Background: an optimization exercise with open tools, aiming at small area. Do not read the settings as production practice. At most, simulation tests tie the RTL to the original design; equivalence was not proved. Some runs may be left out. An edit can pass the tests and still lose a function that they never use. For runs 4, 5 and 10, only the layout was checked, not whether the RTL still works. Power figures rest on the tool's default switching activity, not on a simulated workload.

### Local utilization, run 1

The bar under the picture is 50 µm long. 22 x 22 tiles, from white (low) to dark blue (high), 0 to 100% covered.
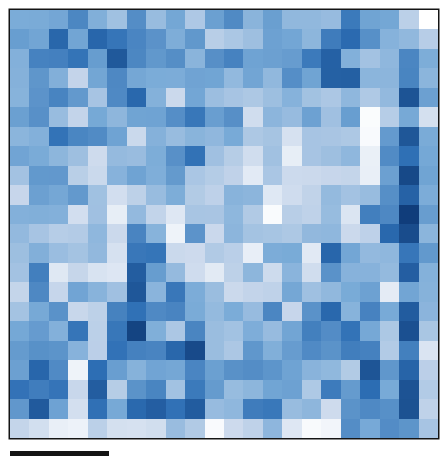
### Top view of the die, run 1

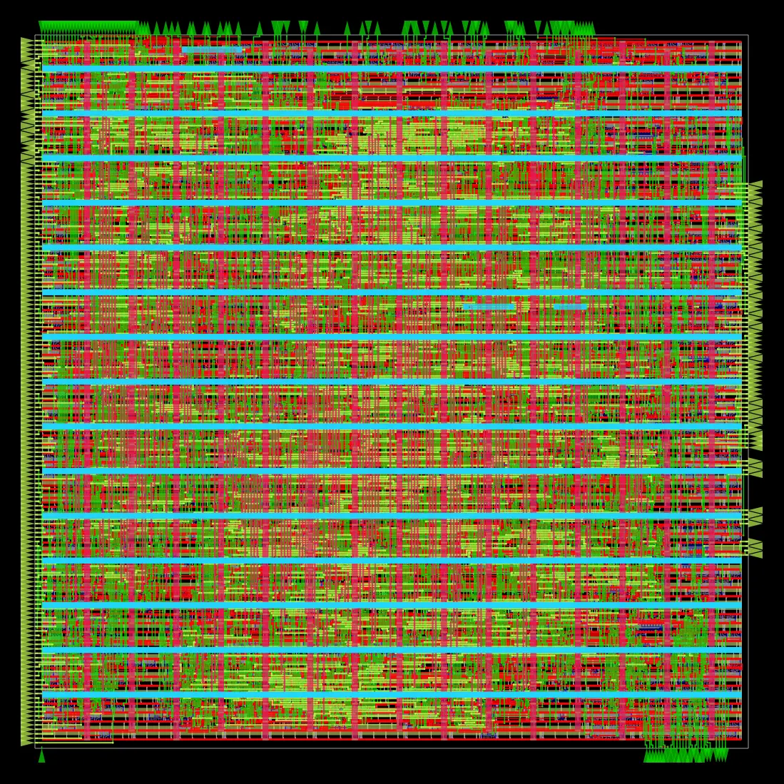
### Layout detail, run 1

Region (148, 39) to (178, 69) µm. Cells in gray, sequential cells in the stronger gray; small squares are vias.
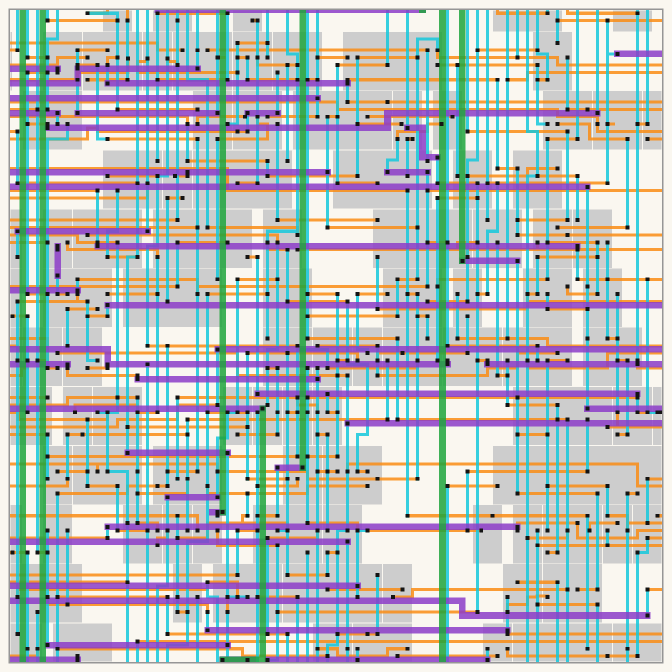
### Routing congestion map, run 1

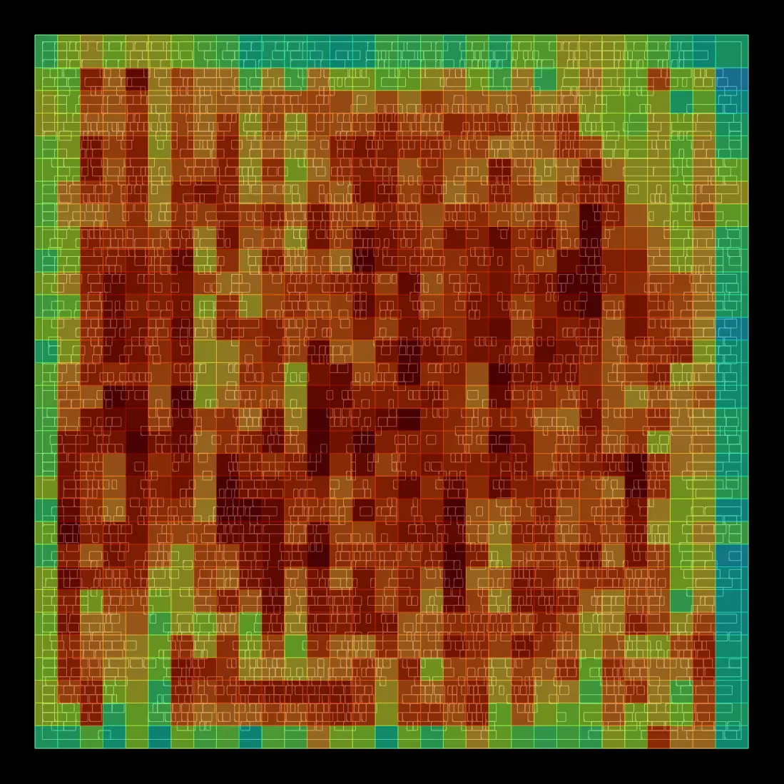
**run.sh**
```bash
#!/bin/bash
# synth_recipe.tcl (not shown) runs the flow's synth.tcl, then flattens the netlist and writes it again
# the make line also repeats each setting of config.mk as NAME=value (left out here)
make -C /OpenROAD-flow-scripts/flow DESIGN_CONFIG=/design/flow/config.mk WORK_HOME=/design/flow/orfs CLKGATE_MAP_FILE= SYNTH_SCRIPT=/design/flow/synth_recipe.tcl finish
```
**config.mk**
```make
export PLATFORM = sky130hd
export DESIGN_NAME = IExecute
export DESIGN_NICKNAME = IExecute
export VERILOG_FILES = /design/flow/design.v
export SDC_FILE = /design/flow/constraint.sdc
export NUM_CORES = 4
export LEC_CHECK = 0
export CAP_MARGIN = 20
export CORE_MARGIN = 2
export CORE_UTILIZATION = 40
export SLEW_MARGIN = 20
```
**constraint.sdc**
```tcl
create_clock -name core_clock -period 12.0 [get_ports {i_clk}]
set_input_delay 2.4000 -clock core_clock [delete_from_list [all_inputs] [get_ports {i_clk}]]
set_output_delay 2.4000 -clock core_clock [all_outputs]
set_load 0.01 [all_outputs]
```
**design.v**
```verilog
module alu #(
   parameter N_BITS = 32,
   parameter N_OPCODE = 6
)
(  input [N_BITS-1:0]   i_datoA,
   input [N_BITS-1:0]   i_datoB,
   input [N_OPCODE-1:0] i_opcode,
   output reg  [N_BITS-1:0] o_aluResult,
   output                   o_cero
);
   always @(*) begin
      case(i_opcode)
         6'b000000:  o_aluResult = i_datoA & i_datoB;
         6'b000001:   o_aluResult = i_datoA | i_datoB;
         6'b000010:  o_aluResult = i_datoA + i_datoB;
         6'b000011: o_aluResult = $unsigned(i_datoA) + $unsigned(i_datoB);
         6'b000100:  o_aluResult = ~(i_datoA | i_datoB);
         6'b000101:  begin
                o_aluResult = i_datoA ^ i_datoB; 
                end
         6'b000110:  o_aluResult = i_datoA << i_datoB;
         6'b000111:  o_aluResult = i_datoA >> i_datoB;
         6'b001000:  o_aluResult = i_datoA >>> i_datoB;
         6'b001001: o_aluResult = i_datoB << i_datoA;
         6'b001010: o_aluResult = i_datoB >> i_datoA;
         6'b001011: o_aluResult = i_datoB >>> i_datoA;
         6'b001100: o_aluResult = $unsigned(i_datoA) - $unsigned(i_datoB);
         6'b001101:  o_aluResult = i_datoA - i_datoB;
         6'b001110:  o_aluResult = i_datoA < i_datoB;
         6'b001111:  o_aluResult = i_datoB << 16;
         6'b010000:   o_aluResult = (i_datoA + i_datoB) & 32'h000000ff;
         6'b010001:   o_aluResult = (i_datoA + i_datoB) & 32'h0000ffff;
         6'b010010:  o_aluResult = ($unsigned(i_datoA) + $unsigned(i_datoB)) & 32'h000000ff;
         6'b010011:  o_aluResult = ($unsigned(i_datoA) + $unsigned(i_datoB)) & 32'h0000ffff;
         default: o_aluResult = {N_BITS{1'b0}}; 
      endcase
   end 
   assign o_cero = (o_aluResult == 0);
endmodule
`timescale 1ns / 1ps
module aluControl#(
      parameter N_OPCODE  = 6,
      parameter N_ALUOP = 2
)
(  input  [N_OPCODE-1:0]  i_funct,  
   input  [N_OPCODE-1:0]  i_op,     
   input  [N_ALUOP-1:0] i_aluOp,  
   output reg [N_OPCODE-1:0] o_opcodeAlu
);
   always@(*) begin
      case(i_aluOp)
      2'b00:  
      begin
         case(i_op)  
            6'b100000: o_opcodeAlu = 6'b010000;  
            6'b100001: o_opcodeAlu = 6'b010001;  
            6'b100011: o_opcodeAlu = 6'b010001;  
            6'b100100: o_opcodeAlu = 6'b010010;  
            6'b100101: o_opcodeAlu = 6'b010011;  
            6'b100111: o_opcodeAlu = 6'b000011;  
            6'b101000: o_opcodeAlu = 6'b0;  
            6'b101001: o_opcodeAlu = 6'b0;  
            6'b101011: o_opcodeAlu = 6'b0;  
            default: o_opcodeAlu = {N_OPCODE{1'b1}};   
         endcase
      end
      2'b01:  
      begin
         case(i_op)
            6'b000100,
            6'b000101: o_opcodeAlu = {N_OPCODE{1'b1}};  
            default: o_opcodeAlu = {N_OPCODE{1'b1}};
         endcase
      end
      2'b10:  
      begin
         case(i_funct)  
            6'b100100: o_opcodeAlu = 6'b000000;  
            6'b100101: o_opcodeAlu = 6'b000001;  
            6'b100001: o_opcodeAlu = 6'b000011;  
            6'b100111: o_opcodeAlu = 6'b000100;  
            6'b100110: o_opcodeAlu = 6'b000101;  
            6'b000000: o_opcodeAlu = 6'b000010;  
            6'b000011: o_opcodeAlu = 6'b001000;  
            6'b000100: o_opcodeAlu = 6'b001001;  
            6'b000110: o_opcodeAlu = 6'b001010;  
            6'b000111: o_opcodeAlu = 6'b001010;  
            6'b100011: o_opcodeAlu = 6'b001100;  
            6'b100010: o_opcodeAlu = 6'b001101;  
            6'b101010: o_opcodeAlu = 6'b001110;  
            6'b001000: o_opcodeAlu = {N_OPCODE{1'b1}};  
            6'b001001: o_opcodeAlu = {N_OPCODE{1'b1}};  
            default: o_opcodeAlu = {N_OPCODE{1'b1}};  
         endcase
      end
      2'b11:  
      begin
         case(i_op)  
            6'b001111: o_opcodeAlu = 6'b001111;  
            6'b001000: o_opcodeAlu = 6'b000010;  
            6'b001100: o_opcodeAlu = 6'b000000;  
            6'b001101: o_opcodeAlu = 6'b000001;  
            6'b001110: o_opcodeAlu = 6'b000101;  
            6'b001010: o_opcodeAlu = 6'b001110;  
            default: o_opcodeAlu = {N_OPCODE{1'b1}};  
         endcase
      end
      default: o_opcodeAlu = {N_OPCODE{1'b1}};  
      endcase
   end  
endmodule
`timescale 1ns / 1ps
module fowarding_unit #(
   parameter N_BITS_REG = 6
)
(   
   input  [N_BITS_REG-1:0] i_rt_id,
   input  [N_BITS_REG-1:0] i_rs_id,
   input  [N_BITS_REG-1:0] i_rd_EX_MEM,
   input  i_regWrite_EX_MEM,
   input  [N_BITS_REG-1:0] i_rd_MEM_WB, 
   input  i_regWrite_MEM_WB,
   output reg [1:0] o_forwardA,
   output reg [1:0] o_forwardB
);
   reg [2:0] temp1_EX;   
   reg [2:0] temp2_EX;   
   reg [3:0] temp1_MEM;  
   reg [3:0] temp2_MEM;  
   always @(*) begin 
      o_forwardA = 2'b00;
      o_forwardB = 2'b00;
      temp1_EX = {i_regWrite_EX_MEM, 
                     (i_rd_EX_MEM != 0), 
                     (i_rd_EX_MEM == i_rs_id)};
      temp2_EX = {i_regWrite_EX_MEM, 
                     (i_rd_EX_MEM != 0), 
                     (i_rd_EX_MEM == i_rt_id)};
      if(temp1_EX == 3'b111)
         o_forwardA = 2'b10;  
      if(temp2_EX == 3'b111)
         o_forwardB = 2'b10;  
      temp1_MEM = {i_regWrite_MEM_WB, 
                     (i_rd_MEM_WB != 0),
                  ~(i_regWrite_EX_MEM && (i_rd_EX_MEM != 0) && (i_rd_EX_MEM == i_rs_id)), 
                     (i_rd_MEM_WB == i_rs_id)};
      temp2_MEM = {i_regWrite_MEM_WB, 
                     (i_rd_MEM_WB != 0),
                  ~(i_regWrite_EX_MEM && (i_rd_EX_MEM != 0) && (i_rd_EX_MEM == i_rt_id)), 
                     (i_rd_MEM_WB == i_rt_id)};
      if(temp1_MEM == 4'b1111)
         o_forwardA = 2'b01;  
      if(temp2_MEM == 4'b1111)
         o_forwardB = 2'b01;  
   end 
endmodule
`timescale 1ns / 1ps
module IExecute #(
   parameter N_BITS = 32,
   parameter N_BITS_REG = 5,
   parameter N_OPCODE = 6
)
(  input i_clk, i_reset,
   input  i_exec_mode,
   input  i_step,
   input [1:0] i_aluOP,  
   input i_aluSrc,
   input [N_BITS-1:0] i_datoLeido1,  
   input [N_BITS-1:0] i_datoLeido2,
   input [N_BITS-1:0] i_datoExtSigno,
   input [N_BITS-1:0] i_instruccion,  
   input [N_BITS_REG-1:0] i_rt_id,  
   input [N_BITS_REG-1:0] i_rd_id,  
   input [N_BITS_REG-1:0] i_rt_OR_rd,  
   input [N_BITS_REG-1:0] i_rd_EX_MEM,  
   input [N_BITS_REG-1:0] i_rd_MEM_WB,  
   input [N_BITS_REG-1:0] i_rs_id,      
   input [N_BITS-1:0] i_wbData,
   input [N_BITS-1:0] i_memData,
   input i_memToReg,
   input i_regWrite_EX_MEM,
   input i_regWrite_MEM_WB,
   input [1:0] i_branch,
   input i_memWrite,
   input [1:0]i_memRead,
   input i_regWrite,
   input i_halt,
   output reg [N_BITS-1:0] o_instruccion,
   output reg  o_ceroSignal,
   output reg  [N_BITS-1:0] o_aluResult,
   output reg [N_BITS-1:0] o_datoLeido2,
   output reg [N_BITS_REG-1:0] o_rd_data,  
   output reg [N_BITS_REG-1:0] o_rt_OR_rd,
   output reg o_memToReg,
   output reg [1:0] o_branch,
   output reg o_memWrite,
   output reg o_memRead,
   output reg o_regWrite,
   output reg o_halt
);
   wire  [N_BITS-1:0] w_aluResult;
   wire  w_ceroSignal;
   wire [1:0] w_forwardA;
   wire [1:0] w_forwardB;
   reg [N_BITS-1:0] dato1ALU;  
   reg [N_BITS-1:0] dato2ALU;  
   reg [N_BITS-1:0] dato2_preALU;  
   wire [N_OPCODE-1:0] aluOpcode;  
   reg memToReg;
   reg regWrite_EX_MEM;
   reg regWrite_MEM_WB;
   reg branch;
   reg memWrite;
   reg memRead;
   always @(*)begin  
      case(w_forwardA)
         2'b00: dato1ALU = i_datoLeido1; 
         2'b01: dato1ALU = i_wbData;
         2'b10: dato1ALU = i_memData;
         default: dato1ALU = 32'h00000000;
      endcase
   end 
   always @(*)begin  
      case(w_forwardB)
         2'b00: dato2_preALU = i_datoLeido2; 
         2'b01: dato2_preALU = i_wbData;
         2'b10: dato2_preALU = i_memData;
         default: dato2_preALU = 32'h00000000;
      endcase
   end 
   always @(*)begin  
      case(i_aluSrc)
         1'b0: dato2ALU = dato2_preALU;
         1'b1: dato2ALU = i_datoExtSigno;
         default: dato2ALU = 32'h00000000;
      endcase
   end 
   always@(posedge i_clk) begin: EX_MEM
      if(i_reset) begin
         o_memToReg <= 1'b0;
         o_branch   <= 1'b0;
         o_memWrite <= 1'b0;
         o_memRead  <= 1'b0;
         o_aluResult <= 32'h00000000;
         o_ceroSignal <= 1'b0;
         o_datoLeido2 <= 32'h00000000;
         o_rd_data <= 6'b000000;
         o_rt_OR_rd <= 6'b000000;
         o_regWrite  <= 1'b0;
      end 
      else begin
         if((i_exec_mode == 1'b0 || (i_exec_mode && i_step)))
         begin
            o_instruccion <= i_instruccion;
            o_memToReg <= i_memToReg;
            o_branch   <= i_branch;
            o_memWrite <= i_memWrite;
            o_memRead  <= i_memRead;
            o_aluResult <= w_aluResult;
            o_ceroSignal <= w_ceroSignal;
            o_datoLeido2 <= dato2_preALU; 
            o_rd_data <= i_rd_id; 
            o_rt_OR_rd <= i_rt_OR_rd; 
            o_regWrite  <= i_regWrite;
            o_halt      <= i_halt;
         end
      end 
   end 
   aluControl
   u_aluBlock (
      .i_aluOp(i_aluOP),   
      .i_funct(i_instruccion[5:0]),  
      .i_op(i_instruccion[31:26]),  
      .o_opcodeAlu(aluOpcode)  
   );
   alu
   u_alu_1(
      .i_datoA(dato1ALU),
      .i_datoB(dato2ALU),
      .i_opcode(aluOpcode),
      .o_aluResult(w_aluResult),
      .o_cero(w_ceroSignal)
   );
   fowarding_unit
   u_corto (
      .i_rt_id(i_rt_id),
      .i_rs_id(i_rs_id),
      .i_rd_EX_MEM(i_rd_EX_MEM),
      .i_regWrite_EX_MEM(i_regWrite_EX_MEM),
      .i_rd_MEM_WB(i_rd_MEM_WB),
      .i_regWrite_MEM_WB(i_regWrite_MEM_WB),
      .o_forwardA(w_forwardA),
      .o_forwardB(w_forwardB)
   );
endmodule
```
==> flow_metrics.env, run 1 <==
export IMPL_top_layer="met5"
export IMPL_grt_start_max_net_pins=80
export IMPL_cts_hold_buffers=0
export IMPL_async_flop_share=0
export IMPL_synth_distinct_cells=100
export IMPL_totalWireLength_mm=109
export IMPL_synth_top_area_cell="dfxtp_1"
export IMPL_pwr_share_comb=0.559
export IMPL_nFillCells=4457
export IMPL_drt_iter0_drc=3967
export IMPL_synth_simple_area_share=0.252
export IMPL_cts_tree="done"
export IMPL_wl_met2_mm=45.8
export IMPL_placed_area_um2=22300
export IMPL_seqPwrFrac=0.209
export IMPL_grt_setup_unrepaired="false"
export IMPL_insertedDiodeCount=3
export IMPL_yosys_warnings=8
export IMPL_vias_per_cell=7.06
export IMPL_multi_input_area_um2=14300
export IMPL_synth_top_family_by_area="compound AO/OA/AOI/OAI gates"
export IMPL_finalSetupViolCount=0
export IMPL_synth_xor_area_frac=0.0130
export IMPL_multi_input_area_share=0.625
export IMPL_regToRegStartpoint="o_aluResult[0]"
export IMPL_yosysTopAreaCellShare=0.0894
export IMPL_met3_length_mm=14.0
export IMPL_drc_errors=0
export IMPL_clockBufferDepth=2
export IMPL_p_clk_frac=0.232
export IMPL_switching_share=0.470
export IMPL_die_area_um2=47100
export IMPL_crit_path_end_kind="flop"
export IMPL_num_vias=24600
export IMPL_layout_nets=3220
export IMPL_drive_above_1_share=0.0781
export IMPL_cp_num_cells=22
export IMPL_whs_path_depth=2
export IMPL_p_comb_mw=1.19
export IMPL_inverters=104
export IMPL_setup_tns_ns=0
export IMPL_largest_cell_class="multi-input combinational cells"
export IMPL_nWellTaps=600
export IMPL_syn_inst=2608
export IMPL_required_ns=12.36
export IMPL_seq_cell_share=0.114
export IMPL_yosys_top_cells_area="dfxtp_1 8.9%, ha_1 7.6%, mux2i_1 5.7%"
export IMPL_cpPeakStageDelay_ns=0.86
export IMPL_power_sequential_mw=0.445
export IMPL_signal_buffers=451
export IMPL_grt_met2_usage=0.669
export IMPL_hp_class="flop to flop"
export IMPL_cp_top_family="simple AND/OR/NAND/NOR gates"
export IMPL_firstDrtPassIters=9
export IMPL_layout_commonest_cell="clkdlybuf4s50_1"
export IMPL_regArea_um2=2610
export IMPL_ant_nets=0
export IMPL_htree_levels=4
export IMPL_grt_pass1_vias=23000
export IMPL_status="finished clean"
export IMPL_setup_ws_ns=1.90
export IMPL_hold_viol_final=0
export IMPL_numClockSinks=114
export IMPL_buf_share=0.186
export IMPL_dp_cells=3450
export IMPL_p_leak_nw=8.37
export IMPL_gp_congestion=1.15
export IMPL_critPathBufInv=3
export IMPL_synth_compound_area_frac=0.372
export IMPL_slew_headroom=0.138
## Picture notes: 'Local utilization'
fullest tile: 95%
mean over tiles: 47%
nearly empty tiles: 0.20%
tiles over 75% full: 7.6%
final core utilization: 0.508
Core Area: 45100 µm²
Initial Utilization: 0.402

## Picture notes: 'Top view of the die'
chip width: 217 µm
Ports: 353

## Picture notes: 'Layout detail'
| color | layer |
|---|---|
| cyan | M2 |
| green | M4 |
| purple | M3 |
| orange | M1 |
cells with their middle in the window: 84
most frequent: a21oi_1 (10), ha_1 (10), nor2_1 (9)
sequential cells in the window: 0

## Picture notes: 'Routing congestion map'
met3 Resource Use GR: 0.125
GRT busiest layer: met2
drt wl/cell: 31.3 µm

==> run 2: a larger rewrite; changed files in full <==
removed: run.sh
==> design.v <==
`timescale 1ns / 1ps
module ex_aoi222 (input a1, a2, b1, b2, c1, c2, output y);
   assign y = ~((a1 & a2) | (b1 & b2) | (c1 & c2));
endmodule
module ex_aoi21 (input a1, a2, b1, output y);
   assign y = ~((a1 & a2) | b1);
endmodule
module ex_xor2 (input a, b, output y);
   assign y = a ^ b;
endmodule
module ex_xnor2 (input a, b, output y);
   assign y = ~(a ^ b);
endmodule
module ex_nor2 (input a, b, output y);
   assign y = ~(a | b);
endmodule
module ex_or2 (input a, b, output y);
   assign y = a | b;
endmodule
module ex_nand2 (input a, b, output y);
   assign y = ~(a & b);
endmodule
module ex_nand3 (input a, b, c, output y);
   assign y = ~(a & b & c);
endmodule
module ex_bsel (input nfb, ext, src, output nb);
   assign nb = ~(src ? ext : ~nfb);
endmodule
module ex_ldh (input d, ld, q, hold, output y);
   assign y = (d & ld) | (q & hold);
endmodule
module ex_aoi22 (input a1, a2, b1, b2, output y);
   assign y = ~((a1 & a2) | (b1 & b2));
endmodule
module ex_ao22 (input a1, a2, b1, b2, output y);
   assign y = (a1 & a2) | (b1 & b2);
endmodule
module ex_and2 (input a, b, output y);
   assign y = a & b;
endmodule
module ex_shr (input [31:0] x, input [4:0] s, input [4:0] ns, output [31:0] y);
   wire [31:0] y0, y1, y2, y3;
   genvar i;
   generate for (i = 0; i < 32; i = i + 1) begin : g
      if (i + 1 < 32) begin : f0
         ex_ao22 u (.a1(x[i]), .a2(ns[0]), .b1(x[i+1]), .b2(s[0]), .y(y0[i]));
      end else begin : z0
         ex_and2 u (.a(x[i]), .b(ns[0]), .y(y0[i]));
      end
      if (i + 2 < 32) begin : f1
         ex_aoi22 u (.a1(y0[i]), .a2(ns[1]), .b1(y0[i+2]), .b2(s[1]), .y(y1[i]));
      end else begin : z1
         ex_nand2 u (.a(y0[i]), .b(ns[1]), .y(y1[i]));
      end
      if (i + 4 < 32) begin : f2
         ex_aoi22 u (.a1(y1[i]), .a2(ns[2]), .b1(y1[i+4]), .b2(s[2]), .y(y2[i]));
      end else begin : z2
         ex_nor2 u (.a(y1[i]), .b(s[2]), .y(y2[i]));
      end
      if (i + 8 < 32) begin : f3
         ex_aoi22 u (.a1(y2[i]), .a2(ns[3]), .b1(y2[i+8]), .b2(s[3]), .y(y3[i]));
      end else begin : z3
         ex_nand2 u (.a(y2[i]), .b(ns[3]), .y(y3[i]));
      end
      if (i + 16 < 32) begin : f4
         ex_aoi22 u (.a1(y3[i]), .a2(ns[4]), .b1(y3[i+16]), .b2(s[4]), .y(y[i]));
      end else begin : z4
         ex_nor2 u (.a(y3[i]), .b(s[4]), .y(y[i]));
      end
   end endgenerate
endmodule
module IExecute #(
   parameter N_BITS = 32,
   parameter N_BITS_REG = 5,
   parameter N_OPCODE = 6
)
(  input i_clk, i_reset,
   input  i_exec_mode,
   input  i_step,
   input [1:0] i_aluOP,
   input i_aluSrc,
   input [N_BITS-1:0] i_datoLeido1,
   input [N_BITS-1:0] i_datoLeido2,
   input [N_BITS-1:0] i_datoExtSigno,
   input [N_BITS-1:0] i_instruccion,
   input [N_BITS_REG-1:0] i_rt_id,
   input [N_BITS_REG-1:0] i_rd_id,
   input [N_BITS_REG-1:0] i_rt_OR_rd,
   input [N_BITS_REG-1:0] i_rd_EX_MEM,
   input [N_BITS_REG-1:0] i_rd_MEM_WB,
   input [N_BITS_REG-1:0] i_rs_id,
   input [N_BITS-1:0] i_wbData,
   input [N_BITS-1:0] i_memData,
   input i_memToReg,
   input i_regWrite_EX_MEM,
   input i_regWrite_MEM_WB,
   input [1:0] i_branch,
   input i_memWrite,
   input [1:0]i_memRead,
   input i_regWrite,
   input i_halt,
   output reg [N_BITS-1:0] o_instruccion,
   output reg  o_ceroSignal,
   output reg  [N_BITS-1:0] o_aluResult,
   output reg [N_BITS-1:0] o_datoLeido2,
   output reg [N_BITS_REG-1:0] o_rd_data,
   output reg [N_BITS_REG-1:0] o_rt_OR_rd,
   output reg o_memToReg,
   output reg [1:0] o_branch,
   output reg o_memWrite,
   output reg o_memRead,
   output reg o_regWrite,
   output reg o_halt
);
   genvar i;
   wire en   = ~i_exec_mode | i_step;
   wire ld   = en & ~i_reset;
   wire hold = ~en & ~i_reset;
   wire nld  = ~ld;
   wire exA = i_regWrite_EX_MEM & (|i_rd_EX_MEM) & (i_rd_EX_MEM == i_rs_id);
   wire wbA = i_regWrite_MEM_WB & (|i_rd_MEM_WB) & (i_rd_MEM_WB == i_rs_id) & ~exA;
   wire exB = i_regWrite_EX_MEM & (|i_rd_EX_MEM) & (i_rd_EX_MEM == i_rt_id);
   wire wbB = i_regWrite_MEM_WB & (|i_rd_MEM_WB) & (i_rd_MEM_WB == i_rt_id) & ~exB;
   wire rfA = ~exA & ~wbA;
   wire exBg = exB & ld;
   wire wbBg = wbB & ld;
   wire rfBg = ~exB & ~wbB & ld;
   wire [5:0] op = i_instruccion[31:26];
   wire [5:0] fn = i_instruccion[5:0];
   wire o00 = (i_aluOP == 2'b00);
   wire o10 = (i_aluOP == 2'b10);
   wire o11 = (i_aluOP == 2'b11);
   wire d_add8  = o00 & (op == 6'b100000 | op == 6'b100100);
   wire d_add16 = o00 & (op == 6'b100001 | op == 6'b100011 | op == 6'b100101);
   wire d_add   = (o00 & op == 6'b100111) | (o10 & (fn == 6'b100001 | fn == 6'b000000)) |
                  (o11 & op == 6'b001000);
   wire d_and   = (o00 & (op == 6'b101000 | op == 6'b101001 | op == 6'b101011)) |
                  (o10 & fn == 6'b100100) | (o11 & op == 6'b001100);
   wire d_or    = (o10 & fn == 6'b100101) | (o11 & op == 6'b001101);
   wire d_nor   = (o10 & fn == 6'b100111);
   wire d_xor   = (o10 & fn == 6'b100110) | (o11 & op == 6'b001110);
   wire d_srA   = (o10 & fn == 6'b000011);                         
   wire d_sl    = (o10 & fn == 6'b000100);                         
   wire d_srB   = (o10 & (fn == 6'b000110 | fn == 6'b000111));     
   wire d_sub   = (o10 & (fn == 6'b100011 | fn == 6'b100010));
   wire d_slt   = (o10 & fn == 6'b101010) | (o11 & op == 6'b001010);
   wire d_lui   = (o11 & op == 6'b001111);                         
   wire inv = d_sub | d_slt;
   wire [31:0] nA, nFB, nB, nBx;
   generate for (i = 0; i < 32; i = i + 1) begin : g_opnd
      ex_aoi222 u_a (.a1(exA), .a2(i_memData[i]), .b1(wbA), .b2(i_wbData[i]),
                     .c1(rfA), .c2(i_datoLeido1[i]), .y(nA[i]));
      ex_aoi222 u_b (.a1(exBg), .a2(i_memData[i]), .b1(wbBg), .b2(i_wbData[i]),
                     .c1(rfBg), .c2(i_datoLeido2[i]), .y(nFB[i]));
      ex_bsel   u_s (.nfb(nFB[i]), .ext(i_datoExtSigno[i]), .src(i_aluSrc), .nb(nB[i]));
      ex_xor2   u_x (.a(nB[i]), .b(inv), .y(nBx[i]));
   end endgenerate
   wire [32:0] cc;
   wire [31:0] s, p, g, nt;
   assign cc[0] = inv;
   generate for (i = 0; i < 32; i = i + 1) begin : g_add
      ex_xor2 u_p (.a(nA[i]), .b(nBx[i]), .y(p[i]));
      ex_nor2 u_g (.a(nA[i]), .b(nBx[i]), .y(g[i]));
      ex_nor2 u_t (.a(p[i]), .b(g[i]), .y(nt[i]));
      if (i % 2 == 0) begin : g_e
         ex_aoi21 u_c (.a1(p[i]), .a2(cc[i]), .b1(g[i]), .y(cc[i+1]));
         ex_xor2  u_s (.a(p[i]), .b(cc[i]), .y(s[i]));
      end else begin : g_o
         wire ng;
         ex_or2   u_n (.a(nA[i]), .b(nBx[i]), .y(ng));
         ex_aoi21 u_c (.a1(ng), .a2(cc[i]), .b1(nt[i]), .y(cc[i+1]));
         ex_xnor2 u_s (.a(p[i]), .b(cc[i]), .y(s[i]));
      end
   end endgenerate
   wire lt = ~cc[32];    
   wire [31:0] X, Y;
   wire selA = d_srA;
   wire selB = ~d_srA & d_srB;
   wire selR = ~d_srA & ~d_srB;
   generate for (i = 0; i < 32; i = i + 1) begin : g_shin
      ex_aoi222 u_x (.a1(selA), .a2(nA[i]), .b1(selB), .b2(nB[i]),
                     .c1(selR), .c2(nB[31-i]), .y(X[i]));
   end endgenerate
   wire [31:0] Av = ~nA;
   wire [31:0] Bv = ~nB;
   wire [4:0]  amt = d_srA ? Bv[4:0] : (d_lui ? 5'd16 : Av[4:0]);
   wire        big = d_srA ? (|Bv[31:5]) : (~d_lui & (|Av[31:5]));
   ex_shr u_shr (.x(X), .s(amt), .ns(~amt), .y(Y));
   wire g_s8  = ld & (d_add8 | d_add16 | d_add | d_sub);
   wire g_s16 = ld & (d_add16 | d_add | d_sub);
   wire g_s32 = ld & (d_add | d_sub);
   wire g_t11 = ld & (d_and | d_or);
   wire g_t01 = ld & (d_or | d_xor);
   wire g_t00 = ld & d_nor;
   wire g_sr  = ld & (d_srA | d_srB) & ~big;
   wire g_sl  = ld & (d_sl & ~big | d_lui);
   wire g_lt  = ld & d_slt & lt;
   wire [31:0] rn;
   generate for (i = 0; i < 32; i = i + 1) begin : g_res
      wire ms = (i < 8) ? g_s8 : (i < 16) ? g_s16 : g_s32;
      wire m1, m2, hq;
      ex_aoi222 u_m1 (.a1(s[i]), .a2(ms), .b1(g[i]), .b2(g_t11), .c1(p[i]), .c2(g_t01), .y(m1));
      ex_aoi222 u_m2 (.a1(nt[i]), .a2(g_t00), .b1(Y[i]), .b2(g_sr), .c1(Y[31-i]), .c2(g_sl), .y(m2));
      if (i == 0) begin : g_b0
         wire hl;
         assign hl = ~((o_aluResult[0] & hold) | g_lt);
         ex_nand3 u_r (.a(m1), .b(m2), .c(hl), .y(rn[i]));
      end else begin : g_bn
         ex_nand2 u_h (.a(o_aluResult[i]), .b(hold), .y(hq));
         ex_nand3 u_r (.a(m1), .b(m2), .c(hq), .y(rn[i]));
      end
   end endgenerate
   wire [31:0] d2n, insn;
   wire [4:0] rdn, rtrdn;
   wire [1:0] brn;
   wire m2rn, mwn, mrn, rwn, hn;
   generate for (i = 0; i < 32; i = i + 1) begin : g_reg32
      wire hq;
      ex_nand2 u_dh (.a(o_datoLeido2[i]), .b(hold), .y(hq));
      ex_nand2 u_d2 (.a(nFB[i]), .b(hq), .y(d2n[i]));
      ex_ldh  u_in (.d(i_instruccion[i]), .ld(ld), .q(o_instruccion[i]), .hold(nld), .y(insn[i]));
   end endgenerate
   generate for (i = 0; i < 5; i = i + 1) begin : g_reg5
      ex_ldh u_rd (.d(i_rd_id[i]), .ld(ld), .q(o_rd_data[i]), .hold(hold), .y(rdn[i]));
      ex_ldh u_rr (.d(i_rt_OR_rd[i]), .ld(ld), .q(o_rt_OR_rd[i]), .hold(hold), .y(rtrdn[i]));
   end endgenerate
   generate for (i = 0; i < 2; i = i + 1) begin : g_reg2
      ex_ldh u_br (.d(i_branch[i]), .ld(ld), .q(o_branch[i]), .hold(hold), .y(brn[i]));
   end endgenerate
   ex_ldh u_m2r (.d(i_memToReg),  .ld(ld), .q(o_memToReg), .hold(hold), .y(m2rn));
   ex_ldh u_mw  (.d(i_memWrite),  .ld(ld), .q(o_memWrite), .hold(hold), .y(mwn));
   ex_ldh u_mr  (.d(i_memRead[0]), .ld(ld), .q(o_memRead), .hold(hold), .y(mrn));
   ex_ldh u_rw  (.d(i_regWrite),  .ld(ld), .q(o_regWrite), .hold(hold), .y(rwn));
   ex_ldh u_hl  (.d(i_halt),      .ld(ld), .q(o_halt),     .hold(nld),  .y(hn));
   wire zn = (ld & ~(|rn)) | (hold & o_ceroSignal);
   always @(posedge i_clk) begin
      o_aluResult   <= rn;
      o_ceroSignal  <= zn;
      o_datoLeido2  <= d2n;
      o_rd_data     <= rdn;
      o_rt_OR_rd    <= rtrdn;
      o_branch      <= brn;
      o_memToReg    <= m2rn;
      o_memWrite    <= mwn;
      o_memRead     <= mrn;
      o_regWrite    <= rwn;
      o_instruccion <= insn;
      o_halt        <= hn;
   end
endmodule
==> flow/run.sh <==
#!/bin/bash
# Layout flow: the standard flow (standard.sh) with two changes:
#  - synthesis is the standard flow's own script (synth_recipe.tcl), except that Yosys's
#    abc call uses an area-oriented mapping script (flow/abc_area.script);
#  - buffer_ports inserts buf_1 cells as the port buffers;
#  - clock tree synthesis uses small clock buffers and no dummy loads.
# Each tool's output is in the ORFS logs; make's output is in standard.log.
set -euo pipefail
HERE=$(pwd)
cat > "$HERE/my_synth.tcl" <<EOF
proc abc {args} {
  set i [lsearch -exact \$args -script]
  if {\$i >= 0} { lset args [expr {\$i+1}] $HERE/flow/abc_area.script }
  puts "abc with area script: \$args"
  yosys abc {*}\$args
}
source $HERE/synth_recipe.tcl
EOF
export BUFFER_PORTS_ARGS="-buffer_cell sky130_fd_sc_hd__buf_1"
# CTS as ORFS runs it, with small clock buffers and no dummy balancing loads
export CTS_ARGS="-sink_clustering_enable -repair_clock_nets -dont_use_dummy_load -buf_list {sky130_fd_sc_hd__clkbuf_2 sky130_fd_sc_hd__clkbuf_4 sky130_fd_sc_hd__clkbuf_8}"
bash standard.sh SYNTH_SCRIPT="$HERE/my_synth.tcl" finish > standard.log 2>&1
==> flow/abc_area.script <==
strash; &get -n; &st; &dch; &nf -a; &put
==> standard.sh <==
#!/bin/bash
# synth_recipe.tcl (not shown) runs the flow's synth.tcl, then flattens the netlist and writes it again
# the make line also repeats each setting of config.mk as NAME=value (left out here)
make -C /OpenROAD-flow-scripts/flow DESIGN_CONFIG=/design/flow/config.mk WORK_HOME=/design/flow/orfs CLKGATE_MAP_FILE= SYNTH_SCRIPT=/design/flow/synth_recipe.tcl "${@:-finish}"
==> config.mk <==
export PLATFORM = sky130hd
export DESIGN_NAME = IExecute
export DESIGN_NICKNAME = IExecute
export VERILOG_FILES = /design/flow/design.v
export SDC_FILE = /design/flow/constraint.sdc
export NUM_CORES = 4
export LEC_CHECK = 0
export CAP_MARGIN = 20
export CORE_MARGIN = 2
export CORE_UTILIZATION = 40
export GPL_TIMING_DRIVEN = 0
export SLEW_MARGIN = 20
export SYNTH_HIERARCHICAL = 1
export SYNTH_MINIMUM_KEEP_SIZE = 0
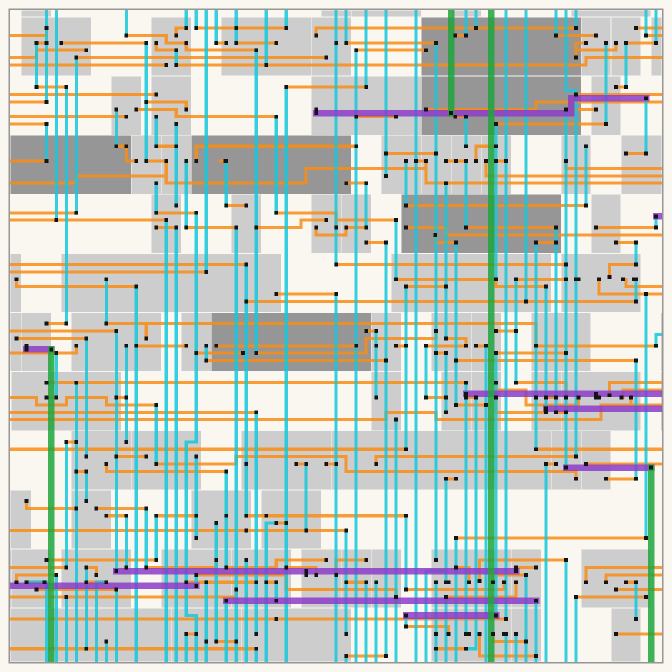
*Layout detail, run 2*
Region (97, 22) to (127, 52) µm. Cells in gray, sequential cells in the stronger gray; small squares are vias.
| color | layer |
|---|---|
| orange | M1 |
| green | M4 |
| purple | M3 |
| cyan | M2 |
cells with their middle in the window: 69
most frequent: buf_1 (17), nand2_1 (10), dfxtp_1 (6)
sequential cells in the window: 6
netlist names of flops here include: o_datoLeido2 (6)

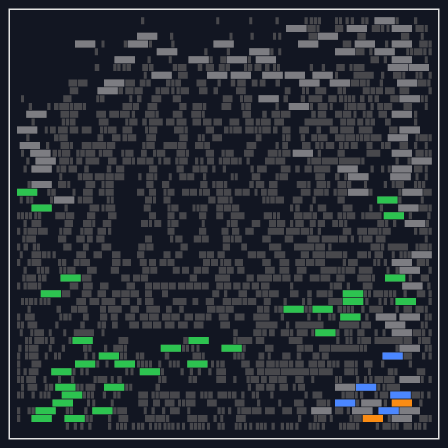
*Sequential cells colored by netlist name, run 2*
| color | netlist name | sequential cells |
|---|---|---|
| orange | o_branch | 2 |
| green | o_datoLeido2 | 32 |
| blue | o_rt_OR_rd | 5 |
total sequential power: 0.421 mW
Reg area: 2280 µm²
final core utilization: 0.529

==> flow_metrics.env, run 2 <==
export IMPL_status="finished clean"
export IMPL_synth_simple_area_share=0.187
export IMPL_hold_start="o_datoLeido2[7]"
export IMPL_numClockSinks=114
export IMPL_hp_class="flop to flop"
export IMPL_switchingPower_mw=0.432
export IMPL_dp_cells=1665
export IMPL_inverters=9
export IMPL_signal_buffers=382
export IMPL_p_leak_nw=4.01
export IMPL_yosysSeqAreaShare=0.270
export IMPL_yosys_top_cells_area="dfxtp_1 27%, a222oi_1 19%, xor2_1 8.9%"
export IMPL_required_ns=12.35
export IMPL_slew_violations=0
export IMPL_firstDrtPassIters=15
export IMPL_core_region_area_um2=20900
export IMPL_met3_usage=0.0550
export IMPL_totalWireLength_mm=38.3
export IMPL_top_layer="met4"
export IMPL_setup_ws_ns=0.623
export IMPL_largest_cell_class="multi-input combinational cells"
export IMPL_p_clk_frac=0.241
export IMPL_num_vias=11100
export IMPL_hold_viol_final=0
export IMPL_fp_dieW_um=149
export IMPL_async_flop_share=0
export IMPL_worstPathArrival_ns=11.73
export IMPL_placed_area_um2=10600
export IMPL_regToRegStartpoint="o_aluResult[13]"
export IMPL_cts_setup_buffers=2
export IMPL_synthToLayoutAreaGrowth_pct=30.9
export IMPL_met3_length_mm=3.20
export IMPL_insertedDiodeCount=1
export IMPL_grt_start_max_net_pins=53
export IMPL_synth_top_area_cell="dfxtp_1"
export IMPL_drt_iter0_drc=1601
export IMPL_synth_xor_area_frac=0.120
export IMPL_cp_num_cells=45
export IMPL_synth_distinct_cells=37
export IMPL_critPathBufInv=3
export IMPL_num_rows=53
export IMPL_busiest_layer="met2"
export IMPL_p_comb_mw=0.431
export IMPL_grt_ovfl_total=0
export IMPL_switching_share=0.384
export IMPL_buf_share=0.157
export IMPL_max_freq_mhz=87.9
export IMPL_synthFlopType="dfxtp_1"
export IMPL_finalSetupViolCount=0
export IMPL_io_pins=353
export IMPL_cpPeakStageDelay_ns=0.60
export IMPL_nFillCells=2161
export IMPL_layout_nets=1660
export IMPL_htree_levels=4
export IMPL_crit_end="o_ceroSignal"
export IMPL_wl_met2_mm=18.5
export IMPL_clockBufferDepth=2
export IMPL_whs_path_depth=2
export IMPL_wl_per_cell_um=22.6
export IMPL_cp_top_family="compound AO/OA/AOI/OAI gates"
export IMPL_grt_met2_usage=0.559
export IMPL_vias_per_cell=6.57
export IMPL_multi_input_area_share=0.580
export IMPL_pwr_share_comb=0.384
export IMPL_synth_compound_area_frac=0.416
export IMPL_slew_headroom=0.190
export IMPL_yosys_warnings=7
export IMPL_clock_area_frac=0.0212
export IMPL_yosysTopAreaCellShare=0.270
export IMPL_cts_made_buffers=17
export IMPL_gp_congestion=0.973
export IMPL_layout_commonest_cell="buf_1"
export IMPL_nWellTaps=275
export IMPL_ant_nets=0
export IMPL_drive_above_1_share=0.0684
export IMPL_synth_top_family_by_area="compound AO/OA/AOI/OAI gates"
export IMPL_die_area_um2=22300
export IMPL_grt_pass1_vias=10000
export IMPL_cts_tree="done"
export IMPL_cts_resized=10
export IMPL_crit_path_end_kind="flop"
export IMPL_drc_errors=0
export IMPL_multi_input_area_um2=6410
export IMPL_setup_tns_ns=0
export IMPL_cts_hold_buffers=0
==> run 3: changes to the inputs <==
--- a/design.v
+++ b/design.v
@@ -31,41 +31,7 @@
 endmodule
-module ex_aoi22 (input a1, a2, b1, b2, output y);
-   assign y = ~((a1 & a2) | (b1 & b2));
-endmodule
-module ex_ao22 (input a1, a2, b1, b2, output y);
-   assign y = (a1 & a2) | (b1 & b2);
-endmodule
-module ex_and2 (input a, b, output y);
-   assign y = a & b;
-endmodule
-module ex_shr (input [31:0] x, input [4:0] s, input [4:0] ns, output [31:0] y);
-   wire [31:0] y0, y1, y2, y3;
-   genvar i;
-   generate for (i = 0; i < 32; i = i + 1) begin : g
-      if (i + 1 < 32) begin : f0
-         ex_ao22 u (.a1(x[i]), .a2(ns[0]), .b1(x[i+1]), .b2(s[0]), .y(y0[i]));
-      end else begin : z0
-         ex_and2 u (.a(x[i]), .b(ns[0]), .y(y0[i]));
-      end
-      if (i + 2 < 32) begin : f1
-         ex_aoi22 u (.a1(y0[i]), .a2(ns[1]), .b1(y0[i+2]), .b2(s[1]), .y(y1[i]));
-      end else begin : z1
-         ex_nand2 u (.a(y0[i]), .b(ns[1]), .y(y1[i]));
-      end
-      if (i + 4 < 32) begin : f2
-         ex_aoi22 u (.a1(y1[i]), .a2(ns[2]), .b1(y1[i+4]), .b2(s[2]), .y(y2[i]));
-      end else begin : z2
-         ex_nor2 u (.a(y1[i]), .b(s[2]), .y(y2[i]));
-      end
-      if (i + 8 < 32) begin : f3
-         ex_aoi22 u (.a1(y2[i]), .a2(ns[3]), .b1(y2[i+8]), .b2(s[3]), .y(y3[i]));
-      end else begin : z3
-         ex_nand2 u (.a(y2[i]), .b(ns[3]), .y(y3[i]));
-      end
-      if (i + 16 < 32) begin : f4
-         ex_aoi22 u (.a1(y3[i]), .a2(ns[4]), .b1(y3[i+16]), .b2(s[4]), .y(y[i]));
-      end else begin : z4
-         ex_nor2 u (.a(y3[i]), .b(s[4]), .y(y[i]));
-      end
-   end endgenerate
+module ex_nldh (input nd, q, hold, output y);
+   assign y = ~(nd & ~(q & hold));
+endmodule
+module ex_shr (input [31:0] x, input [4:0] amt, output [31:0] y);
+   assign y = x >> amt;
 endmodule
@@ -187,3 +153,3 @@
    wire        big = d_srA ? (|Bv[31:5]) : (~d_lui & (|Av[31:5]));
-   ex_shr u_shr (.x(X), .s(amt), .ns(~amt), .y(Y));
+   ex_shr u_shr (.x(X), .amt(amt), .y(Y));
    wire g_s8  = ld & (d_add8 | d_add16 | d_add | d_sub);
@@ -217,5 +183,3 @@
    generate for (i = 0; i < 32; i = i + 1) begin : g_reg32
-      wire hq;
-      ex_nand2 u_dh (.a(o_datoLeido2[i]), .b(hold), .y(hq));
-      ex_nand2 u_d2 (.a(nFB[i]), .b(hq), .y(d2n[i]));
+      ex_nldh u_d2 (.nd(nFB[i]), .q(o_datoLeido2[i]), .hold(hold), .y(d2n[i]));
       ex_ldh  u_in (.d(i_instruccion[i]), .ld(ld), .q(o_instruccion[i]), .hold(nld), .y(insn[i]));
==> flow/run.sh (replaced) <==
#!/bin/bash
# Layout flow: the standard flow (standard.sh) with two changes:
#  - synthesis is the standard flow's own script (synth_recipe.tcl), except that Yosys's
#    abc call uses an area-oriented mapping script (flow/abc_area.script);
#  - buffer_ports inserts buf_1 cells as the port buffers.
# Each tool's output is in the ORFS logs; make's output is in standard.log.
set -euo pipefail
HERE=$(pwd)
cat > "$HERE/my_synth.tcl" <<EOF
proc abc {args} {
  set i [lsearch -exact \$args -script]
  if {\$i >= 0} { lset args [expr {\$i+1}] $HERE/flow/abc_area.script }
  puts "abc with area script: \$args"
  yosys abc {*}\$args
}
source $HERE/synth_recipe.tcl
EOF
export BUFFER_PORTS_ARGS="-buffer_cell sky130_fd_sc_hd__buf_1"
bash standard.sh SYNTH_SCRIPT="$HERE/my_synth.tcl" finish > standard.log 2>&1
--- a/config.mk
+++ b/config.mk
@@ -10,3 +10,2 @@
 export CORE_UTILIZATION = 40
-export GPL_TIMING_DRIVEN = 0
 export SLEW_MARGIN = 20
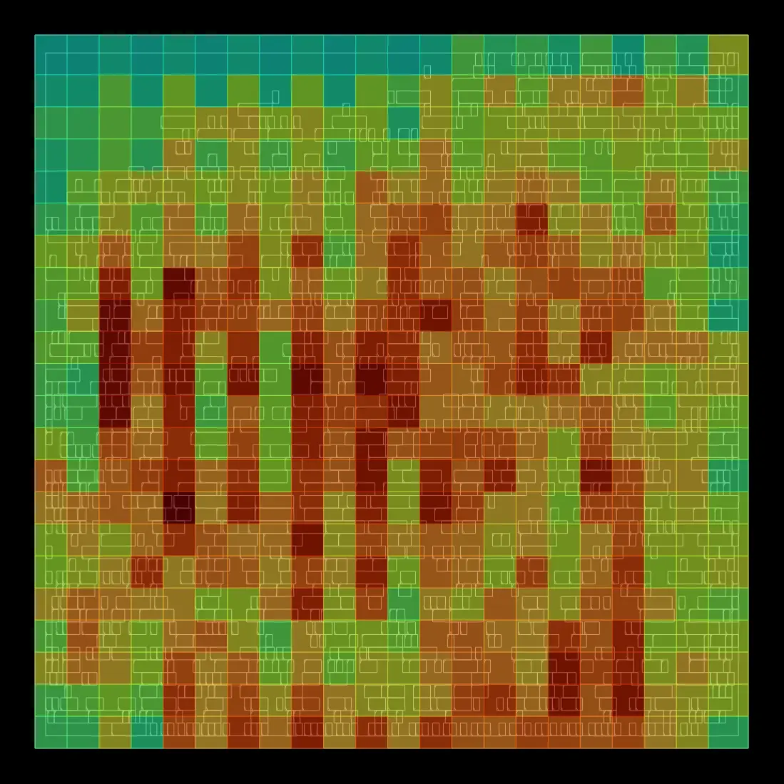
*Routing congestion map, run 3*
met3 Resource Use GR: 0.0476
met2 GRT Util: 0.538
final core utilization: 0.536
drt wl/cell: 22.7 µm
met1 Use GR: 0.371

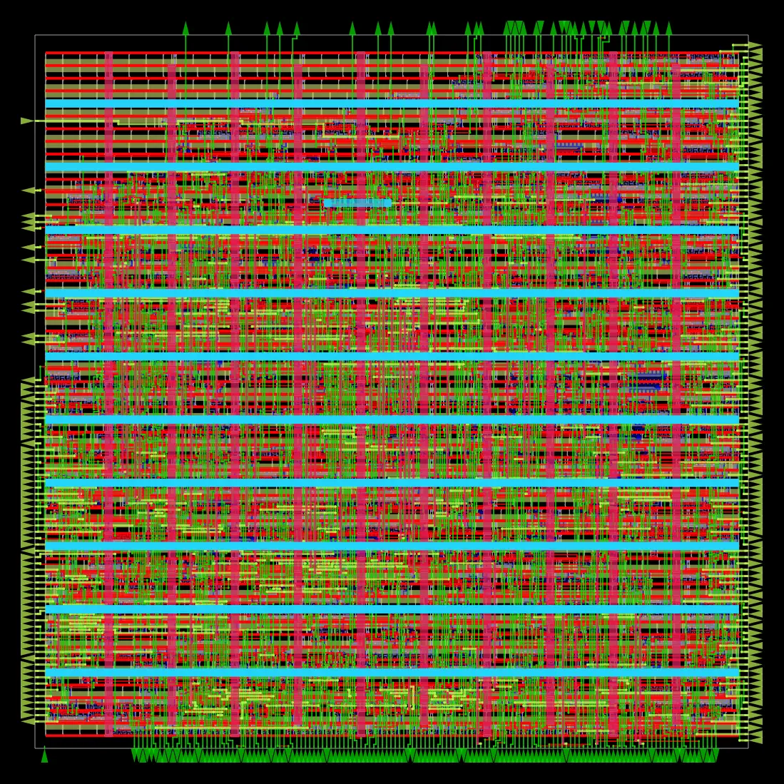
*Top view of the die, run 3*
post-route non-filler standard cell count: 1685
FP Rows: 54
chip width: 153 µm

==> flow_metrics.env, run 3 <==
export IMPL_multi_input_area_um2=6780
export IMPL_cts_setup_buffers=0
export IMPL_drt_iter0_drc=1568
export IMPL_syn_inst=970
export IMPL_yosys_top_cells_area="dfxtp_1 26%, a222oi_1 18%, mux4_2 8.6%"
export IMPL_seq_cell_share=0.194
export IMPL_synth_top_area_cell="dfxtp_1"
export IMPL_dp_cells=1648
export IMPL_synth_xor_area_frac=0.114
export IMPL_p_leak_nw=4.41
export IMPL_initial_utilization=0.408
export IMPL_multi_input_area_share=0.578
export IMPL_required_ns=12.37
export IMPL_p_comb_mw=0.449
export IMPL_yosys_warnings=7
export IMPL_vias_per_cell=6.45
export IMPL_slew_headroom=0.202
export IMPL_yosysSeqAreaShare=0.255
export IMPL_crit_end="o_ceroSignal"
export IMPL_cts_hold_buffers=0
export IMPL_die_area_um2=23600
export IMPL_cts_made_buffers=17
export IMPL_status="finished clean"
export IMPL_max_freq_mhz=89.9
export IMPL_r2r_setup_slack_ns=10.18
export IMPL_pwr_share_comb=0.321
export IMPL_htree_levels=4
export IMPL_synth_fa_ha_area_frac=0
export IMPL_ant_nets=0
export IMPL_setup_ws_ns=0.873
export IMPL_grt_pass1_vias=10400
export IMPL_buf_share=0.144
export IMPL_nWellTaps=280
export IMPL_core_region_area_um2=21900
export IMPL_inverters=11
export IMPL_signal_buffers=402
export IMPL_power_sequential_mw=0.422
export IMPL_clockBufferDepth=2
export IMPL_grt_ovfl_total=0
export IMPL_regToRegStartpoint="o_aluResult[12]"
export IMPL_nFillCells=2177
export IMPL_async_flop_share=0
export IMPL_yosysTopAreaCellShare=0.255
export IMPL_wl_met2_mm=18.5
export IMPL_synth_simple_area_share=0.162
export IMPL_io_pins=353
export IMPL_synthFlopType="dfxtp_1"
export IMPL_largest_cell_class="multi-input combinational cells"
export IMPL_critPathBufInv=1
export IMPL_layout_commonest_cell="buf_1"
export IMPL_busiest_layer="met2"
export IMPL_synthToLayoutAreaGrowth_pct=31.4
export IMPL_numClockSinks=114
export IMPL_regArea_um2=2280
export IMPL_cts_resized=0
export IMPL_hold_start="o_ceroSignal"
export IMPL_num_vias=10900
export IMPL_switching_share=0.367
export IMPL_whs_path_depth=1
export IMPL_cts_tree="done"
export IMPL_seqPwrFrac=0.302
export IMPL_firstDrtPassIters=11
export IMPL_cp_top_family="compound AO/OA/AOI/OAI gates"
export IMPL_placed_area_um2=11100
export IMPL_slew_violations=0
export IMPL_layout_nets=1630
export IMPL_hp_class="flop to flop"
export IMPL_totalWireLength_mm=38.2
export IMPL_cp_num_cells=48
export IMPL_drc_errors=0
export IMPL_synth_compound_area_frac=0.339
export IMPL_gp_congestion=0.985
export IMPL_p_clk_frac=0.376
export IMPL_finalSetupViolCount=0
==> run 4: changes to the inputs <==
--- a/design.v
+++ b/design.v
@@ -16,4 +16,4 @@
 endmodule
-module ex_or2 (input a, b, output y);
-   assign y = a | b;
+module ex_inv (input a, output y);
+   assign y = ~a;
 endmodule
@@ -31,7 +31,33 @@
 endmodule
-module ex_nldh (input nd, q, hold, output y);
-   assign y = ~(nd & ~(q & hold));
-endmodule
-module ex_shr (input [31:0] x, input [4:0] amt, output [31:0] y);
-   assign y = x >> amt;
+module ex_aoi22 (input a1, a2, b1, b2, output y);
+   assign y = ~((a1 & a2) | (b1 & b2));
+endmodule
+module ex_nand4 (input a, b, c, d, output y);
+   assign y = ~(a & b & c & d);
+endmodule
+module ex_shr (input [31:0] x, input [3:0] s, input [3:0] ns, output [31:0] z);
+   wire [31:0] y0, y1, y2;
+   genvar i;
+   generate for (i = 0; i < 32; i = i + 1) begin : g
+      if (i + 1 < 32) begin : f0
+         ex_aoi22 u (.a1(x[i]), .a2(ns[0]), .b1(x[i+1]), .b2(s[0]), .y(y0[i]));
+      end else begin : z0
+         ex_nand2 u (.a(x[i]), .b(ns[0]), .y(y0[i]));
+      end
+      if (i + 2 < 32) begin : f1
+         ex_aoi22 u (.a1(y0[i]), .a2(ns[1]), .b1(y0[i+2]), .b2(s[1]), .y(y1[i]));
+      end else begin : z1
+         ex_nor2 u (.a(y0[i]), .b(s[1]), .y(y1[i]));
+      end
+      if (i + 4 < 32) begin : f2
+         ex_aoi22 u (.a1(y1[i]), .a2(ns[2]), .b1(y1[i+4]), .b2(s[2]), .y(y2[i]));
+      end else begin : z2
+         ex_nand2 u (.a(y1[i]), .b(ns[2]), .y(y2[i]));
+      end
+      if (i + 8 < 32) begin : f3
+         ex_aoi22 u (.a1(y2[i]), .a2(ns[3]), .b1(y2[i+8]), .b2(s[3]), .y(z[i]));
+      end else begin : z3
+         ex_nor2 u (.a(y2[i]), .b(s[3]), .y(z[i]));
+      end
+   end endgenerate
 endmodule
@@ -135,3 +161,3 @@
          wire ng;
-         ex_or2   u_n (.a(nA[i]), .b(nBx[i]), .y(ng));
+         ex_inv   u_n (.a(g[i]), .y(ng));
          ex_aoi21 u_c (.a1(ng), .a2(cc[i]), .b1(nt[i]), .y(cc[i+1]));
@@ -141,3 +167,3 @@
    wire lt = ~cc[32];    
-   wire [31:0] X, Y;
+   wire [31:0] X, Z;    
    wire selA = d_srA;
@@ -153,3 +179,3 @@
    wire        big = d_srA ? (|Bv[31:5]) : (~d_lui & (|Av[31:5]));
-   ex_shr u_shr (.x(X), .amt(amt), .y(Y));
+   ex_shr u_shr (.x(X), .s(amt[3:0]), .ns(~amt[3:0]), .z(Z));
    wire g_s8  = ld & (d_add8 | d_add16 | d_add | d_sub);
@@ -162,3 +188,7 @@
    wire g_sl  = ld & (d_sl & ~big | d_lui);
-   wire g_lt  = ld & d_slt & lt;
+   wire g_srL = g_sr & ~amt[4];
+   wire g_srH = g_sr & amt[4];
+   wire g_slL = g_sl & ~amt[4];
+   wire g_slH = g_sl & amt[4];
+   wire nlt   = ~(ld & d_slt & lt);
    wire [31:0] rn;
@@ -166,12 +196,15 @@
       wire ms = (i < 8) ? g_s8 : (i < 16) ? g_s16 : g_s32;
-      wire m1, m2, hq;
+      wire m1, m2, m3;
       ex_aoi222 u_m1 (.a1(s[i]), .a2(ms), .b1(g[i]), .b2(g_t11), .c1(p[i]), .c2(g_t01), .y(m1));
-      ex_aoi222 u_m2 (.a1(nt[i]), .a2(g_t00), .b1(Y[i]), .b2(g_sr), .c1(Y[31-i]), .c2(g_sl), .y(m2));
+      if (i < 16) begin : g_lo
+         ex_aoi222 u_m2 (.a1(nt[i]), .a2(g_t00), .b1(Z[i]), .b2(g_srL), .c1(Z[i+16]), .c2(g_srH), .y(m2));
+         ex_aoi22  u_m3 (.a1(Z[31-i]), .a2(g_slL), .b1(o_aluResult[i]), .b2(hold), .y(m3));
+      end else begin : g_hi
+         ex_aoi222 u_m2 (.a1(nt[i]), .a2(g_t00), .b1(Z[i]), .b2(g_srL), .c1(Z[31-i]), .c2(g_slL), .y(m2));
+         ex_aoi22  u_m3 (.a1(Z[47-i]), .a2(g_slH), .b1(o_aluResult[i]), .b2(hold), .y(m3));
+      end
       if (i == 0) begin : g_b0
-         wire hl;
-         assign hl = ~((o_aluResult[0] & hold) | g_lt);
-         ex_nand3 u_r (.a(m1), .b(m2), .c(hl), .y(rn[i]));
+         ex_nand4 u_r (.a(m1), .b(m2), .c(m3), .d(nlt), .y(rn[i]));
       end else begin : g_bn
-         ex_nand2 u_h (.a(o_aluResult[i]), .b(hold), .y(hq));
-         ex_nand3 u_r (.a(m1), .b(m2), .c(hq), .y(rn[i]));
+         ex_nand3 u_r (.a(m1), .b(m2), .c(m3), .y(rn[i]));
       end
@@ -183,3 +216,5 @@
    generate for (i = 0; i < 32; i = i + 1) begin : g_reg32
-      ex_nldh u_d2 (.nd(nFB[i]), .q(o_datoLeido2[i]), .hold(hold), .y(d2n[i]));
+      wire hq;
+      ex_nand2 u_dh (.a(o_datoLeido2[i]), .b(hold), .y(hq));
+      ex_nand2 u_d2 (.a(nFB[i]), .b(hq), .y(d2n[i]));
       ex_ldh  u_in (.d(i_instruccion[i]), .ld(ld), .q(o_instruccion[i]), .hold(nld), .y(insn[i]));
--- a/flow/run.sh
+++ b/flow/run.sh
@@ -4,3 +4,4 @@
 #    abc call uses an area-oriented mapping script (flow/abc_area.script);
-#  - buffer_ports inserts buf_1 cells as the port buffers.
+#  - buffer_ports inserts buf_1 cells as the port buffers;
+#  - clock tree synthesis uses small clock buffers and no dummy loads.
 # Each tool's output is in the ORFS logs; make's output is in standard.log.
@@ -18,2 +19,4 @@
 export BUFFER_PORTS_ARGS="-buffer_cell sky130_fd_sc_hd__buf_1"
+# CTS as ORFS runs it, with small clock buffers and no dummy balancing loads
+export CTS_ARGS="-sink_clustering_enable -repair_clock_nets -dont_use_dummy_load -buf_list {sky130_fd_sc_hd__clkbuf_4 sky130_fd_sc_hd__clkbuf_8}"
 bash standard.sh SYNTH_SCRIPT="$HERE/my_synth.tcl" finish > standard.log 2>&1
--- a/config.mk
+++ b/config.mk
@@ -9,3 +9,4 @@
 export CORE_MARGIN = 2
-export CORE_UTILIZATION = 40
+export CORE_UTILIZATION = 60
+export PLACE_DENSITY = 0.75
 export SLEW_MARGIN = 20
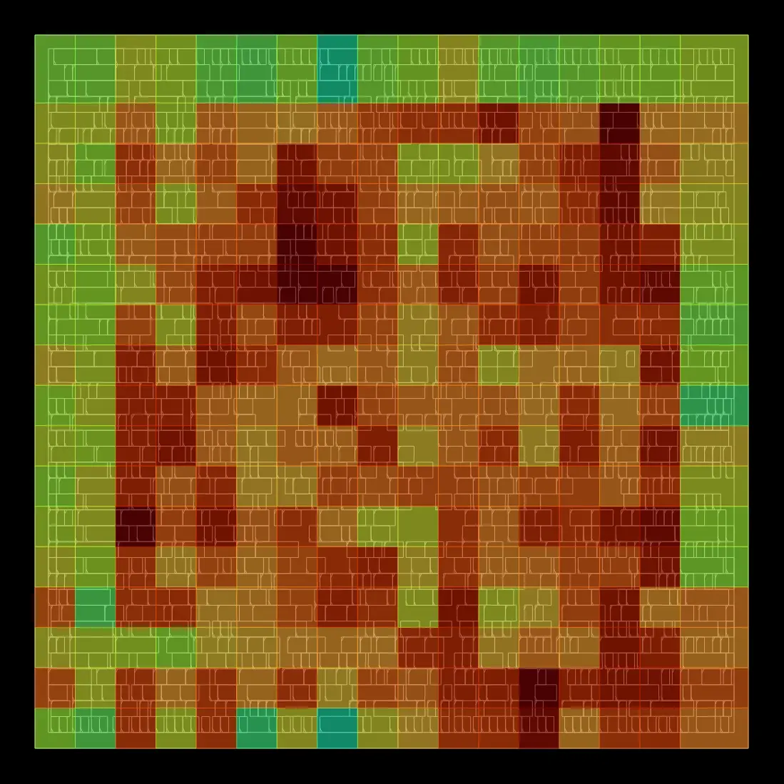
*Routing congestion map, run 4*
drt wl/cell: 22.7 µm
GRT Util Overall: 0.452

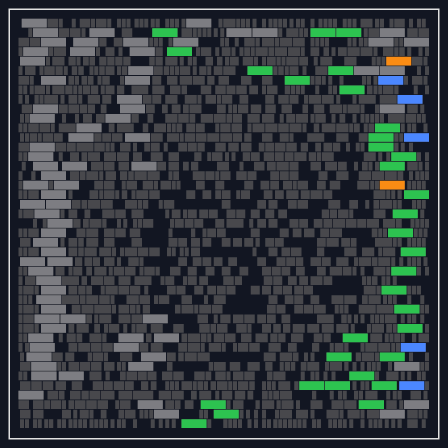
*Sequential cells colored by netlist name, run 4*
| color | netlist name | sequential cells |
|---|---|---|
| orange | o_branch | 2 |
| blue | o_rt_OR_rd | 5 |
| green | o_datoLeido2 | 32 |
not colored: 75

==> flow_metrics.env, run 4 <==
export IMPL_status="finished clean"
export IMPL_signal_buffers=393
export IMPL_power_sequential_mw=0.423
export IMPL_ant_nets=0
export IMPL_cp_top_family="compound AO/OA/AOI/OAI gates"
export IMPL_synthFlopType="dfxtp_1"
export IMPL_buf_share=0.154
export IMPL_clock_area_frac=0.0221
export IMPL_critPathBufInv=2
export IMPL_die_area_um2=14900
export IMPL_fin_util=0.771
export IMPL_largest_cell_class="multi-input combinational cells"
export IMPL_cts_tree="done"
export IMPL_finalSetupViolCount=0
export IMPL_p_clk_frac=0.235
export IMPL_htree_levels=4
export IMPL_met3_usage=0.125
export IMPL_regToRegStartpoint="o_aluResult[13]"
export IMPL_slew_violations=0
export IMPL_top_layer="met4"
export IMPL_pwr_share_comb=0.380
export IMPL_yosysTopAreaCellShare=0.273
export IMPL_clockBufferDepth=2
export IMPL_synth_distinct_cells=35
export IMPL_met3_length_mm=5.28
export IMPL_vias_per_cell=7.23
export IMPL_wl_met2_mm=15.4
export IMPL_fp_dieW_um=122
export IMPL_hold_start="o_datoLeido2[5]"
export IMPL_nFillCells=1041
export IMPL_yosys_top_cells_area="dfxtp_1 27%, a222oi_1 19%, a22oi_1 13%"
export IMPL_slew_headroom=0.234
export IMPL_setup_tns_ns=0
export IMPL_async_flop_share=0
export IMPL_cts_resized=0
export IMPL_drc_errors=0
export IMPL_switchingPower_mw=0.418
export IMPL_firstDrtPassIters=14
export IMPL_dp_cells=1570
export IMPL_drive_above_1_share=0.0646
export IMPL_cp_num_cells=49
export IMPL_yosys_warnings=7
export IMPL_switching_share=0.380
export IMPL_core_region_area_um2=13700
export IMPL_initial_utilization=0.609
export IMPL_p_leak_nw=3.86
export IMPL_seqPwrFrac=0.385
export IMPL_max_freq_mhz=88.7
export IMPL_r2r_setup_slack_ns=10.33
export IMPL_cpPeakStageDelay_ns=0.62
export IMPL_nWellTaps=180
export IMPL_whs_path_depth=2
export IMPL_layout_nets=1649
export IMPL_synth_xor_area_frac=0.122
export IMPL_placed_area_um2=10300
export IMPL_synth_top_area_cell="dfxtp_1"
export IMPL_grt_start_max_net_pins=82
export IMPL_regArea_um2=2280
export IMPL_num_vias=11500
export IMPL_grt_ovfl_total=0
export IMPL_synth_simple_area_share=0.167
export IMPL_io_pins=353
export IMPL_num_rows=43
export IMPL_grt_util_met1=0.587
export IMPL_totalWireLength_mm=36.1
export IMPL_cts_hold_buffers=0
export IMPL_seq_cell_share=0.216
export IMPL_gp_congestion=1.08
export IMPL_multi_input_area_um2=6120
export IMPL_grt_pass1_vias=10000
export IMPL_synth_fa_ha_area_frac=0
export IMPL_synth_compound_area_frac=0.428
export IMPL_layout_commonest_cell="buf_1"
export IMPL_busiest_layer="met2"
export IMPL_drt_iter0_drc=2861
export IMPL_grt_met2_usage=0.683
export IMPL_crit_path_end_kind="flop"
export IMPL_numClockSinks=114
export IMPL_cts_setup_buffers=0
export IMPL_hold_viol_final=0
==> run 5: changes to the inputs <==
--- a/config.mk
+++ b/config.mk
@@ -9,4 +9,3 @@
 export CORE_MARGIN = 2
-export CORE_UTILIZATION = 60
-export PLACE_DENSITY = 0.75
+export CORE_UTILIZATION = 45
 export SLEW_MARGIN = 20
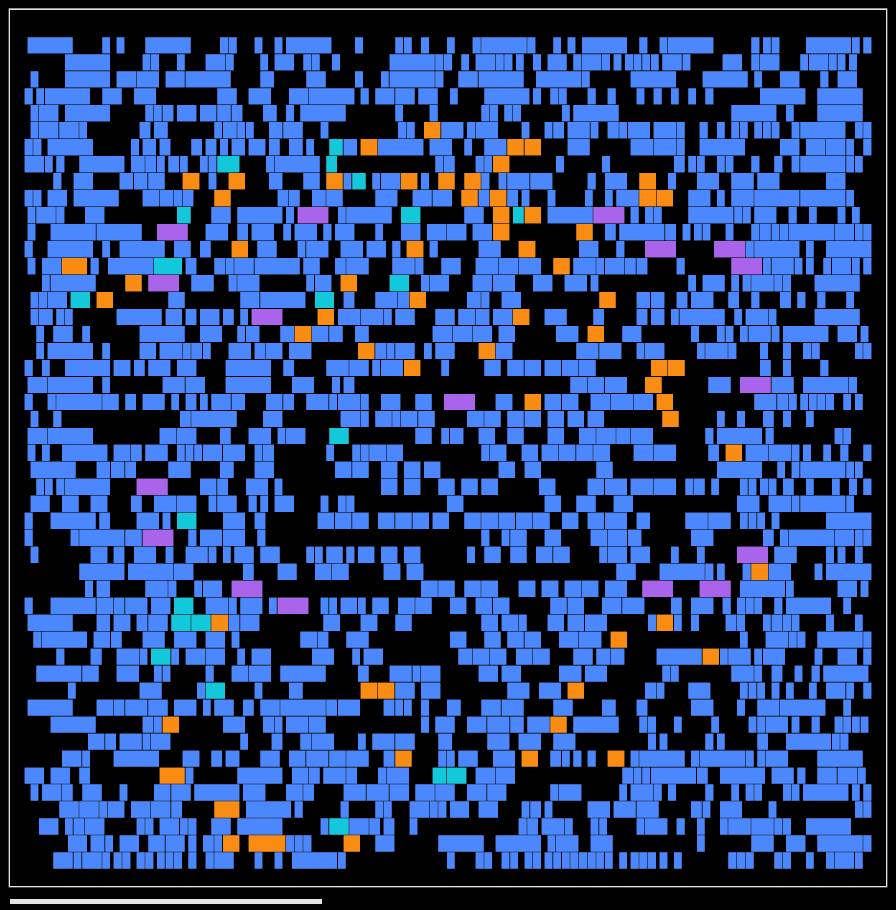
*Sizing map, run 5*
The bar under the picture is 50 µm long.
| color | size | cells |
|---|---|---|
| blue | x1 and smaller | 1324 |
| orange | x3 and x4 | 63 |
| cyan | x2 | 21 |
| purple | x6 and larger | 17 |
nonclk buf count: 410
Area Growth Syn to Fin: 28.6%

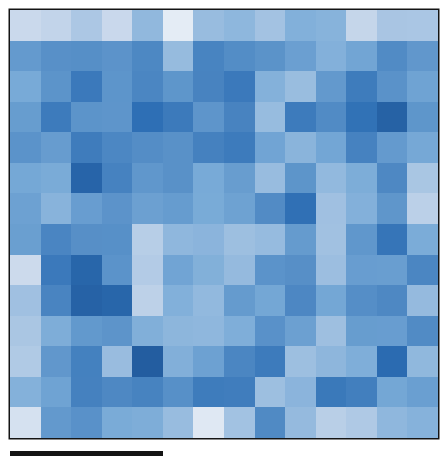
*Local utilization, run 5*
The bar under the picture is 50 µm long. 14 x 14 tiles, from white (low) to dark blue (high), 0 to 100% covered.
tiles over 75% full: 3.6%
mean over tiles: 53%
fullest tile: 82%

==> flow_metrics.env, run 5 <==
export IMPL_status="finished clean"
export IMPL_grt_antenna_before_repair=4
export IMPL_die_area_um2=19700
export IMPL_stdcell_count=1661
export IMPL_syn_area_per_cell_um2=8.38
export IMPL_power_leader="combinational logic"
export IMPL_slew_headroom=0.195
export IMPL_pre_cts_slack_ns=-0.0178
export IMPL_cap_violations=0
export IMPL_grt_pass1_vias=9898
export IMPL_cp_top_family="compound AO/OA/AOI/OAI gates"
export IMPL_hpwl_mm=29.0
export IMPL_startpoint_type="primary input"
export IMPL_p_comb_mw=0.425
export IMPL_skew_ns=0.0112
export IMPL_async_flop_share=0
export IMPL_synth_seq_cells=114
export IMPL_io_pins=353
export IMPL_switching_share=0.380
export IMPL_cts_root_buf="clkbuf_8"
export IMPL_grt_setup_unrepaired="false"
export IMPL_slew_violations=0
export IMPL_fin_util=0.595
export IMPL_worstPathArrival_ns=11.51
export IMPL_insertedDiodeCount=7
export IMPL_grt_use_total=0.360
export IMPL_seqPwrFrac=0.380
export IMPL_critPathBufInv=1
export IMPL_worst_slew_pin_slew_ns=1.21
export IMPL_largest_cell_class="multi-input combinational cells"
export IMPL_drive_above_1_share=0.0709
export IMPL_r2r_setup_slack_ns=10.22
export IMPL_synthFlopType="dfxtp_1"
export IMPL_crit_top_cell="a21oi_1"
export IMPL_cts_tree="done"
export IMPL_whs_path_depth=2
export IMPL_nFillCells=1847
export IMPL_drt_iter0_drc=2235
export IMPL_buf_share=0.164
export IMPL_wl_met2_mm=16.3
export IMPL_vias_per_cell=6.66
export IMPL_grt_start_max_net_pins=82
export IMPL_synth_commonest_cells="160 x a222oi_1, 146 x a22oi_1, 123 x nor2_1"
export IMPL_syn_inst=998
export IMPL_regArea_um2=2280
export IMPL_vdd_ir_drop_max_v=0.0000819
export IMPL_initial_utilization=0.462
export IMPL_seq_cell_share=0.212
export IMPL_hold_viol_final=0
export IMPL_multi_input_area_share=0.566
export IMPL_max_freq_mhz=89.8
export IMPL_grt_met2_usage=0.535
export IMPL_cts_resized=0
export IMPL_required_ns=12.37
export IMPL_layout_commonest_cell="buf_1"
export IMPL_synth_most_common_cell="a222oi_1"
export IMPL_fp_dieW_um=140
export IMPL_clk_insertion_delay_late_ns=0.43
export IMPL_synth_distinct_cells=35
export IMPL_regToRegStartpoint="o_aluResult[17]"
export IMPL_ant_nets=0
export IMPL_clockBufferDepth=2
export IMPL_wl_met1_mm=15.7
export IMPL_num_vias=11100
export IMPL_grt_pass1_wl_mm=55.8
export IMPL_busiest_layer="met2"
export IMPL_setup_tns_ns=0
export IMPL_crit_type="primary input to flop"
export IMPL_worstPathMaxFanout=3
export IMPL_cts_hold_buffers=0
export IMPL_clock_area_frac=0.0218
export IMPL_p_clk_mw=0.263
export IMPL_yosys_top_cells_area="dfxtp_1 27%, a222oi_1 19%, a22oi_1 13%"
export IMPL_cpPeakStageDelay_ns=0.62
export IMPL_p_int_mw=0.688
export IMPL_muxShareOfSynthArea=0
export IMPL_cp_num_cells=48
export IMPL_hp_class="flop to flop"
export IMPL_htree_levels=4
export IMPL_p_leak_nw=3.94
export IMPL_yosysTopAreaCellShare=0.273
export IMPL_cts_made_buffers=17
export IMPL_dp_cells=1637
export IMPL_clkTransAtPathRegs_ns=0.05
export IMPL_layout_common_cells="350 x buf_1, 160 x a222oi_1, 146 x a22oi_1"
export IMPL_top_regs="o_aluResult (32), o_datoLeido2 (32), o_instruccion (32)"
export IMPL_seq_cells=114
export IMPL_wl_per_cell_um=22.6
export IMPL_critPathLaunch="i_rd_EX_MEM[1]"
export IMPL_multi_input_cells=862
export IMPL_io_buffer_count=351
export IMPL_synth_xor_area_frac=0.122
export IMPL_gp_congestion=0.951
export IMPL_grt_ovfl_total=0
export IMPL_power_density_nw_per_um2=103
export IMPL_worstHoldEndpoint="o_datoLeido2[15]"
export IMPL_synth_compound_area_frac=0.428
export IMPL_slowest_stage="or4_4"
export IMPL_met3_usage=0.0848
export IMPL_finalSetupViolCount=0
export IMPL_core_region_area_um2=18100
export IMPL_switchingPower_mw=0.422
export IMPL_yosys_warnings=7
export IMPL_power_sequential_mw=0.422
export IMPL_cts_setup_buffers=0
export IMPL_multi_input_area_um2=6090
export IMPL_p_clk_frac=0.237
export IMPL_placed_area_um2=10400
export IMPL_whs_ns=0.443
export IMPL_synth_fa_ha_area_frac=0
export IMPL_nWellTaps=229
export IMPL_inverters=22
export IMPL_setup_ws_ns=0.861
export IMPL_fin_crit_ns=11.14
export IMPL_num_rows=49
export IMPL_top_layer="met4"
export IMPL_grt_util_met1=0.496
export IMPL_clock_buffers=17
export IMPL_synth_top_family_by_area="compound AO/OA/AOI/OAI gates"
export IMPL_drc_errors=0
export IMPL_fin_area_um2=10800
export IMPL_layout_nets=1666
export IMPL_numClockSinks=114
export IMPL_syn_area_um2=8360
export IMPL_synth_edf_count=0
export IMPL_yosysSeqAreaShare=0.273
export IMPL_r2r_cells=6
export IMPL_fin_crit_sh=0.928
export IMPL_pwr_share_comb=0.383
export IMPL_met3_length_mm=4.26
export IMPL_firstDrtPassIters=10
export IMPL_hold_start="o_datoLeido2[15]"
export IMPL_totalWireLength_mm=37.6
export IMPL_r2r_end="o_ceroSignal"
export IMPL_crit_end="o_ceroSignal"
export IMPL_p_total_mw=1.11
export IMPL_die_h_um=140
export IMPL_synth_top_area_cell="dfxtp_1"
export IMPL_crit_path_end_kind="flop"
export IMPL_synth_simple_area_share=0.167
==> run 6: changes to the inputs <==
--- a/design.v
+++ b/design.v
@@ -33,2 +33,5 @@
    assign y = ~((a1 & a2) | (b1 & b2));
+endmodule
+module ex_nor4 (input a, b, c, d, output y);
+   assign y = ~(a | b | c | d);
 endmodule
@@ -233,3 +236,11 @@
    ex_ldh u_hl  (.d(i_halt),      .ld(ld), .q(o_halt),     .hold(nld),  .y(hn));
-   wire zn = (ld & ~(|rn)) | (hold & o_ceroSignal);
+   wire z_lo = ld & ~(|rn[23:0]);
+   wire z_a, z_b, z_c, z_n, z_h;
+   ex_nor4  u_za (.a(rn[24]), .b(rn[25]), .c(rn[26]), .d(rn[27]), .y(z_a));
+   ex_nor2  u_zb (.a(rn[28]), .b(rn[29]), .y(z_b));
+   ex_nor2  u_zc (.a(rn[30]), .b(rn[31]), .y(z_c));
+   ex_nand4 u_zn (.a(z_lo), .b(z_a), .c(z_b), .d(z_c), .y(z_n));
+   ex_nand2 u_zh (.a(o_ceroSignal), .b(hold), .y(z_h));
+   wire zn;
+   ex_nand2 u_zo (.a(z_n), .b(z_h), .y(zn));
    always @(posedge i_clk) begin
--- a/flow/run.sh
+++ b/flow/run.sh
@@ -5,3 +5,4 @@
 #  - buffer_ports inserts buf_1 cells as the port buffers;
-#  - clock tree synthesis uses small clock buffers and no dummy loads.
+#  - clock tree synthesis uses small clock buffers and no dummy loads;
+#  - timing-driven placement does not keep the buffers of its trial repairs.
 # Each tool's output is in the ORFS logs; make's output is in standard.log.
@@ -19,2 +20,4 @@
 export BUFFER_PORTS_ARGS="-buffer_cell sky130_fd_sc_hd__buf_1"
+# timing-driven global placement, without keeping its resizer's buffers
+export GPL_KEEP_OVERFLOW=0
 # CTS as ORFS runs it, with small clock buffers and no dummy balancing loads
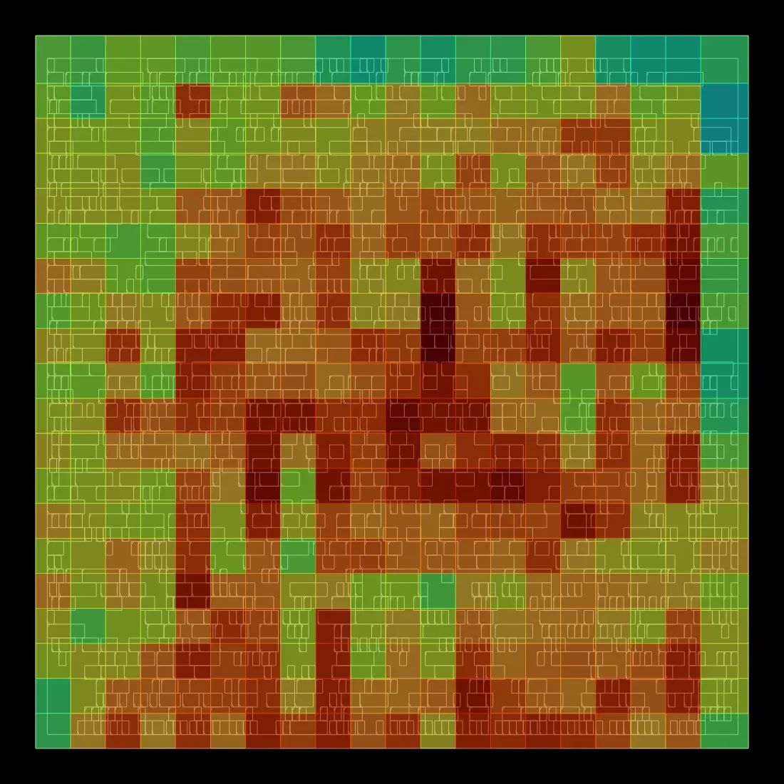
*Routing congestion map, run 6*
met1 Use GR: 0.467
met3 Resource Use GR: 0.0807
drt wl/cell: 23.4 µm

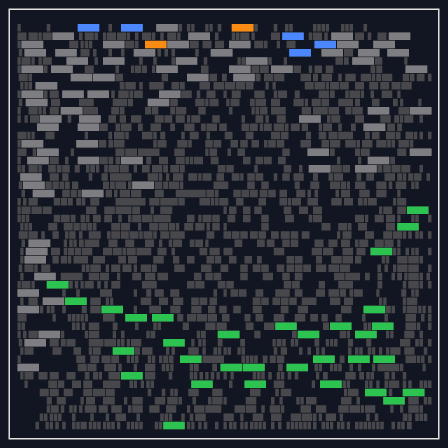
*Sequential cells colored by netlist name, run 6*
| color | netlist name | sequential cells |
|---|---|---|
| green | o_datoLeido2 | 32 |
| orange | o_branch | 2 |
| blue | o_rt_OR_rd | 5 |

==> flow_metrics.env, run 6 <==
export IMPL_grt_met2_usage=0.588
export IMPL_seqPwrFrac=0.382
export IMPL_worst_slew_pin_slew_ns=1.20
export IMPL_regToRegStartpoint="o_aluResult[20]"
export IMPL_drt_iter0_drc=2064
export IMPL_syn_inst=1003
export IMPL_syn_area_um2=8380
export IMPL_power_leader="sequential cells"
export IMPL_p_int_mw=0.678
export IMPL_setup_tns_ns=0
export IMPL_multi_input_area_share=0.583
export IMPL_grt_antenna_before_repair=0
export IMPL_critPathLaunch="i_rd_EX_MEM[3]"
export IMPL_core_region_area_um2=18100
export IMPL_signal_buffers=369
export IMPL_crit_top_cell="a21oi_1"
export IMPL_slew_violations=0
export IMPL_yosysSeqAreaShare=0.272
export IMPL_synth_fa_ha_area_frac=0
export IMPL_finalSetupViolCount=0
export IMPL_synth_edf_count=0
export IMPL_startpoint_type="primary input"
export IMPL_firstDrtPassIters=15
export IMPL_hp_class="flop to flop"
export IMPL_clk_insertion_delay_late_ns=0.45
export IMPL_synthToLayoutAreaGrowth_pct=27.7
export IMPL_worstPathMaxFanout=14
export IMPL_critPathBufInv=2
export IMPL_r2r_setup_slack_ns=10.03
export IMPL_synth_top_area_cell="dfxtp_1"
export IMPL_pwr_share_comb=0.380
export IMPL_whs_ns=0.441
export IMPL_gp_congestion=0.974
export IMPL_synth_compound_area_frac=0.426
export IMPL_wl_met2_mm=17.2
export IMPL_stdcell_count=1621
export IMPL_regArea_um2=2280
export IMPL_cts_made_buffers=17
export IMPL_io_buffer_count=351
export IMPL_p_leak_nw=3.81
export IMPL_yosysTopAreaCellShare=0.272
export IMPL_muxShareOfSynthArea=0
export IMPL_status="finished clean"
export IMPL_setup_ws_ns=0.548
export IMPL_grt_ovfl_total=0
export IMPL_cts_resized=8
export IMPL_multi_input_area_um2=6240
export IMPL_num_rows=49
export IMPL_cts_tree="done"
export IMPL_buf_share=0.147
export IMPL_insertedDiodeCount=0
export IMPL_grt_start_max_net_pins=56
export IMPL_cts_setup_buffers=2
export IMPL_required_ns=12.37
export IMPL_worstHoldEndpoint="o_datoLeido2[23]"
export IMPL_max_freq_mhz=87.3
export IMPL_seq_cells=114
export IMPL_top_regs="o_aluResult (32), o_datoLeido2 (32), o_instruccion (32)"
export IMPL_layout_common_cells="350 x buf_1, 160 x a222oi_1, 145 x a22oi_1"
export IMPL_totalWireLength_mm=37.9
export IMPL_multi_input_cells=870
export IMPL_synth_most_common_cell="a222oi_1"
export IMPL_vias_per_cell=6.90
export IMPL_hold_viol_final=0
export IMPL_synth_xor_area_frac=0.121
export IMPL_synth_seq_cells=114
export IMPL_async_flop_share=0
export IMPL_clockBufferDepth=2
export IMPL_switching_share=0.386
export IMPL_nWellTaps=229
export IMPL_syn_area_per_cell_um2=8.36
export IMPL_fin_crit_sh=0.954
export IMPL_inverters=22
export IMPL_num_vias=11200
export IMPL_cap_violations=0
export IMPL_synth_simple_area_share=0.171
export IMPL_fin_util=0.590
export IMPL_slowest_stage="or4_4"
export IMPL_drc_errors=0
export IMPL_grt_pass1_wl_mm=56.8
export IMPL_whs_path_depth=2
export IMPL_largest_cell_class="multi-input combinational cells"
export IMPL_initial_utilization=0.462
export IMPL_cts_hold_buffers=0
export IMPL_yosys_warnings=7
export IMPL_cts_root_buf="clkbuf_8"
export IMPL_layout_commonest_cell="buf_1"
export IMPL_fin_area_um2=10700
export IMPL_drive_above_1_share=0.0575
export IMPL_numClockSinks=114
export IMPL_worstPathArrival_ns=11.83
export IMPL_busiest_layer="met2"
export IMPL_synth_top_family_by_area="compound AO/OA/AOI/OAI gates"
export IMPL_r2r_cells=7
export IMPL_synthFlopType="dfxtp_1"
export IMPL_nFillCells=1781
export IMPL_cp_num_cells=49
export IMPL_p_comb_mw=0.419
export IMPL_synth_distinct_cells=34
export IMPL_p_clk_frac=0.238
export IMPL_fp_dieW_um=141
export IMPL_clock_buffers=17
export IMPL_met3_length_mm=4.04
export IMPL_skew_ns=0.0166
export IMPL_crit_type="primary input to flop"
export IMPL_layout_nets=1633
export IMPL_wl_met1_mm=14.7
export IMPL_grt_use_total=0.365
export IMPL_p_clk_mw=0.262
export IMPL_yosys_top_cells_area="dfxtp_1 27%, a222oi_1 19%, a22oi_1 13%"
export IMPL_grt_pass1_vias=10200
export IMPL_power_sequential_mw=0.422
export IMPL_pre_cts_slack_ns=-1.26
export IMPL_htree_levels=4
export IMPL_seq_cell_share=0.213
export IMPL_slew_headroom=0.197
export IMPL_ant_nets=0
export IMPL_cpPeakStageDelay_ns=0.62
export IMPL_cp_top_family="compound AO/OA/AOI/OAI gates"
export IMPL_fin_crit_ns=11.45
export IMPL_die_area_um2=19700
export IMPL_hold_start="o_datoLeido2[23]"
export IMPL_io_pins=353
export IMPL_switchingPower_mw=0.426
export IMPL_top_layer="met4"
export IMPL_crit_end="o_ceroSignal"
export IMPL_power_density_nw_per_um2=103
export IMPL_crit_path_end_kind="flop"
export IMPL_r2r_end="o_ceroSignal"
export IMPL_clkTransAtPathRegs_ns=0.06
export IMPL_p_total_mw=1.10
export IMPL_hpwl_mm=28.2
export IMPL_placed_area_um2=10300
==> run 7: changes to the inputs <==
--- a/config.mk
+++ b/config.mk
@@ -7,6 +7,6 @@
 export LEC_CHECK = 0
-export CAP_MARGIN = 20
+export CAP_MARGIN = 10
 export CORE_MARGIN = 2
 export CORE_UTILIZATION = 45
-export SLEW_MARGIN = 20
+export SLEW_MARGIN = 10
 export SYNTH_HIERARCHICAL = 1
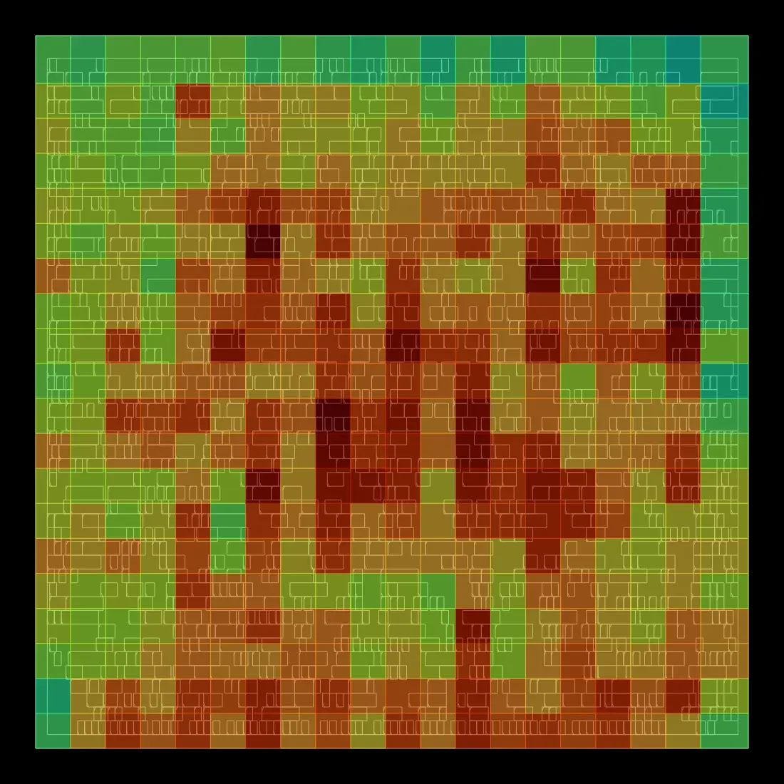
*Routing congestion map, run 7*
GRT Util Overall: 0.361
met1 Use GR: 0.456

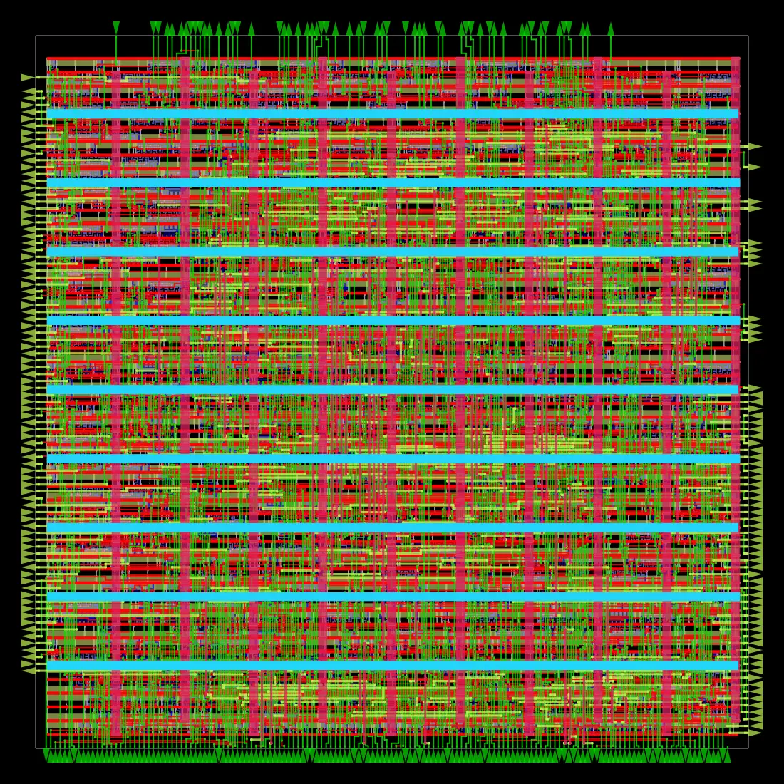
*Top view of the die, run 7*
Die H: 141 µm
die area: 19700 µm²
FP Rows: 49
Design Area, Final: 10600 µm²

==> flow_metrics.env, run 7 <==
export IMPL_status="finished clean"
export IMPL_seq_cells=114
export IMPL_switching_share=0.388
export IMPL_totalWireLength_mm=37.6
export IMPL_slew_violations=0
export IMPL_vias_per_cell=6.85
export IMPL_critPathLaunch="i_rd_EX_MEM[0]"
export IMPL_synthToLayoutAreaGrowth_pct=26.8
export IMPL_yosys_warnings=7
export IMPL_num_vias=11100
export IMPL_seq_cell_share=0.215
export IMPL_clockBufferDepth=2
export IMPL_yosys_top_cells_area="dfxtp_1 27%, a222oi_1 19%, a22oi_1 13%"
export IMPL_crit_type="primary input to flop"
export IMPL_cp_num_cells=49
export IMPL_drive_above_1_share=0.0526
export IMPL_multi_input_cells=869
export IMPL_required_ns=12.33
export IMPL_clock_area_frac=0.0220
export IMPL_synth_top_area_cell="dfxtp_1"
export IMPL_cts_root_buf="clkbuf_8"
export IMPL_slew_headroom=0.156
export IMPL_met3_length_mm=4.03
export IMPL_syn_area_um2=8380
export IMPL_grt_met2_usage=0.583
export IMPL_wl_met2_mm=17.1
export IMPL_pre_cts_slack_ns=-1.32
export IMPL_skew_ns=0.0221
export IMPL_cts_resized=7
export IMPL_grt_pass1_vias=10100
export IMPL_stdcell_count=1617
export IMPL_vdd_ir_drop_max_v=0.0000720
export IMPL_layout_common_cells="350 x buf_1, 160 x a222oi_1, 145 x a22oi_1"
export IMPL_layout_nets=1629
export IMPL_r2r_setup_slack_ns=10.00
export IMPL_cp_top_family="compound AO/OA/AOI/OAI gates"
export IMPL_busiest_layer="met2"
export IMPL_crit_path_end_kind="flop"
export IMPL_drt_iter0_drc=2045
export IMPL_pwr_share_comb=0.376
export IMPL_p_clk_mw=0.268
export IMPL_clk_insertion_delay_late_ns=0.46
export IMPL_clock_buffers=17
export IMPL_grt_ovfl_total=0
export IMPL_hold_start="o_datoLeido2[27]"
export IMPL_seqPwrFrac=0.382
export IMPL_core_region_area_um2=18100
export IMPL_p_comb_mw=0.415
export IMPL_synth_commonest_cells="160 x a222oi_1, 145 x a22oi_1, 125 x nor2_1"
export IMPL_async_flop_share=0
export IMPL_grt_antenna_before_repair=0
export IMPL_finalSetupViolCount=0
export IMPL_fin_crit_sh=0.953
export IMPL_dp_cells=1595
export IMPL_signal_buffers=366
export IMPL_largest_cell_class="multi-input combinational cells"
export IMPL_wl_per_cell_um=23.3
export IMPL_synth_simple_area_share=0.171
export IMPL_numClockSinks=114
export IMPL_p_int_mw=0.677
export IMPL_fp_dieW_um=141
export IMPL_regToRegStartpoint="o_aluResult[11]"
export IMPL_power_sequential_mw=0.422
export IMPL_synth_edf_count=0
export IMPL_top_regs="o_aluResult (32), o_datoLeido2 (32), o_instruccion (32)"
export IMPL_gp_congestion=0.974
export IMPL_placed_area_um2=10300
export IMPL_layout_commonest_cell="buf_1"
export IMPL_synth_distinct_cells=34
export IMPL_r2r_cells=7
export IMPL_buf_share=0.144
export IMPL_muxShareOfSynthArea=0
export IMPL_synth_seq_cells=114
export IMPL_inverters=22
export IMPL_synth_xor_area_frac=0.121
export IMPL_worstPathArrival_ns=11.77
export IMPL_p_leak_nw=3.79
export IMPL_worst_slew_pin_slew_ns=1.27
export IMPL_firstDrtPassIters=14
export IMPL_power_leader="sequential cells"
export IMPL_synth_fa_ha_area_frac=0
export IMPL_r2r_end="o_ceroSignal"
export IMPL_drc_errors=0
export IMPL_crit_end="o_ceroSignal"
export IMPL_worstPathMaxFanout=11
export IMPL_grt_pass1_wl_mm=56.2
export IMPL_setup_ws_ns=0.561
export IMPL_startpoint_type="primary input"
export IMPL_met3_usage=0.0889
export IMPL_setup_tns_ns=0
export IMPL_worstHoldEndpoint="o_datoLeido2[27]"
export IMPL_yosysSeqAreaShare=0.272
export IMPL_synth_compound_area_frac=0.426
export IMPL_io_buffer_count=351
export IMPL_grt_setup_unrepaired="false"
export IMPL_cpPeakStageDelay_ns=0.56
export IMPL_cts_tree="done"
export IMPL_syn_area_per_cell_um2=8.36
export IMPL_hold_viol_final=0
export IMPL_cts_made_buffers=17
export IMPL_fin_util=0.586
export IMPL_crit_top_cell="a21oi_1"
export IMPL_fin_crit_ns=11.44
export IMPL_htree_levels=4
export IMPL_clkTransAtPathRegs_ns=0.06
export IMPL_whs_ns=0.441
==> run 8: changes to the inputs <==
--- a/flow/run.sh
+++ b/flow/run.sh
@@ -23,3 +23,3 @@
 # CTS as ORFS runs it, with small clock buffers and no dummy balancing loads
-export CTS_ARGS="-sink_clustering_enable -repair_clock_nets -dont_use_dummy_load -buf_list {sky130_fd_sc_hd__clkbuf_4 sky130_fd_sc_hd__clkbuf_8}"
+export CTS_ARGS="-sink_clustering_enable -sink_clustering_size 30 -sink_clustering_max_diameter 100 -repair_clock_nets -dont_use_dummy_load -buf_list {sky130_fd_sc_hd__clkbuf_8}"
 bash standard.sh SYNTH_SCRIPT="$HERE/my_synth.tcl" finish > standard.log 2>&1
--- a/config.mk
+++ b/config.mk
@@ -7,6 +7,6 @@
 export LEC_CHECK = 0
-export CAP_MARGIN = 10
+export CAP_MARGIN = 20
 export CORE_MARGIN = 2
 export CORE_UTILIZATION = 45
-export SLEW_MARGIN = 10
+export SLEW_MARGIN = 20
 export SYNTH_HIERARCHICAL = 1
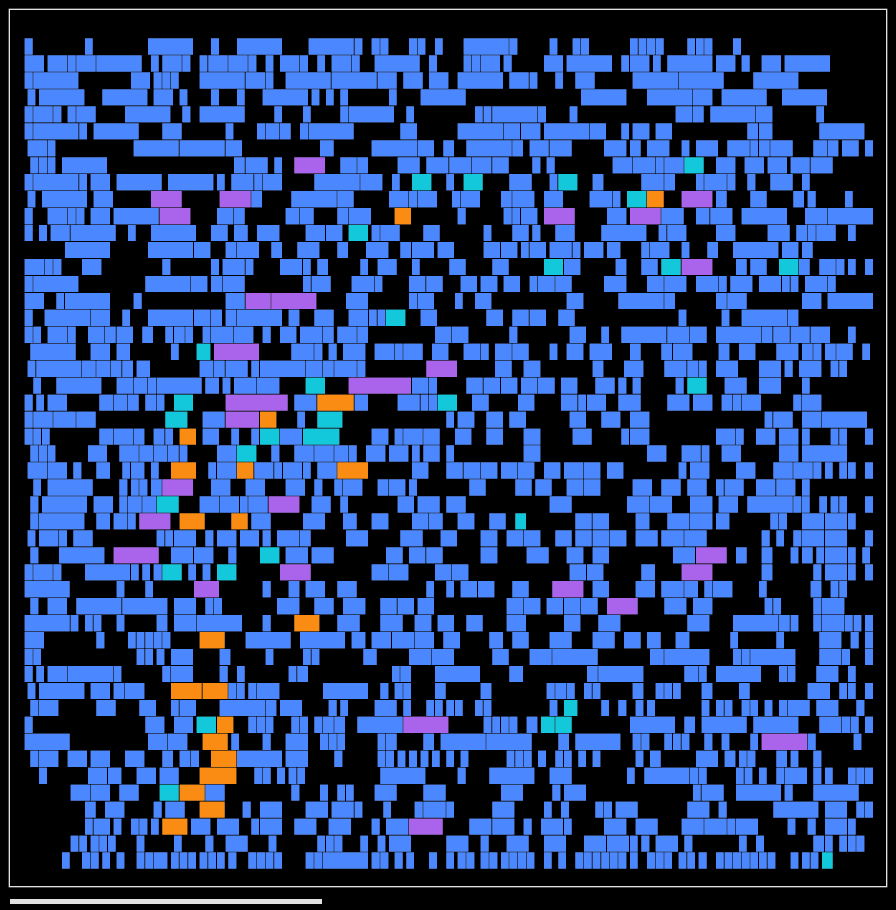
*Sizing map, run 8*
The bar under the picture is 50 µm long.
| color | size | cells |
|---|---|---|
| purple | x6 and larger | 28 |
| orange | x3 and x4 | 21 |
| cyan | x2 | 31 |
| blue | x1 and smaller | 1312 |
Area Growth Syn to Fin: 27.7%
nonclk buf count: 369

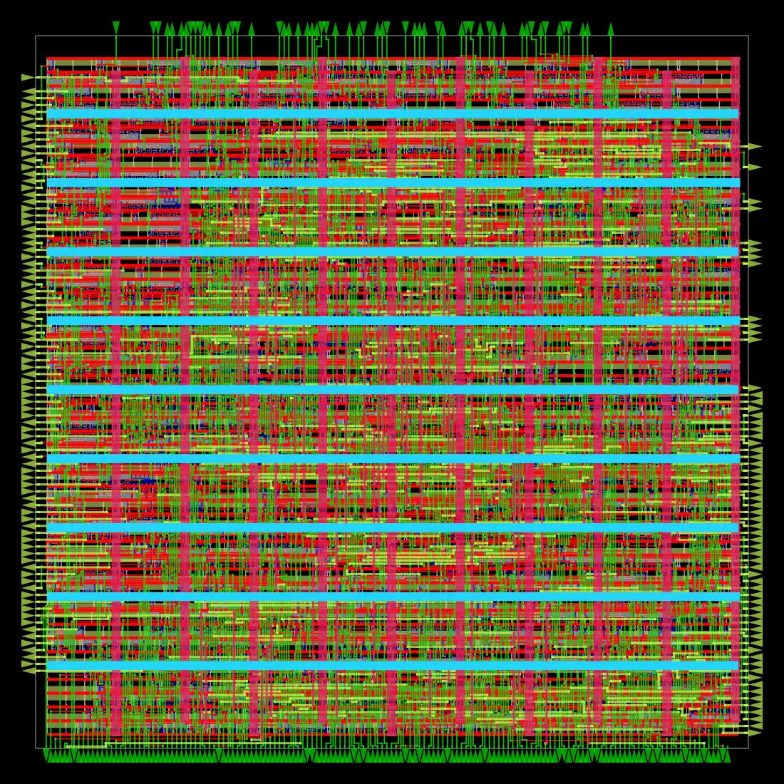
*Top view of the die, run 8*
chip width: 141 µm
post-route non-filler standard cell count: 1621
Design Area, Final: 10700 µm²
final core utilization: 0.590
total wire length: 37.9 mm

==> flow_metrics.env, run 8 <==
export IMPL_status="finished clean"
export IMPL_slew_headroom=0.197
export IMPL_cap_violations=0
export IMPL_max_freq_mhz=87.3
export IMPL_clk_insertion_delay_late_ns=0.45
export IMPL_core_region_area_um2=18100
export IMPL_pre_cts_slack_ns=-1.26
export IMPL_vdd_ir_drop_max_v=0.0000893
export IMPL_startpoint_type="primary input"
export IMPL_synth_top_family_by_area="compound AO/OA/AOI/OAI gates"
export IMPL_worstHoldEndpoint="o_datoLeido2[23]"
export IMPL_clockBufferDepth=2
export IMPL_critPathBufInv=2
export IMPL_yosysSeqAreaShare=0.272
export IMPL_hpwl_mm=28.2
export IMPL_num_vias=11200
export IMPL_synthFlopType="dfxtp_1"
export IMPL_async_flop_share=0
export IMPL_whs_ns=0.441
export IMPL_ant_nets=0
export IMPL_crit_path_end_kind="flop"
export IMPL_setup_tns_ns=0
export IMPL_slowest_stage="or4_4"
export IMPL_cts_resized=8
export IMPL_hold_viol_final=0
export IMPL_syn_inst=1003
export IMPL_vias_per_cell=6.90
export IMPL_synth_commonest_cells="160 x a222oi_1, 145 x a22oi_1, 125 x nor2_1"
export IMPL_largest_cell_class="multi-input combinational cells"
export IMPL_whs_path_depth=2
export IMPL_p_leak_nw=3.81
export IMPL_power_density_nw_per_um2=103
export IMPL_power_sequential_mw=0.422
export IMPL_synth_xor_area_frac=0.121
export IMPL_seqPwrFrac=0.382
export IMPL_grt_pass1_wl_mm=56.8
export IMPL_layout_common_cells="350 x buf_1, 160 x a222oi_1, 145 x a22oi_1"
export IMPL_yosysTopAreaCellShare=0.272
export IMPL_grt_start_max_net_pins=56
export IMPL_grt_antenna_before_repair=0
export IMPL_switching_share=0.386
export IMPL_clock_area_frac=0.0219
export IMPL_synth_edf_count=0
export IMPL_num_rows=49
export IMPL_finalSetupViolCount=0
export IMPL_skew_ns=0.0166
export IMPL_hp_class="flop to flop"
export IMPL_clkTransAtPathRegs_ns=0.06
export IMPL_regArea_um2=2280
export IMPL_top_regs="o_aluResult (32), o_datoLeido2 (32), o_instruccion (32)"
export IMPL_io_buffer_count=351
export IMPL_cts_root_buf="clkbuf_8"
export IMPL_setup_ws_ns=0.548
export IMPL_insertedDiodeCount=0
export IMPL_wl_met1_mm=14.7
export IMPL_power_leader="sequential cells"
export IMPL_wl_per_cell_um=23.4
export IMPL_syn_area_per_cell_um2=8.36
export IMPL_p_total_mw=1.10
export IMPL_buf_share=0.147
export IMPL_worstPathArrival_ns=11.83
export IMPL_drc_errors=0
export IMPL_synth_distinct_cells=34
export IMPL_htree_levels=4
export IMPL_fin_crit_ns=11.45
export IMPL_syn_area_um2=8380
export IMPL_top_layer="met4"
export IMPL_grt_pass1_vias=10200
export IMPL_layout_nets=1633
export IMPL_p_int_mw=0.678
export IMPL_hold_start="o_datoLeido2[23]"
export IMPL_inverters=22
export IMPL_met3_length_mm=4.04
export IMPL_switchingPower_mw=0.426
export IMPL_pwr_share_comb=0.380
export IMPL_placed_area_um2=10300
export IMPL_cts_tree="done"
export IMPL_synth_compound_area_frac=0.426
export IMPL_grt_ovfl_total=0
export IMPL_r2r_cells=7
export IMPL_synth_most_common_cell="a222oi_1"
export IMPL_yosys_warnings=7
export IMPL_r2r_end="o_ceroSignal"
export IMPL_drive_above_1_share=0.0575
export IMPL_cts_hold_buffers=0
export IMPL_seq_cell_share=0.213
export IMPL_firstDrtPassIters=15
export IMPL_required_ns=12.37
export IMPL_nFillCells=1781
export IMPL_numClockSinks=114
export IMPL_p_clk_frac=0.238
export IMPL_cpPeakStageDelay_ns=0.62
export IMPL_dp_cells=1597
export IMPL_synth_fa_ha_area_frac=0
export IMPL_crit_type="primary input to flop"
export IMPL_slew_violations=0
export IMPL_clock_buffers=17
export IMPL_io_pins=353
export IMPL_seq_cells=114
export IMPL_muxShareOfSynthArea=0
export IMPL_grt_util_met1=0.467
export IMPL_critPathLaunch="i_rd_EX_MEM[3]"
export IMPL_layout_commonest_cell="buf_1"
export IMPL_cp_num_cells=49
export IMPL_synth_top_area_cell="dfxtp_1"
export IMPL_wl_met2_mm=17.2
export IMPL_met3_usage=0.0807
export IMPL_r2r_setup_slack_ns=10.03
export IMPL_multi_input_area_um2=6240
export IMPL_multi_input_cells=870
export IMPL_crit_end="o_ceroSignal"
export IMPL_grt_use_total=0.365
export IMPL_p_comb_mw=0.419
export IMPL_busiest_layer="met2"
export IMPL_drt_iter0_drc=2064
export IMPL_crit_top_cell="a21oi_1"
export IMPL_nWellTaps=229
export IMPL_die_area_um2=19700
export IMPL_cts_setup_buffers=2
export IMPL_yosys_top_cells_area="dfxtp_1 27%, a222oi_1 19%, a22oi_1 13%"
export IMPL_worstPathMaxFanout=14
export IMPL_cp_top_family="compound AO/OA/AOI/OAI gates"
export IMPL_regToRegStartpoint="o_aluResult[20]"
export IMPL_grt_met2_usage=0.588
export IMPL_fin_crit_sh=0.954
export IMPL_p_clk_mw=0.262
export IMPL_synth_simple_area_share=0.171
export IMPL_gp_congestion=0.974
export IMPL_multi_input_area_share=0.583
export IMPL_worst_slew_pin_slew_ns=1.20
export IMPL_synth_seq_cells=114
export IMPL_initial_utilization=0.462
export IMPL_cts_made_buffers=17
==> run 9: changes to the inputs <==
--- a/flow/run.sh
+++ b/flow/run.sh
@@ -23,3 +23,3 @@
 # CTS as ORFS runs it, with small clock buffers and no dummy balancing loads
-export CTS_ARGS="-sink_clustering_enable -sink_clustering_size 30 -sink_clustering_max_diameter 100 -repair_clock_nets -dont_use_dummy_load -buf_list {sky130_fd_sc_hd__clkbuf_8}"
+export CTS_ARGS="-repair_clock_nets -dont_use_dummy_load -buf_list {sky130_fd_sc_hd__clkbuf_4 sky130_fd_sc_hd__clkbuf_8}"
 bash standard.sh SYNTH_SCRIPT="$HERE/my_synth.tcl" finish > standard.log 2>&1
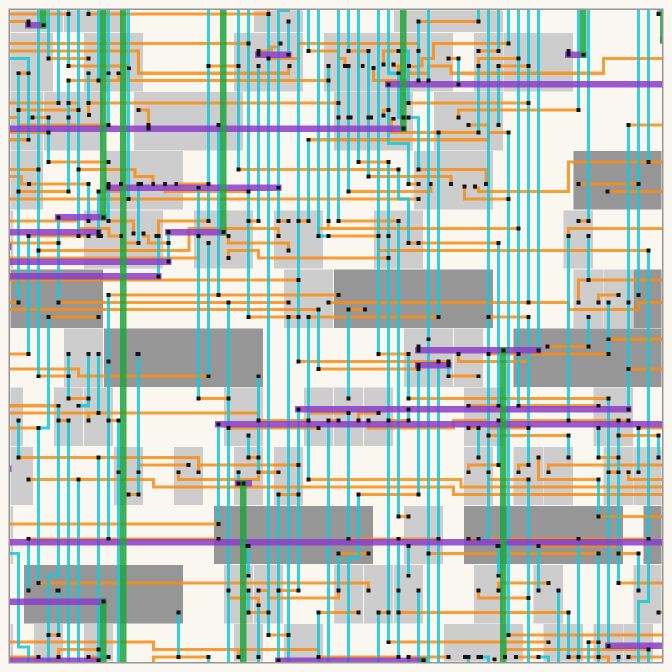
*Layout detail, run 9*
Region (90, 20) to (120, 50) µm. Cells in gray, sequential cells in the stronger gray; small squares are vias.
| color | layer |
|---|---|
| green | M4 |
| orange | M1 |
| purple | M3 |
| cyan | M2 |
cells with their middle in the window: 67
netlist names of flops here include: o_datoLeido2 (8)
most frequent: nand2_1 (12), buf_1 (11), nor2_1 (9)
sequential cells in the window: 8

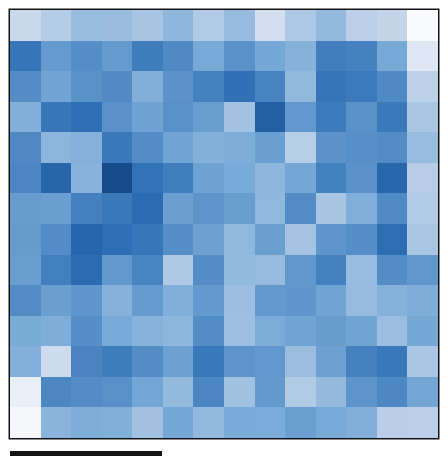
*Local utilization, run 9*
The bar under the picture is 50 µm long. 14 x 14 tiles, from white (low) to dark blue (high), 0 to 100% covered.
fullest tile: 90%
tiles over 75% full: 4.6%
densest ninth of the die: west
mean over tiles: 53%
Core Area: 18100 µm²
Initial Utilization: 0.462

==> flow_metrics.env, run 9 <==
export IMPL_seq_cell_share=0.213
export IMPL_switchingPower_mw=0.426
export IMPL_crit_end="o_ceroSignal"
export IMPL_fin_area_um2=10700
export IMPL_syn_inst=1003
export IMPL_stdcell_count=1621
export IMPL_clk_insertion_delay_late_ns=0.45
export IMPL_grt_antenna_before_repair=0
export IMPL_wl_per_cell_um=23.4
export IMPL_cts_hold_buffers=0
export IMPL_cpPeakStageDelay_ns=0.62
export IMPL_grt_start_max_net_pins=56
export IMPL_synth_distinct_cells=34
export IMPL_layout_common_cells="350 x buf_1, 160 x a222oi_1, 145 x a22oi_1"
export IMPL_fin_crit_ns=11.45
export IMPL_clkTransAtPathRegs_ns=0.06
export IMPL_synth_fa_ha_area_frac=0
export IMPL_clock_buffers=17
export IMPL_totalWireLength_mm=37.9
export IMPL_regToRegStartpoint="o_aluResult[20]"
export IMPL_insertedDiodeCount=0
export IMPL_multi_input_cells=870
export IMPL_p_comb_mw=0.419
export IMPL_busiest_layer="met2"
export IMPL_syn_area_um2=8380
export IMPL_crit_type="primary input to flop"
export IMPL_yosys_top_cells_area="dfxtp_1 27%, a222oi_1 19%, a22oi_1 13%"
export IMPL_slew_violations=0
export IMPL_top_layer="met4"
export IMPL_status="finished clean"
export IMPL_htree_levels=4
export IMPL_signal_buffers=369
export IMPL_largest_cell_class="multi-input combinational cells"
export IMPL_yosysTopAreaCellShare=0.272
export IMPL_yosysSeqAreaShare=0.272
export IMPL_nWellTaps=229
export IMPL_synth_commonest_cells="160 x a222oi_1, 145 x a22oi_1, 125 x nor2_1"
export IMPL_met3_length_mm=4.04
export IMPL_worst_slew_pin_slew_ns=1.20
export IMPL_whs_ns=0.441
export IMPL_fin_util=0.590
export IMPL_power_leader="sequential cells"
export IMPL_wl_met1_mm=14.7
export IMPL_pwr_share_comb=0.380
export IMPL_dp_cells=1597
export IMPL_nFillCells=1781
export IMPL_async_flop_share=0
export IMPL_regArea_um2=2280
export IMPL_top_regs="o_aluResult (32), o_datoLeido2 (32), o_instruccion (32)"
export IMPL_grt_pass1_vias=10200
export IMPL_power_density_nw_per_um2=103
export IMPL_met3_usage=0.0807
export IMPL_synth_most_common_cell="a222oi_1"
export IMPL_critPathLaunch="i_rd_EX_MEM[3]"
export IMPL_numClockSinks=114
export IMPL_skew_ns=0.0166
export IMPL_grt_use_total=0.365
export IMPL_num_vias=11200
export IMPL_seqPwrFrac=0.382
export IMPL_r2r_cells=7
export IMPL_setup_ws_ns=0.548
export IMPL_synth_top_family_by_area="compound AO/OA/AOI/OAI gates"
export IMPL_cts_made_buffers=17
export IMPL_startpoint_type="primary input"
export IMPL_yosys_warnings=7
export IMPL_synth_seq_cells=114
export IMPL_io_buffer_count=351
export IMPL_drc_errors=0
export IMPL_drive_above_1_share=0.0575
export IMPL_synth_edf_count=0
export IMPL_cp_num_cells=49
export IMPL_slowest_stage="or4_4"
export IMPL_crit_path_end_kind="flop"
export IMPL_p_clk_mw=0.262
export IMPL_p_clk_frac=0.238
export IMPL_wl_met2_mm=17.2
export IMPL_synthFlopType="dfxtp_1"
export IMPL_multi_input_area_share=0.583
export IMPL_hold_viol_final=0
export IMPL_hp_class="flop to flop"
export IMPL_synth_xor_area_frac=0.121
export IMPL_r2r_end="o_ceroSignal"
==> run 10: changes to the inputs <==
--- a/design.v
+++ b/design.v
@@ -33,2 +33,24 @@
    assign y = ~((a1 & a2) | (b1 & b2));
+endmodule
+module ex_nor3 (input a, b, c, output y);
+   assign y = ~(a | b | c);
+endmodule
+module ex_fwd (input [4:0] rem, input [4:0] rmw, input [4:0] r, input vem, vmw, ng,
+               output ex, wb, rf);
+   wire [4:0] e, w;
+   wire e1, e2, w1, w2, exr, wbr;
+   genvar k;
+   generate for (k = 0; k < 5; k = k + 1) begin : g
+      ex_xnor2 u_e (.a(rem[k]), .b(r[k]), .y(e[k]));
+      ex_xnor2 u_w (.a(rmw[k]), .b(r[k]), .y(w[k]));
+   end endgenerate
+   ex_nand3 u_e1 (.a(e[0]), .b(e[1]), .c(e[2]), .y(e1));
+   ex_nand3 u_e2 (.a(e[3]), .b(e[4]), .c(vem), .y(e2));
+   ex_nand3 u_w1 (.a(w[0]), .b(w[1]), .c(w[2]), .y(w1));
+   ex_nand3 u_w2 (.a(w[3]), .b(w[4]), .c(vmw), .y(w2));
+   ex_nor2  u_x  (.a(e1), .b(e2), .y(exr));
+   ex_nor2  u_w  (.a(w1), .b(w2), .y(wbr));
+   ex_nor3  u_ox (.a(e1), .b(e2), .c(ng), .y(ex));
+   ex_nor4  u_ow (.a(w1), .b(w2), .c(exr), .d(ng), .y(wb));
+   ex_nor3  u_of (.a(wbr), .b(exr), .c(ng), .y(rf));
 endmodule
@@ -114,10 +136,9 @@
    wire nld  = ~ld;
-   wire exA = i_regWrite_EX_MEM & (|i_rd_EX_MEM) & (i_rd_EX_MEM == i_rs_id);
-   wire wbA = i_regWrite_MEM_WB & (|i_rd_MEM_WB) & (i_rd_MEM_WB == i_rs_id) & ~exA;
-   wire exB = i_regWrite_EX_MEM & (|i_rd_EX_MEM) & (i_rd_EX_MEM == i_rt_id);
-   wire wbB = i_regWrite_MEM_WB & (|i_rd_MEM_WB) & (i_rd_MEM_WB == i_rt_id) & ~exB;
-   wire rfA = ~exA & ~wbA;
-   wire exBg = exB & ld;
-   wire wbBg = wbB & ld;
-   wire rfBg = ~exB & ~wbB & ld;
+   wire vEM = i_regWrite_EX_MEM & (|i_rd_EX_MEM);
+   wire vMW = i_regWrite_MEM_WB & (|i_rd_MEM_WB);
+   wire exA, wbA, rfA, exBg, wbBg, rfBg;
+   ex_fwd u_fa (.rem(i_rd_EX_MEM), .rmw(i_rd_MEM_WB), .r(i_rs_id), .vem(vEM), .vmw(vMW),
+                .ng(1'b0), .ex(exA), .wb(wbA), .rf(rfA));
+   ex_fwd u_fb (.rem(i_rd_EX_MEM), .rmw(i_rd_MEM_WB), .r(i_rt_id), .vem(vEM), .vmw(vMW),
+                .ng(nld), .ex(exBg), .wb(wbBg), .rf(rfBg));
    wire [5:0] op = i_instruccion[31:26];
--- a/flow/run.sh
+++ b/flow/run.sh
@@ -23,3 +23,3 @@
 # CTS as ORFS runs it, with small clock buffers and no dummy balancing loads
-export CTS_ARGS="-repair_clock_nets -dont_use_dummy_load -buf_list {sky130_fd_sc_hd__clkbuf_4 sky130_fd_sc_hd__clkbuf_8}"
+export CTS_ARGS="-sink_clustering_enable -repair_clock_nets -dont_use_dummy_load -buf_list {sky130_fd_sc_hd__clkbuf_4 sky130_fd_sc_hd__clkbuf_8}"
 bash standard.sh SYNTH_SCRIPT="$HERE/my_synth.tcl" finish > standard.log 2>&1
--- a/config.mk
+++ b/config.mk
@@ -7,6 +7,6 @@
 export LEC_CHECK = 0
-export CAP_MARGIN = 20
+export CAP_MARGIN = 10
 export CORE_MARGIN = 2
 export CORE_UTILIZATION = 45
-export SLEW_MARGIN = 20
+export SLEW_MARGIN = 10
 export SYNTH_HIERARCHICAL = 1
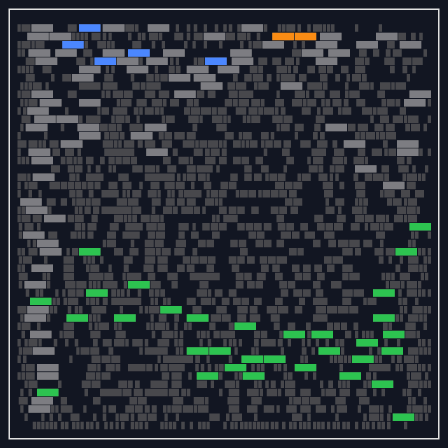
*Sequential cells colored by netlist name, run 10*
| color | netlist name | sequential cells |
|---|---|---|
| blue | o_rt_OR_rd | 5 |
| green | o_datoLeido2 | 32 |
| orange | o_branch | 2 |
not colored: 75
final core utilization: 0.596
sequential share of cell area: 0.211
total sequential power: 0.422 mW

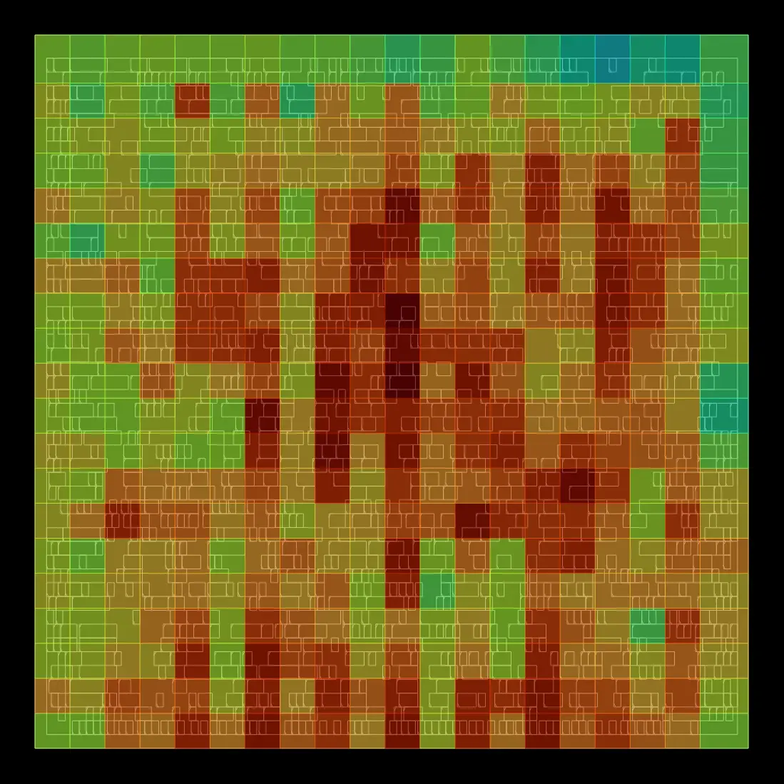
*Routing congestion map, run 10*
met3 Resource Use GR: 0.0693
met2 GRT Util: 0.594
drt wl/cell: 23.3 µm
met1 Use GR: 0.472

==> flow_metrics.env, run 10 <==
export IMPL_top_regs="o_aluResult (32), o_datoLeido2 (32), o_instruccion (32)"
export IMPL_clk_insertion_delay_late_ns=0.44
export IMPL_met3_length_mm=3.66
export IMPL_numClockSinks=114
export IMPL_clock_area_frac=0.0216
export IMPL_num_rows=49
export IMPL_grt_ovfl_total=0
export IMPL_whs_ns=0.439
export IMPL_multi_input_area_share=0.576
export IMPL_cts_hold_buffers=0
export IMPL_worst_slew_pin_slew_ns=1.38
export IMPL_yosysTopAreaCellShare=0.272
export IMPL_setup_ws_ns=0.636
export IMPL_slew_violations=0
export IMPL_synth_top_family_by_area="compound AO/OA/AOI/OAI gates"
export IMPL_power_density_nw_per_um2=100
export IMPL_io_pins=353
export IMPL_cts_root_buf="clkbuf_8"
export IMPL_critPathBufInv=1
export IMPL_grt_use_total=0.367
export IMPL_r2r_setup_slack_ns=10.01
export IMPL_core_region_area_um2=18100
export IMPL_largest_cell_class="multi-input combinational cells"
export IMPL_vias_per_cell=6.89
export IMPL_synth_compound_area_frac=0.429
export IMPL_dp_cells=1604
export IMPL_cap_violations=0
export IMPL_synth_fa_ha_area_frac=0
export IMPL_crit_path_end_kind="flop"
export IMPL_die_area_um2=19800
export IMPL_p_total_mw=1.09
export IMPL_inverters=23
export IMPL_gp_congestion=0.997
export IMPL_max_freq_mhz=88.0
export IMPL_synth_xor_area_frac=0.121
export IMPL_grt_pass1_wl_mm=57.2
export IMPL_synth_distinct_cells=38
export IMPL_layout_nets=1640
export IMPL_p_clk_mw=0.267
export IMPL_synth_most_common_cell="a222oi_1"
export IMPL_stdcell_count=1628
export IMPL_required_ns=12.34
export IMPL_hp_class="flop to flop"
export IMPL_cp_num_cells=49
export IMPL_placed_area_um2=10500
export IMPL_startpoint_type="primary input"
export IMPL_power_leader="sequential cells"
export IMPL_wl_met2_mm=17.4
export IMPL_fin_crit_ns=11.36
export IMPL_grt_antenna_before_repair=0
export IMPL_grt_setup_unrepaired="false"
export IMPL_multi_input_area_um2=6220
export IMPL_cts_setup_buffers=5
export IMPL_pre_cts_slack_ns=-0.777
export IMPL_yosys_warnings=7
export IMPL_totalWireLength_mm=38.0
export IMPL_synth_seq_cells=114
export IMPL_ant_nets=0
export IMPL_buf_share=0.157
export IMPL_status="finished clean"
export IMPL_cpPeakStageDelay_ns=0.54
export IMPL_setup_tns_ns=0
export IMPL_worstPathMaxFanout=8
export IMPL_crit_type="primary input to flop"
## Run 11: large edit since run 10, in outline
design.v: 281 -> 259 lines; modules unchanged: 14
  IExecute: edited, 193 -> 193 lines
  removed: ex_nor3, ex_fwd
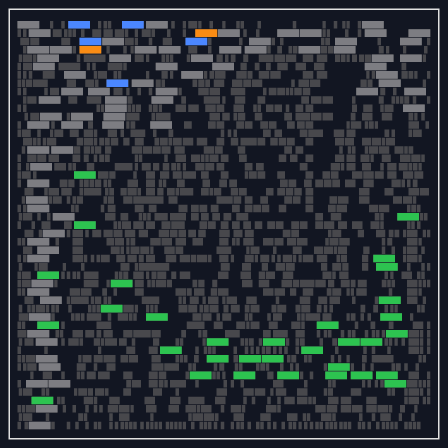
*Sequential cells colored by netlist name, run 11*
| color | netlist name | sequential cells |
|---|---|---|
| orange | o_branch | 2 |
| blue | o_rt_OR_rd | 5 |
| green | o_datoLeido2 | 32 |
sequential share of cell area: 0.215
final core utilization: 0.592

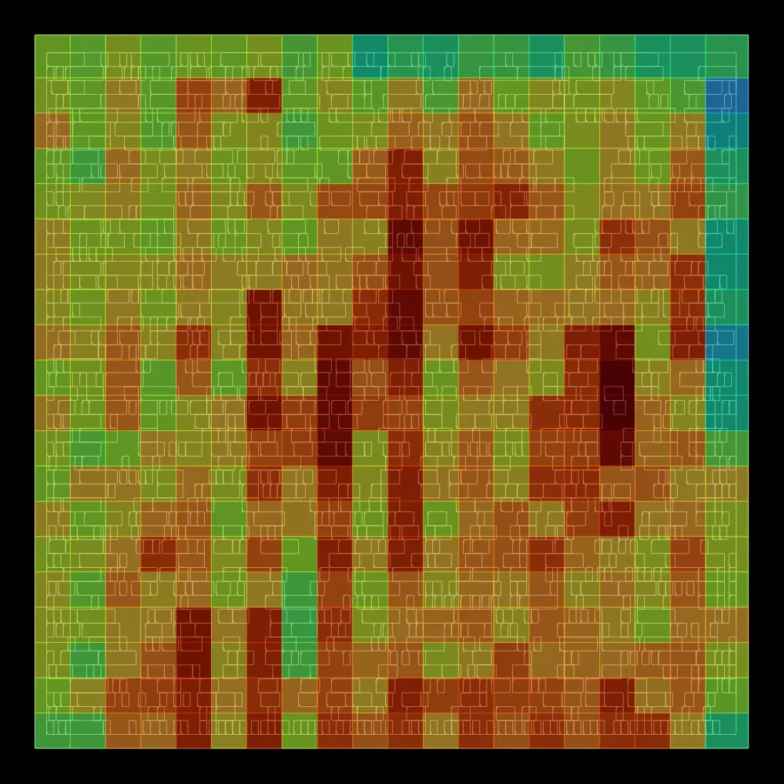
*Routing congestion map, run 11*
drt wl/cell: 21.7 µm
met2 GRT Util: 0.570
met3 Resource Use GR: 0.0661

==> flow_metrics.env, run 11 <==
export IMPL_status="finished clean"
export IMPL_r2r_end="o_ceroSignal"
export IMPL_layout_commonest_cell="buf_1"
export IMPL_seqPwrFrac=0.384
export IMPL_totalWireLength_mm=35.2
export IMPL_async_flop_share=0
export IMPL_p_clk_frac=0.237
export IMPL_vias_per_cell=6.65
export IMPL_cpPeakStageDelay_ns=1.21
export IMPL_stdcell_count=1623
export IMPL_initial_utilization=0.460
export IMPL_die_area_um2=19400
export IMPL_firstDrtPassIters=13
export IMPL_io_pins=353
export IMPL_synth_top_area_cell="dfxtp_1"
export IMPL_synth_commonest_cells="160 x a222oi_1, 119 x nor2_1, 116 x nand2_1"
export IMPL_clkTransAtPathRegs_ns=0.07
export IMPL_met3_length_mm=3.19
export IMPL_grt_util_met1=0.416
export IMPL_num_rows=49
export IMPL_pre_cts_slack_ns=-2.03
export IMPL_p_int_mw=0.685
export IMPL_layout_common_cells="350 x buf_1, 160 x a222oi_1, 116 x nand2_1"
export IMPL_slowest_stage="a222oi_1"
export IMPL_top_layer="met4"
export IMPL_worst_slew_pin_slew_ns=1.38
export IMPL_setup_tns_ns=0
export IMPL_crit_path_end_kind="flop"
export IMPL_whs_path_depth=2
export IMPL_cts_setup_buffers=2
export IMPL_fin_crit_ns=11.15
export IMPL_regArea_um2=2280
export IMPL_hold_start="o_datoLeido2[22]"
export IMPL_insertedDiodeCount=0
export IMPL_slew_headroom=0.0817
export IMPL_power_sequential_mw=0.422
export IMPL_crit_end="o_ceroSignal"
export IMPL_cts_hold_buffers=0
export IMPL_crit_top_cell="a21oi_1"
export IMPL_whs_ns=0.442
export IMPL_seq_cells=114
export IMPL_placed_area_um2=10200
export IMPL_hold_viol_final=0
export IMPL_synth_top_family_by_area="compound AO/OA/AOI/OAI gates"
export IMPL_max_freq_mhz=89.7
export IMPL_drc_errors=0
export IMPL_top_regs="o_aluResult (32), o_datoLeido2 (32), o_instruccion (32)"
export IMPL_cts_root_buf="clkbuf_8"
export IMPL_synthToLayoutAreaGrowth_pct=28.9
export IMPL_fin_area_um2=10600
export IMPL_signal_buffers=372
export IMPL_numClockSinks=114
export IMPL_p_comb_mw=0.417
export IMPL_io_buffer_count=351
export IMPL_drt_iter0_drc=1670
export IMPL_cts_resized=9
export IMPL_busiest_layer="met2"
export IMPL_required_ns=12.39
export IMPL_p_clk_mw=0.261
export IMPL_crit_type="primary input to flop"
export IMPL_largest_cell_class="multi-input combinational cells"
export IMPL_grt_ovfl_total=0
export IMPL_vdd_ir_drop_max_v=0.0000773
export IMPL_gp_congestion=0.959
export IMPL_cp_top_family="compound AO/OA/AOI/OAI gates"
export IMPL_slew_violations=0
export IMPL_htree_levels=4
export IMPL_core_region_area_um2=18000
export IMPL_wl_met2_mm=16.7
export IMPL_wl_met1_mm=13.9
export IMPL_grt_pass1_wl_mm=52.4
export IMPL_power_density_nw_per_um2=103
export IMPL_clock_area_frac=0.0220
export IMPL_worstPathMaxFanout=32
export IMPL_clockBufferDepth=2
export IMPL_worstPathArrival_ns=11.54
export IMPL_p_leak_nw=3.87
export IMPL_fin_crit_sh=0.929
export IMPL_synth_seq_cells=114
export IMPL_hpwl_mm=26.7
export IMPL_p_total_mw=1.10
export IMPL_critPathLaunch="i_rd_EX_MEM[2]"
export IMPL_synthFlopType="dfxtp_1"
export IMPL_fp_dieW_um=139
export IMPL_layout_nets=1635
export IMPL_synth_compound_area_frac=0.408
export IMPL_multi_input_area_share=0.579
export IMPL_worstHoldEndpoint="o_datoLeido2[22]"
export IMPL_synth_edf_count=0
export IMPL_clk_insertion_delay_late_ns=0.44
export IMPL_ant_nets=0
export IMPL_skew_ns=0.0260
export IMPL_yosys_warnings=7
export IMPL_switching_share=0.378
export IMPL_pwr_share_comb=0.379
export IMPL_yosysTopAreaCellShare=0.276
export IMPL_syn_inst=1001
export IMPL_yosys_top_cells_area="dfxtp_1 28%, a222oi_1 19%, a22oi_1 10%"
export IMPL_nWellTaps=229
export IMPL_grt_pass1_vias=9778
export IMPL_dp_cells=1597
export IMPL_nFillCells=1780
export IMPL_drive_above_1_share=0.0588
export IMPL_startpoint_type="primary input"
export IMPL_muxShareOfSynthArea=0
export IMPL_grt_start_max_net_pins=54
export IMPL_r2r_setup_slack_ns=10.29
export IMPL_inverters=17
export IMPL_cp_num_cells=42
export IMPL_synth_simple_area_share=0.185
export IMPL_yosysSeqAreaShare=0.276
export IMPL_clock_buffers=17
export IMPL_grt_antenna_before_repair=0
export IMPL_hp_class="flop to flop"
export IMPL_grt_setup_unrepaired="false"
export IMPL_r2r_cells=7
export IMPL_synth_xor_area_frac=0.123
export IMPL_grt_use_total=0.339
export IMPL_synth_distinct_cells=35
export IMPL_regToRegStartpoint="o_aluResult[13]"
export IMPL_multi_input_area_um2=6160
export IMPL_cap_violations=0
export IMPL_syn_area_per_cell_um2=8.25
export IMPL_setup_ws_ns=0.854
export IMPL_switchingPower_mw=0.415
export IMPL_multi_input_cells=874
export IMPL_syn_area_um2=8260
export IMPL_num_vias=10800
export IMPL_finalSetupViolCount=0
export IMPL_synth_most_common_cell="a222oi_1"
export IMPL_power_leader="sequential cells"
export IMPL_cts_tree="done"
export IMPL_buf_share=0.151
export IMPL_synth_fa_ha_area_frac=0

==> notes/layouts.md <==
Pictures saved along the way, in no particular order.

Sequential cells colored by netlist name.
panel A
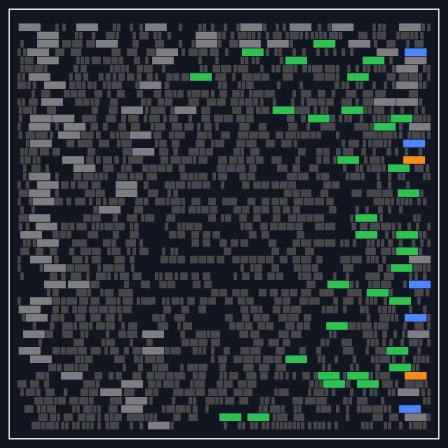
panel B
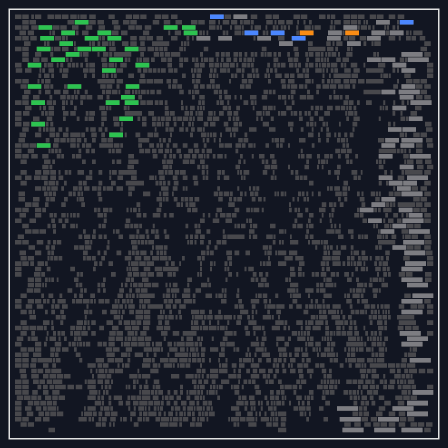
panel C
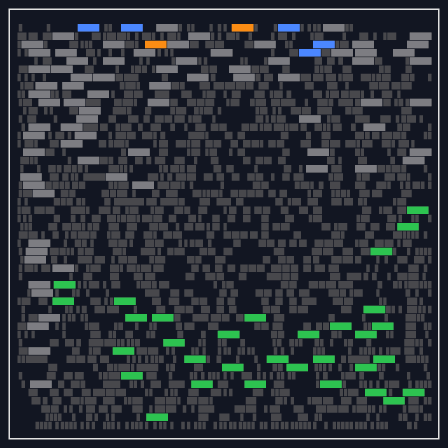
panel D
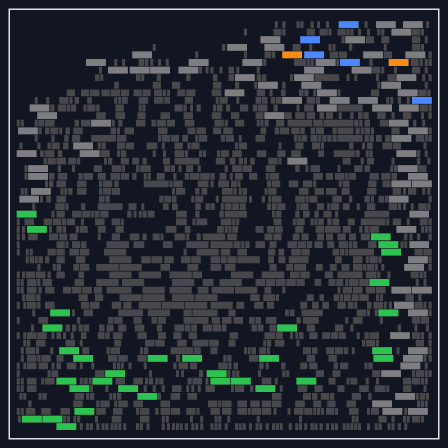
- run 7 = panel C
- run 3 = panel D
- run 1 = panel B
- run 5 = panel A
Of these, most cells: panel B

Key to panel D:
| color | netlist name | sequential cells |
|---|---|---|
| blue | o_rt_OR_rd | 5 |
| orange | o_branch | 2 |
| green | o_datoLeido2 | 32 |
not colored: 75


==> notes/layouts.md <==
Pictures saved along the way, in no particular order.

Top view of the die.
shot_01.png
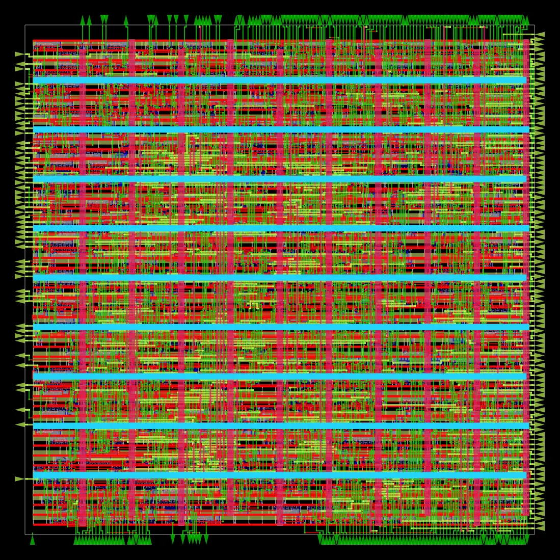
shot_02.png
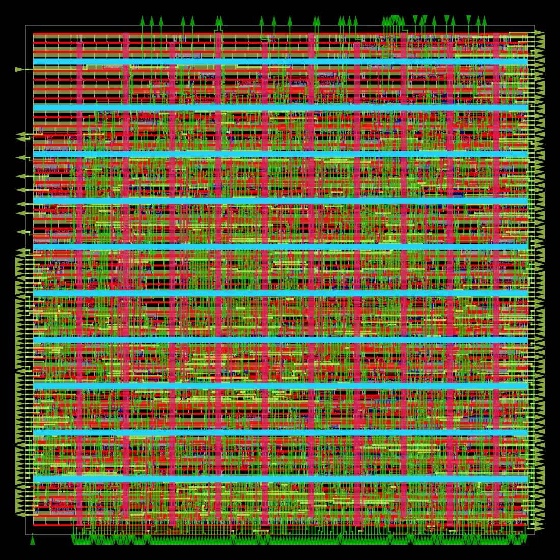
shot_03.png
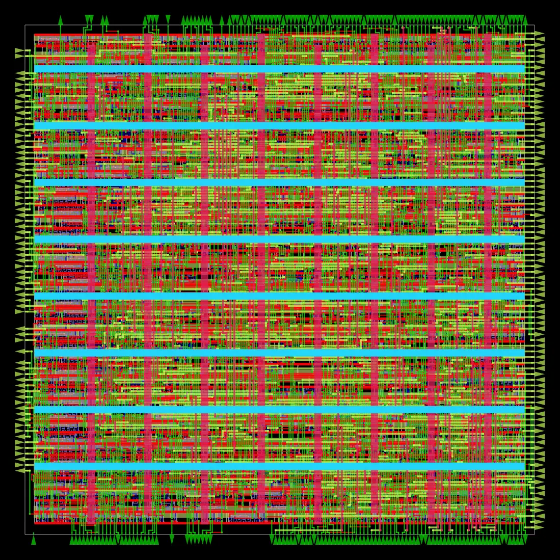
shot_04.png
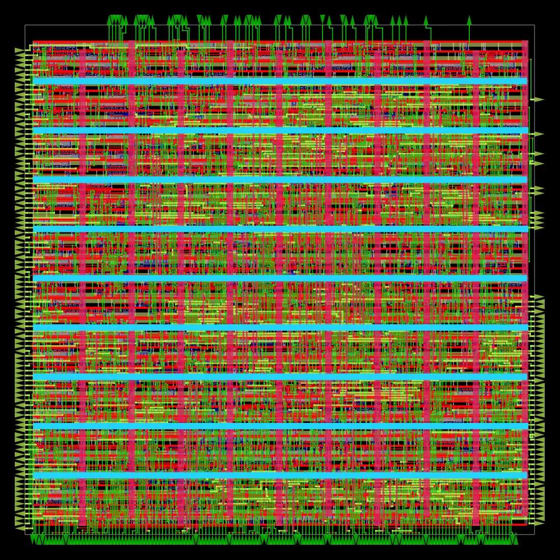
- highest utilization: shot_03.png
- smallest die: shot_03.png
shot_02.png: run 2
shot_03.png: run 4
shot_04.png: run 10
shot_01.png: run 5

[separate check: timing with driven ports]
The flow's constraints put no driver on any port. The routed layouts listed below were extracted and timed again, unchanged, in two steps. Step 1 assumes that a clkbuf_16 drives the clock port and a buf_2 every other input. Step 2 moves the port delays by t, midway between the first and last clock arrival at a register: inputs arrive t later, outputs are due t later. That takes back most of the time a late clock gives input paths. Three values: ideal ports, drivers, drivers and shift; two values: the first two.
| run | shift t [ns] | setup WS [ns] | worst data-port slew with drivers (ns) | pins driven straight from the clock port |
|---|---|---|---|---|
| run 1 | 0.515 | 1.903 / 1.945 / 1.430 | 0.10 | 1 |
| run 2 | 0.483 | 0.623 / 0.630 / 0.147 | 0.10 | 1 |
| run 3 | 0.476 | 0.873 / 0.899 / 0.423 | 0.08 | 1 |
| run 4 | 0.477 | 0.732 / 0.747 / 0.270 | 0.09 | 1 |
| run 5 | 0.473 | 0.861 / 0.874 / 0.401 | 0.11 | 1 |
| run 6 | 0.470 | 0.548 / 0.566 / 0.096 | 0.08 | 1 |
| run 7 | 0.484 | 0.561 / 0.581 / 0.097 | 0.07 | 1 |
| run 8 | 0.470 | 0.548 / 0.566 / 0.096 | 0.08 | 1 |
| run 9 | 0.470 | 0.548 / 0.566 / 0.096 | 0.08 | 1 |
| run 10 | 0.478 | 0.636 / 0.655 / 0.177 | 0.09 | 1 |
| run 11 | 0.482 | 0.854 / 0.861 / 0.379 | 0.08 | 1 |
After both steps setup and hold are still met in every run listed. For run 2, which loses most, drivers alone change the setup slack by +0.007 ns; drivers and shift together by -0.476 ns.
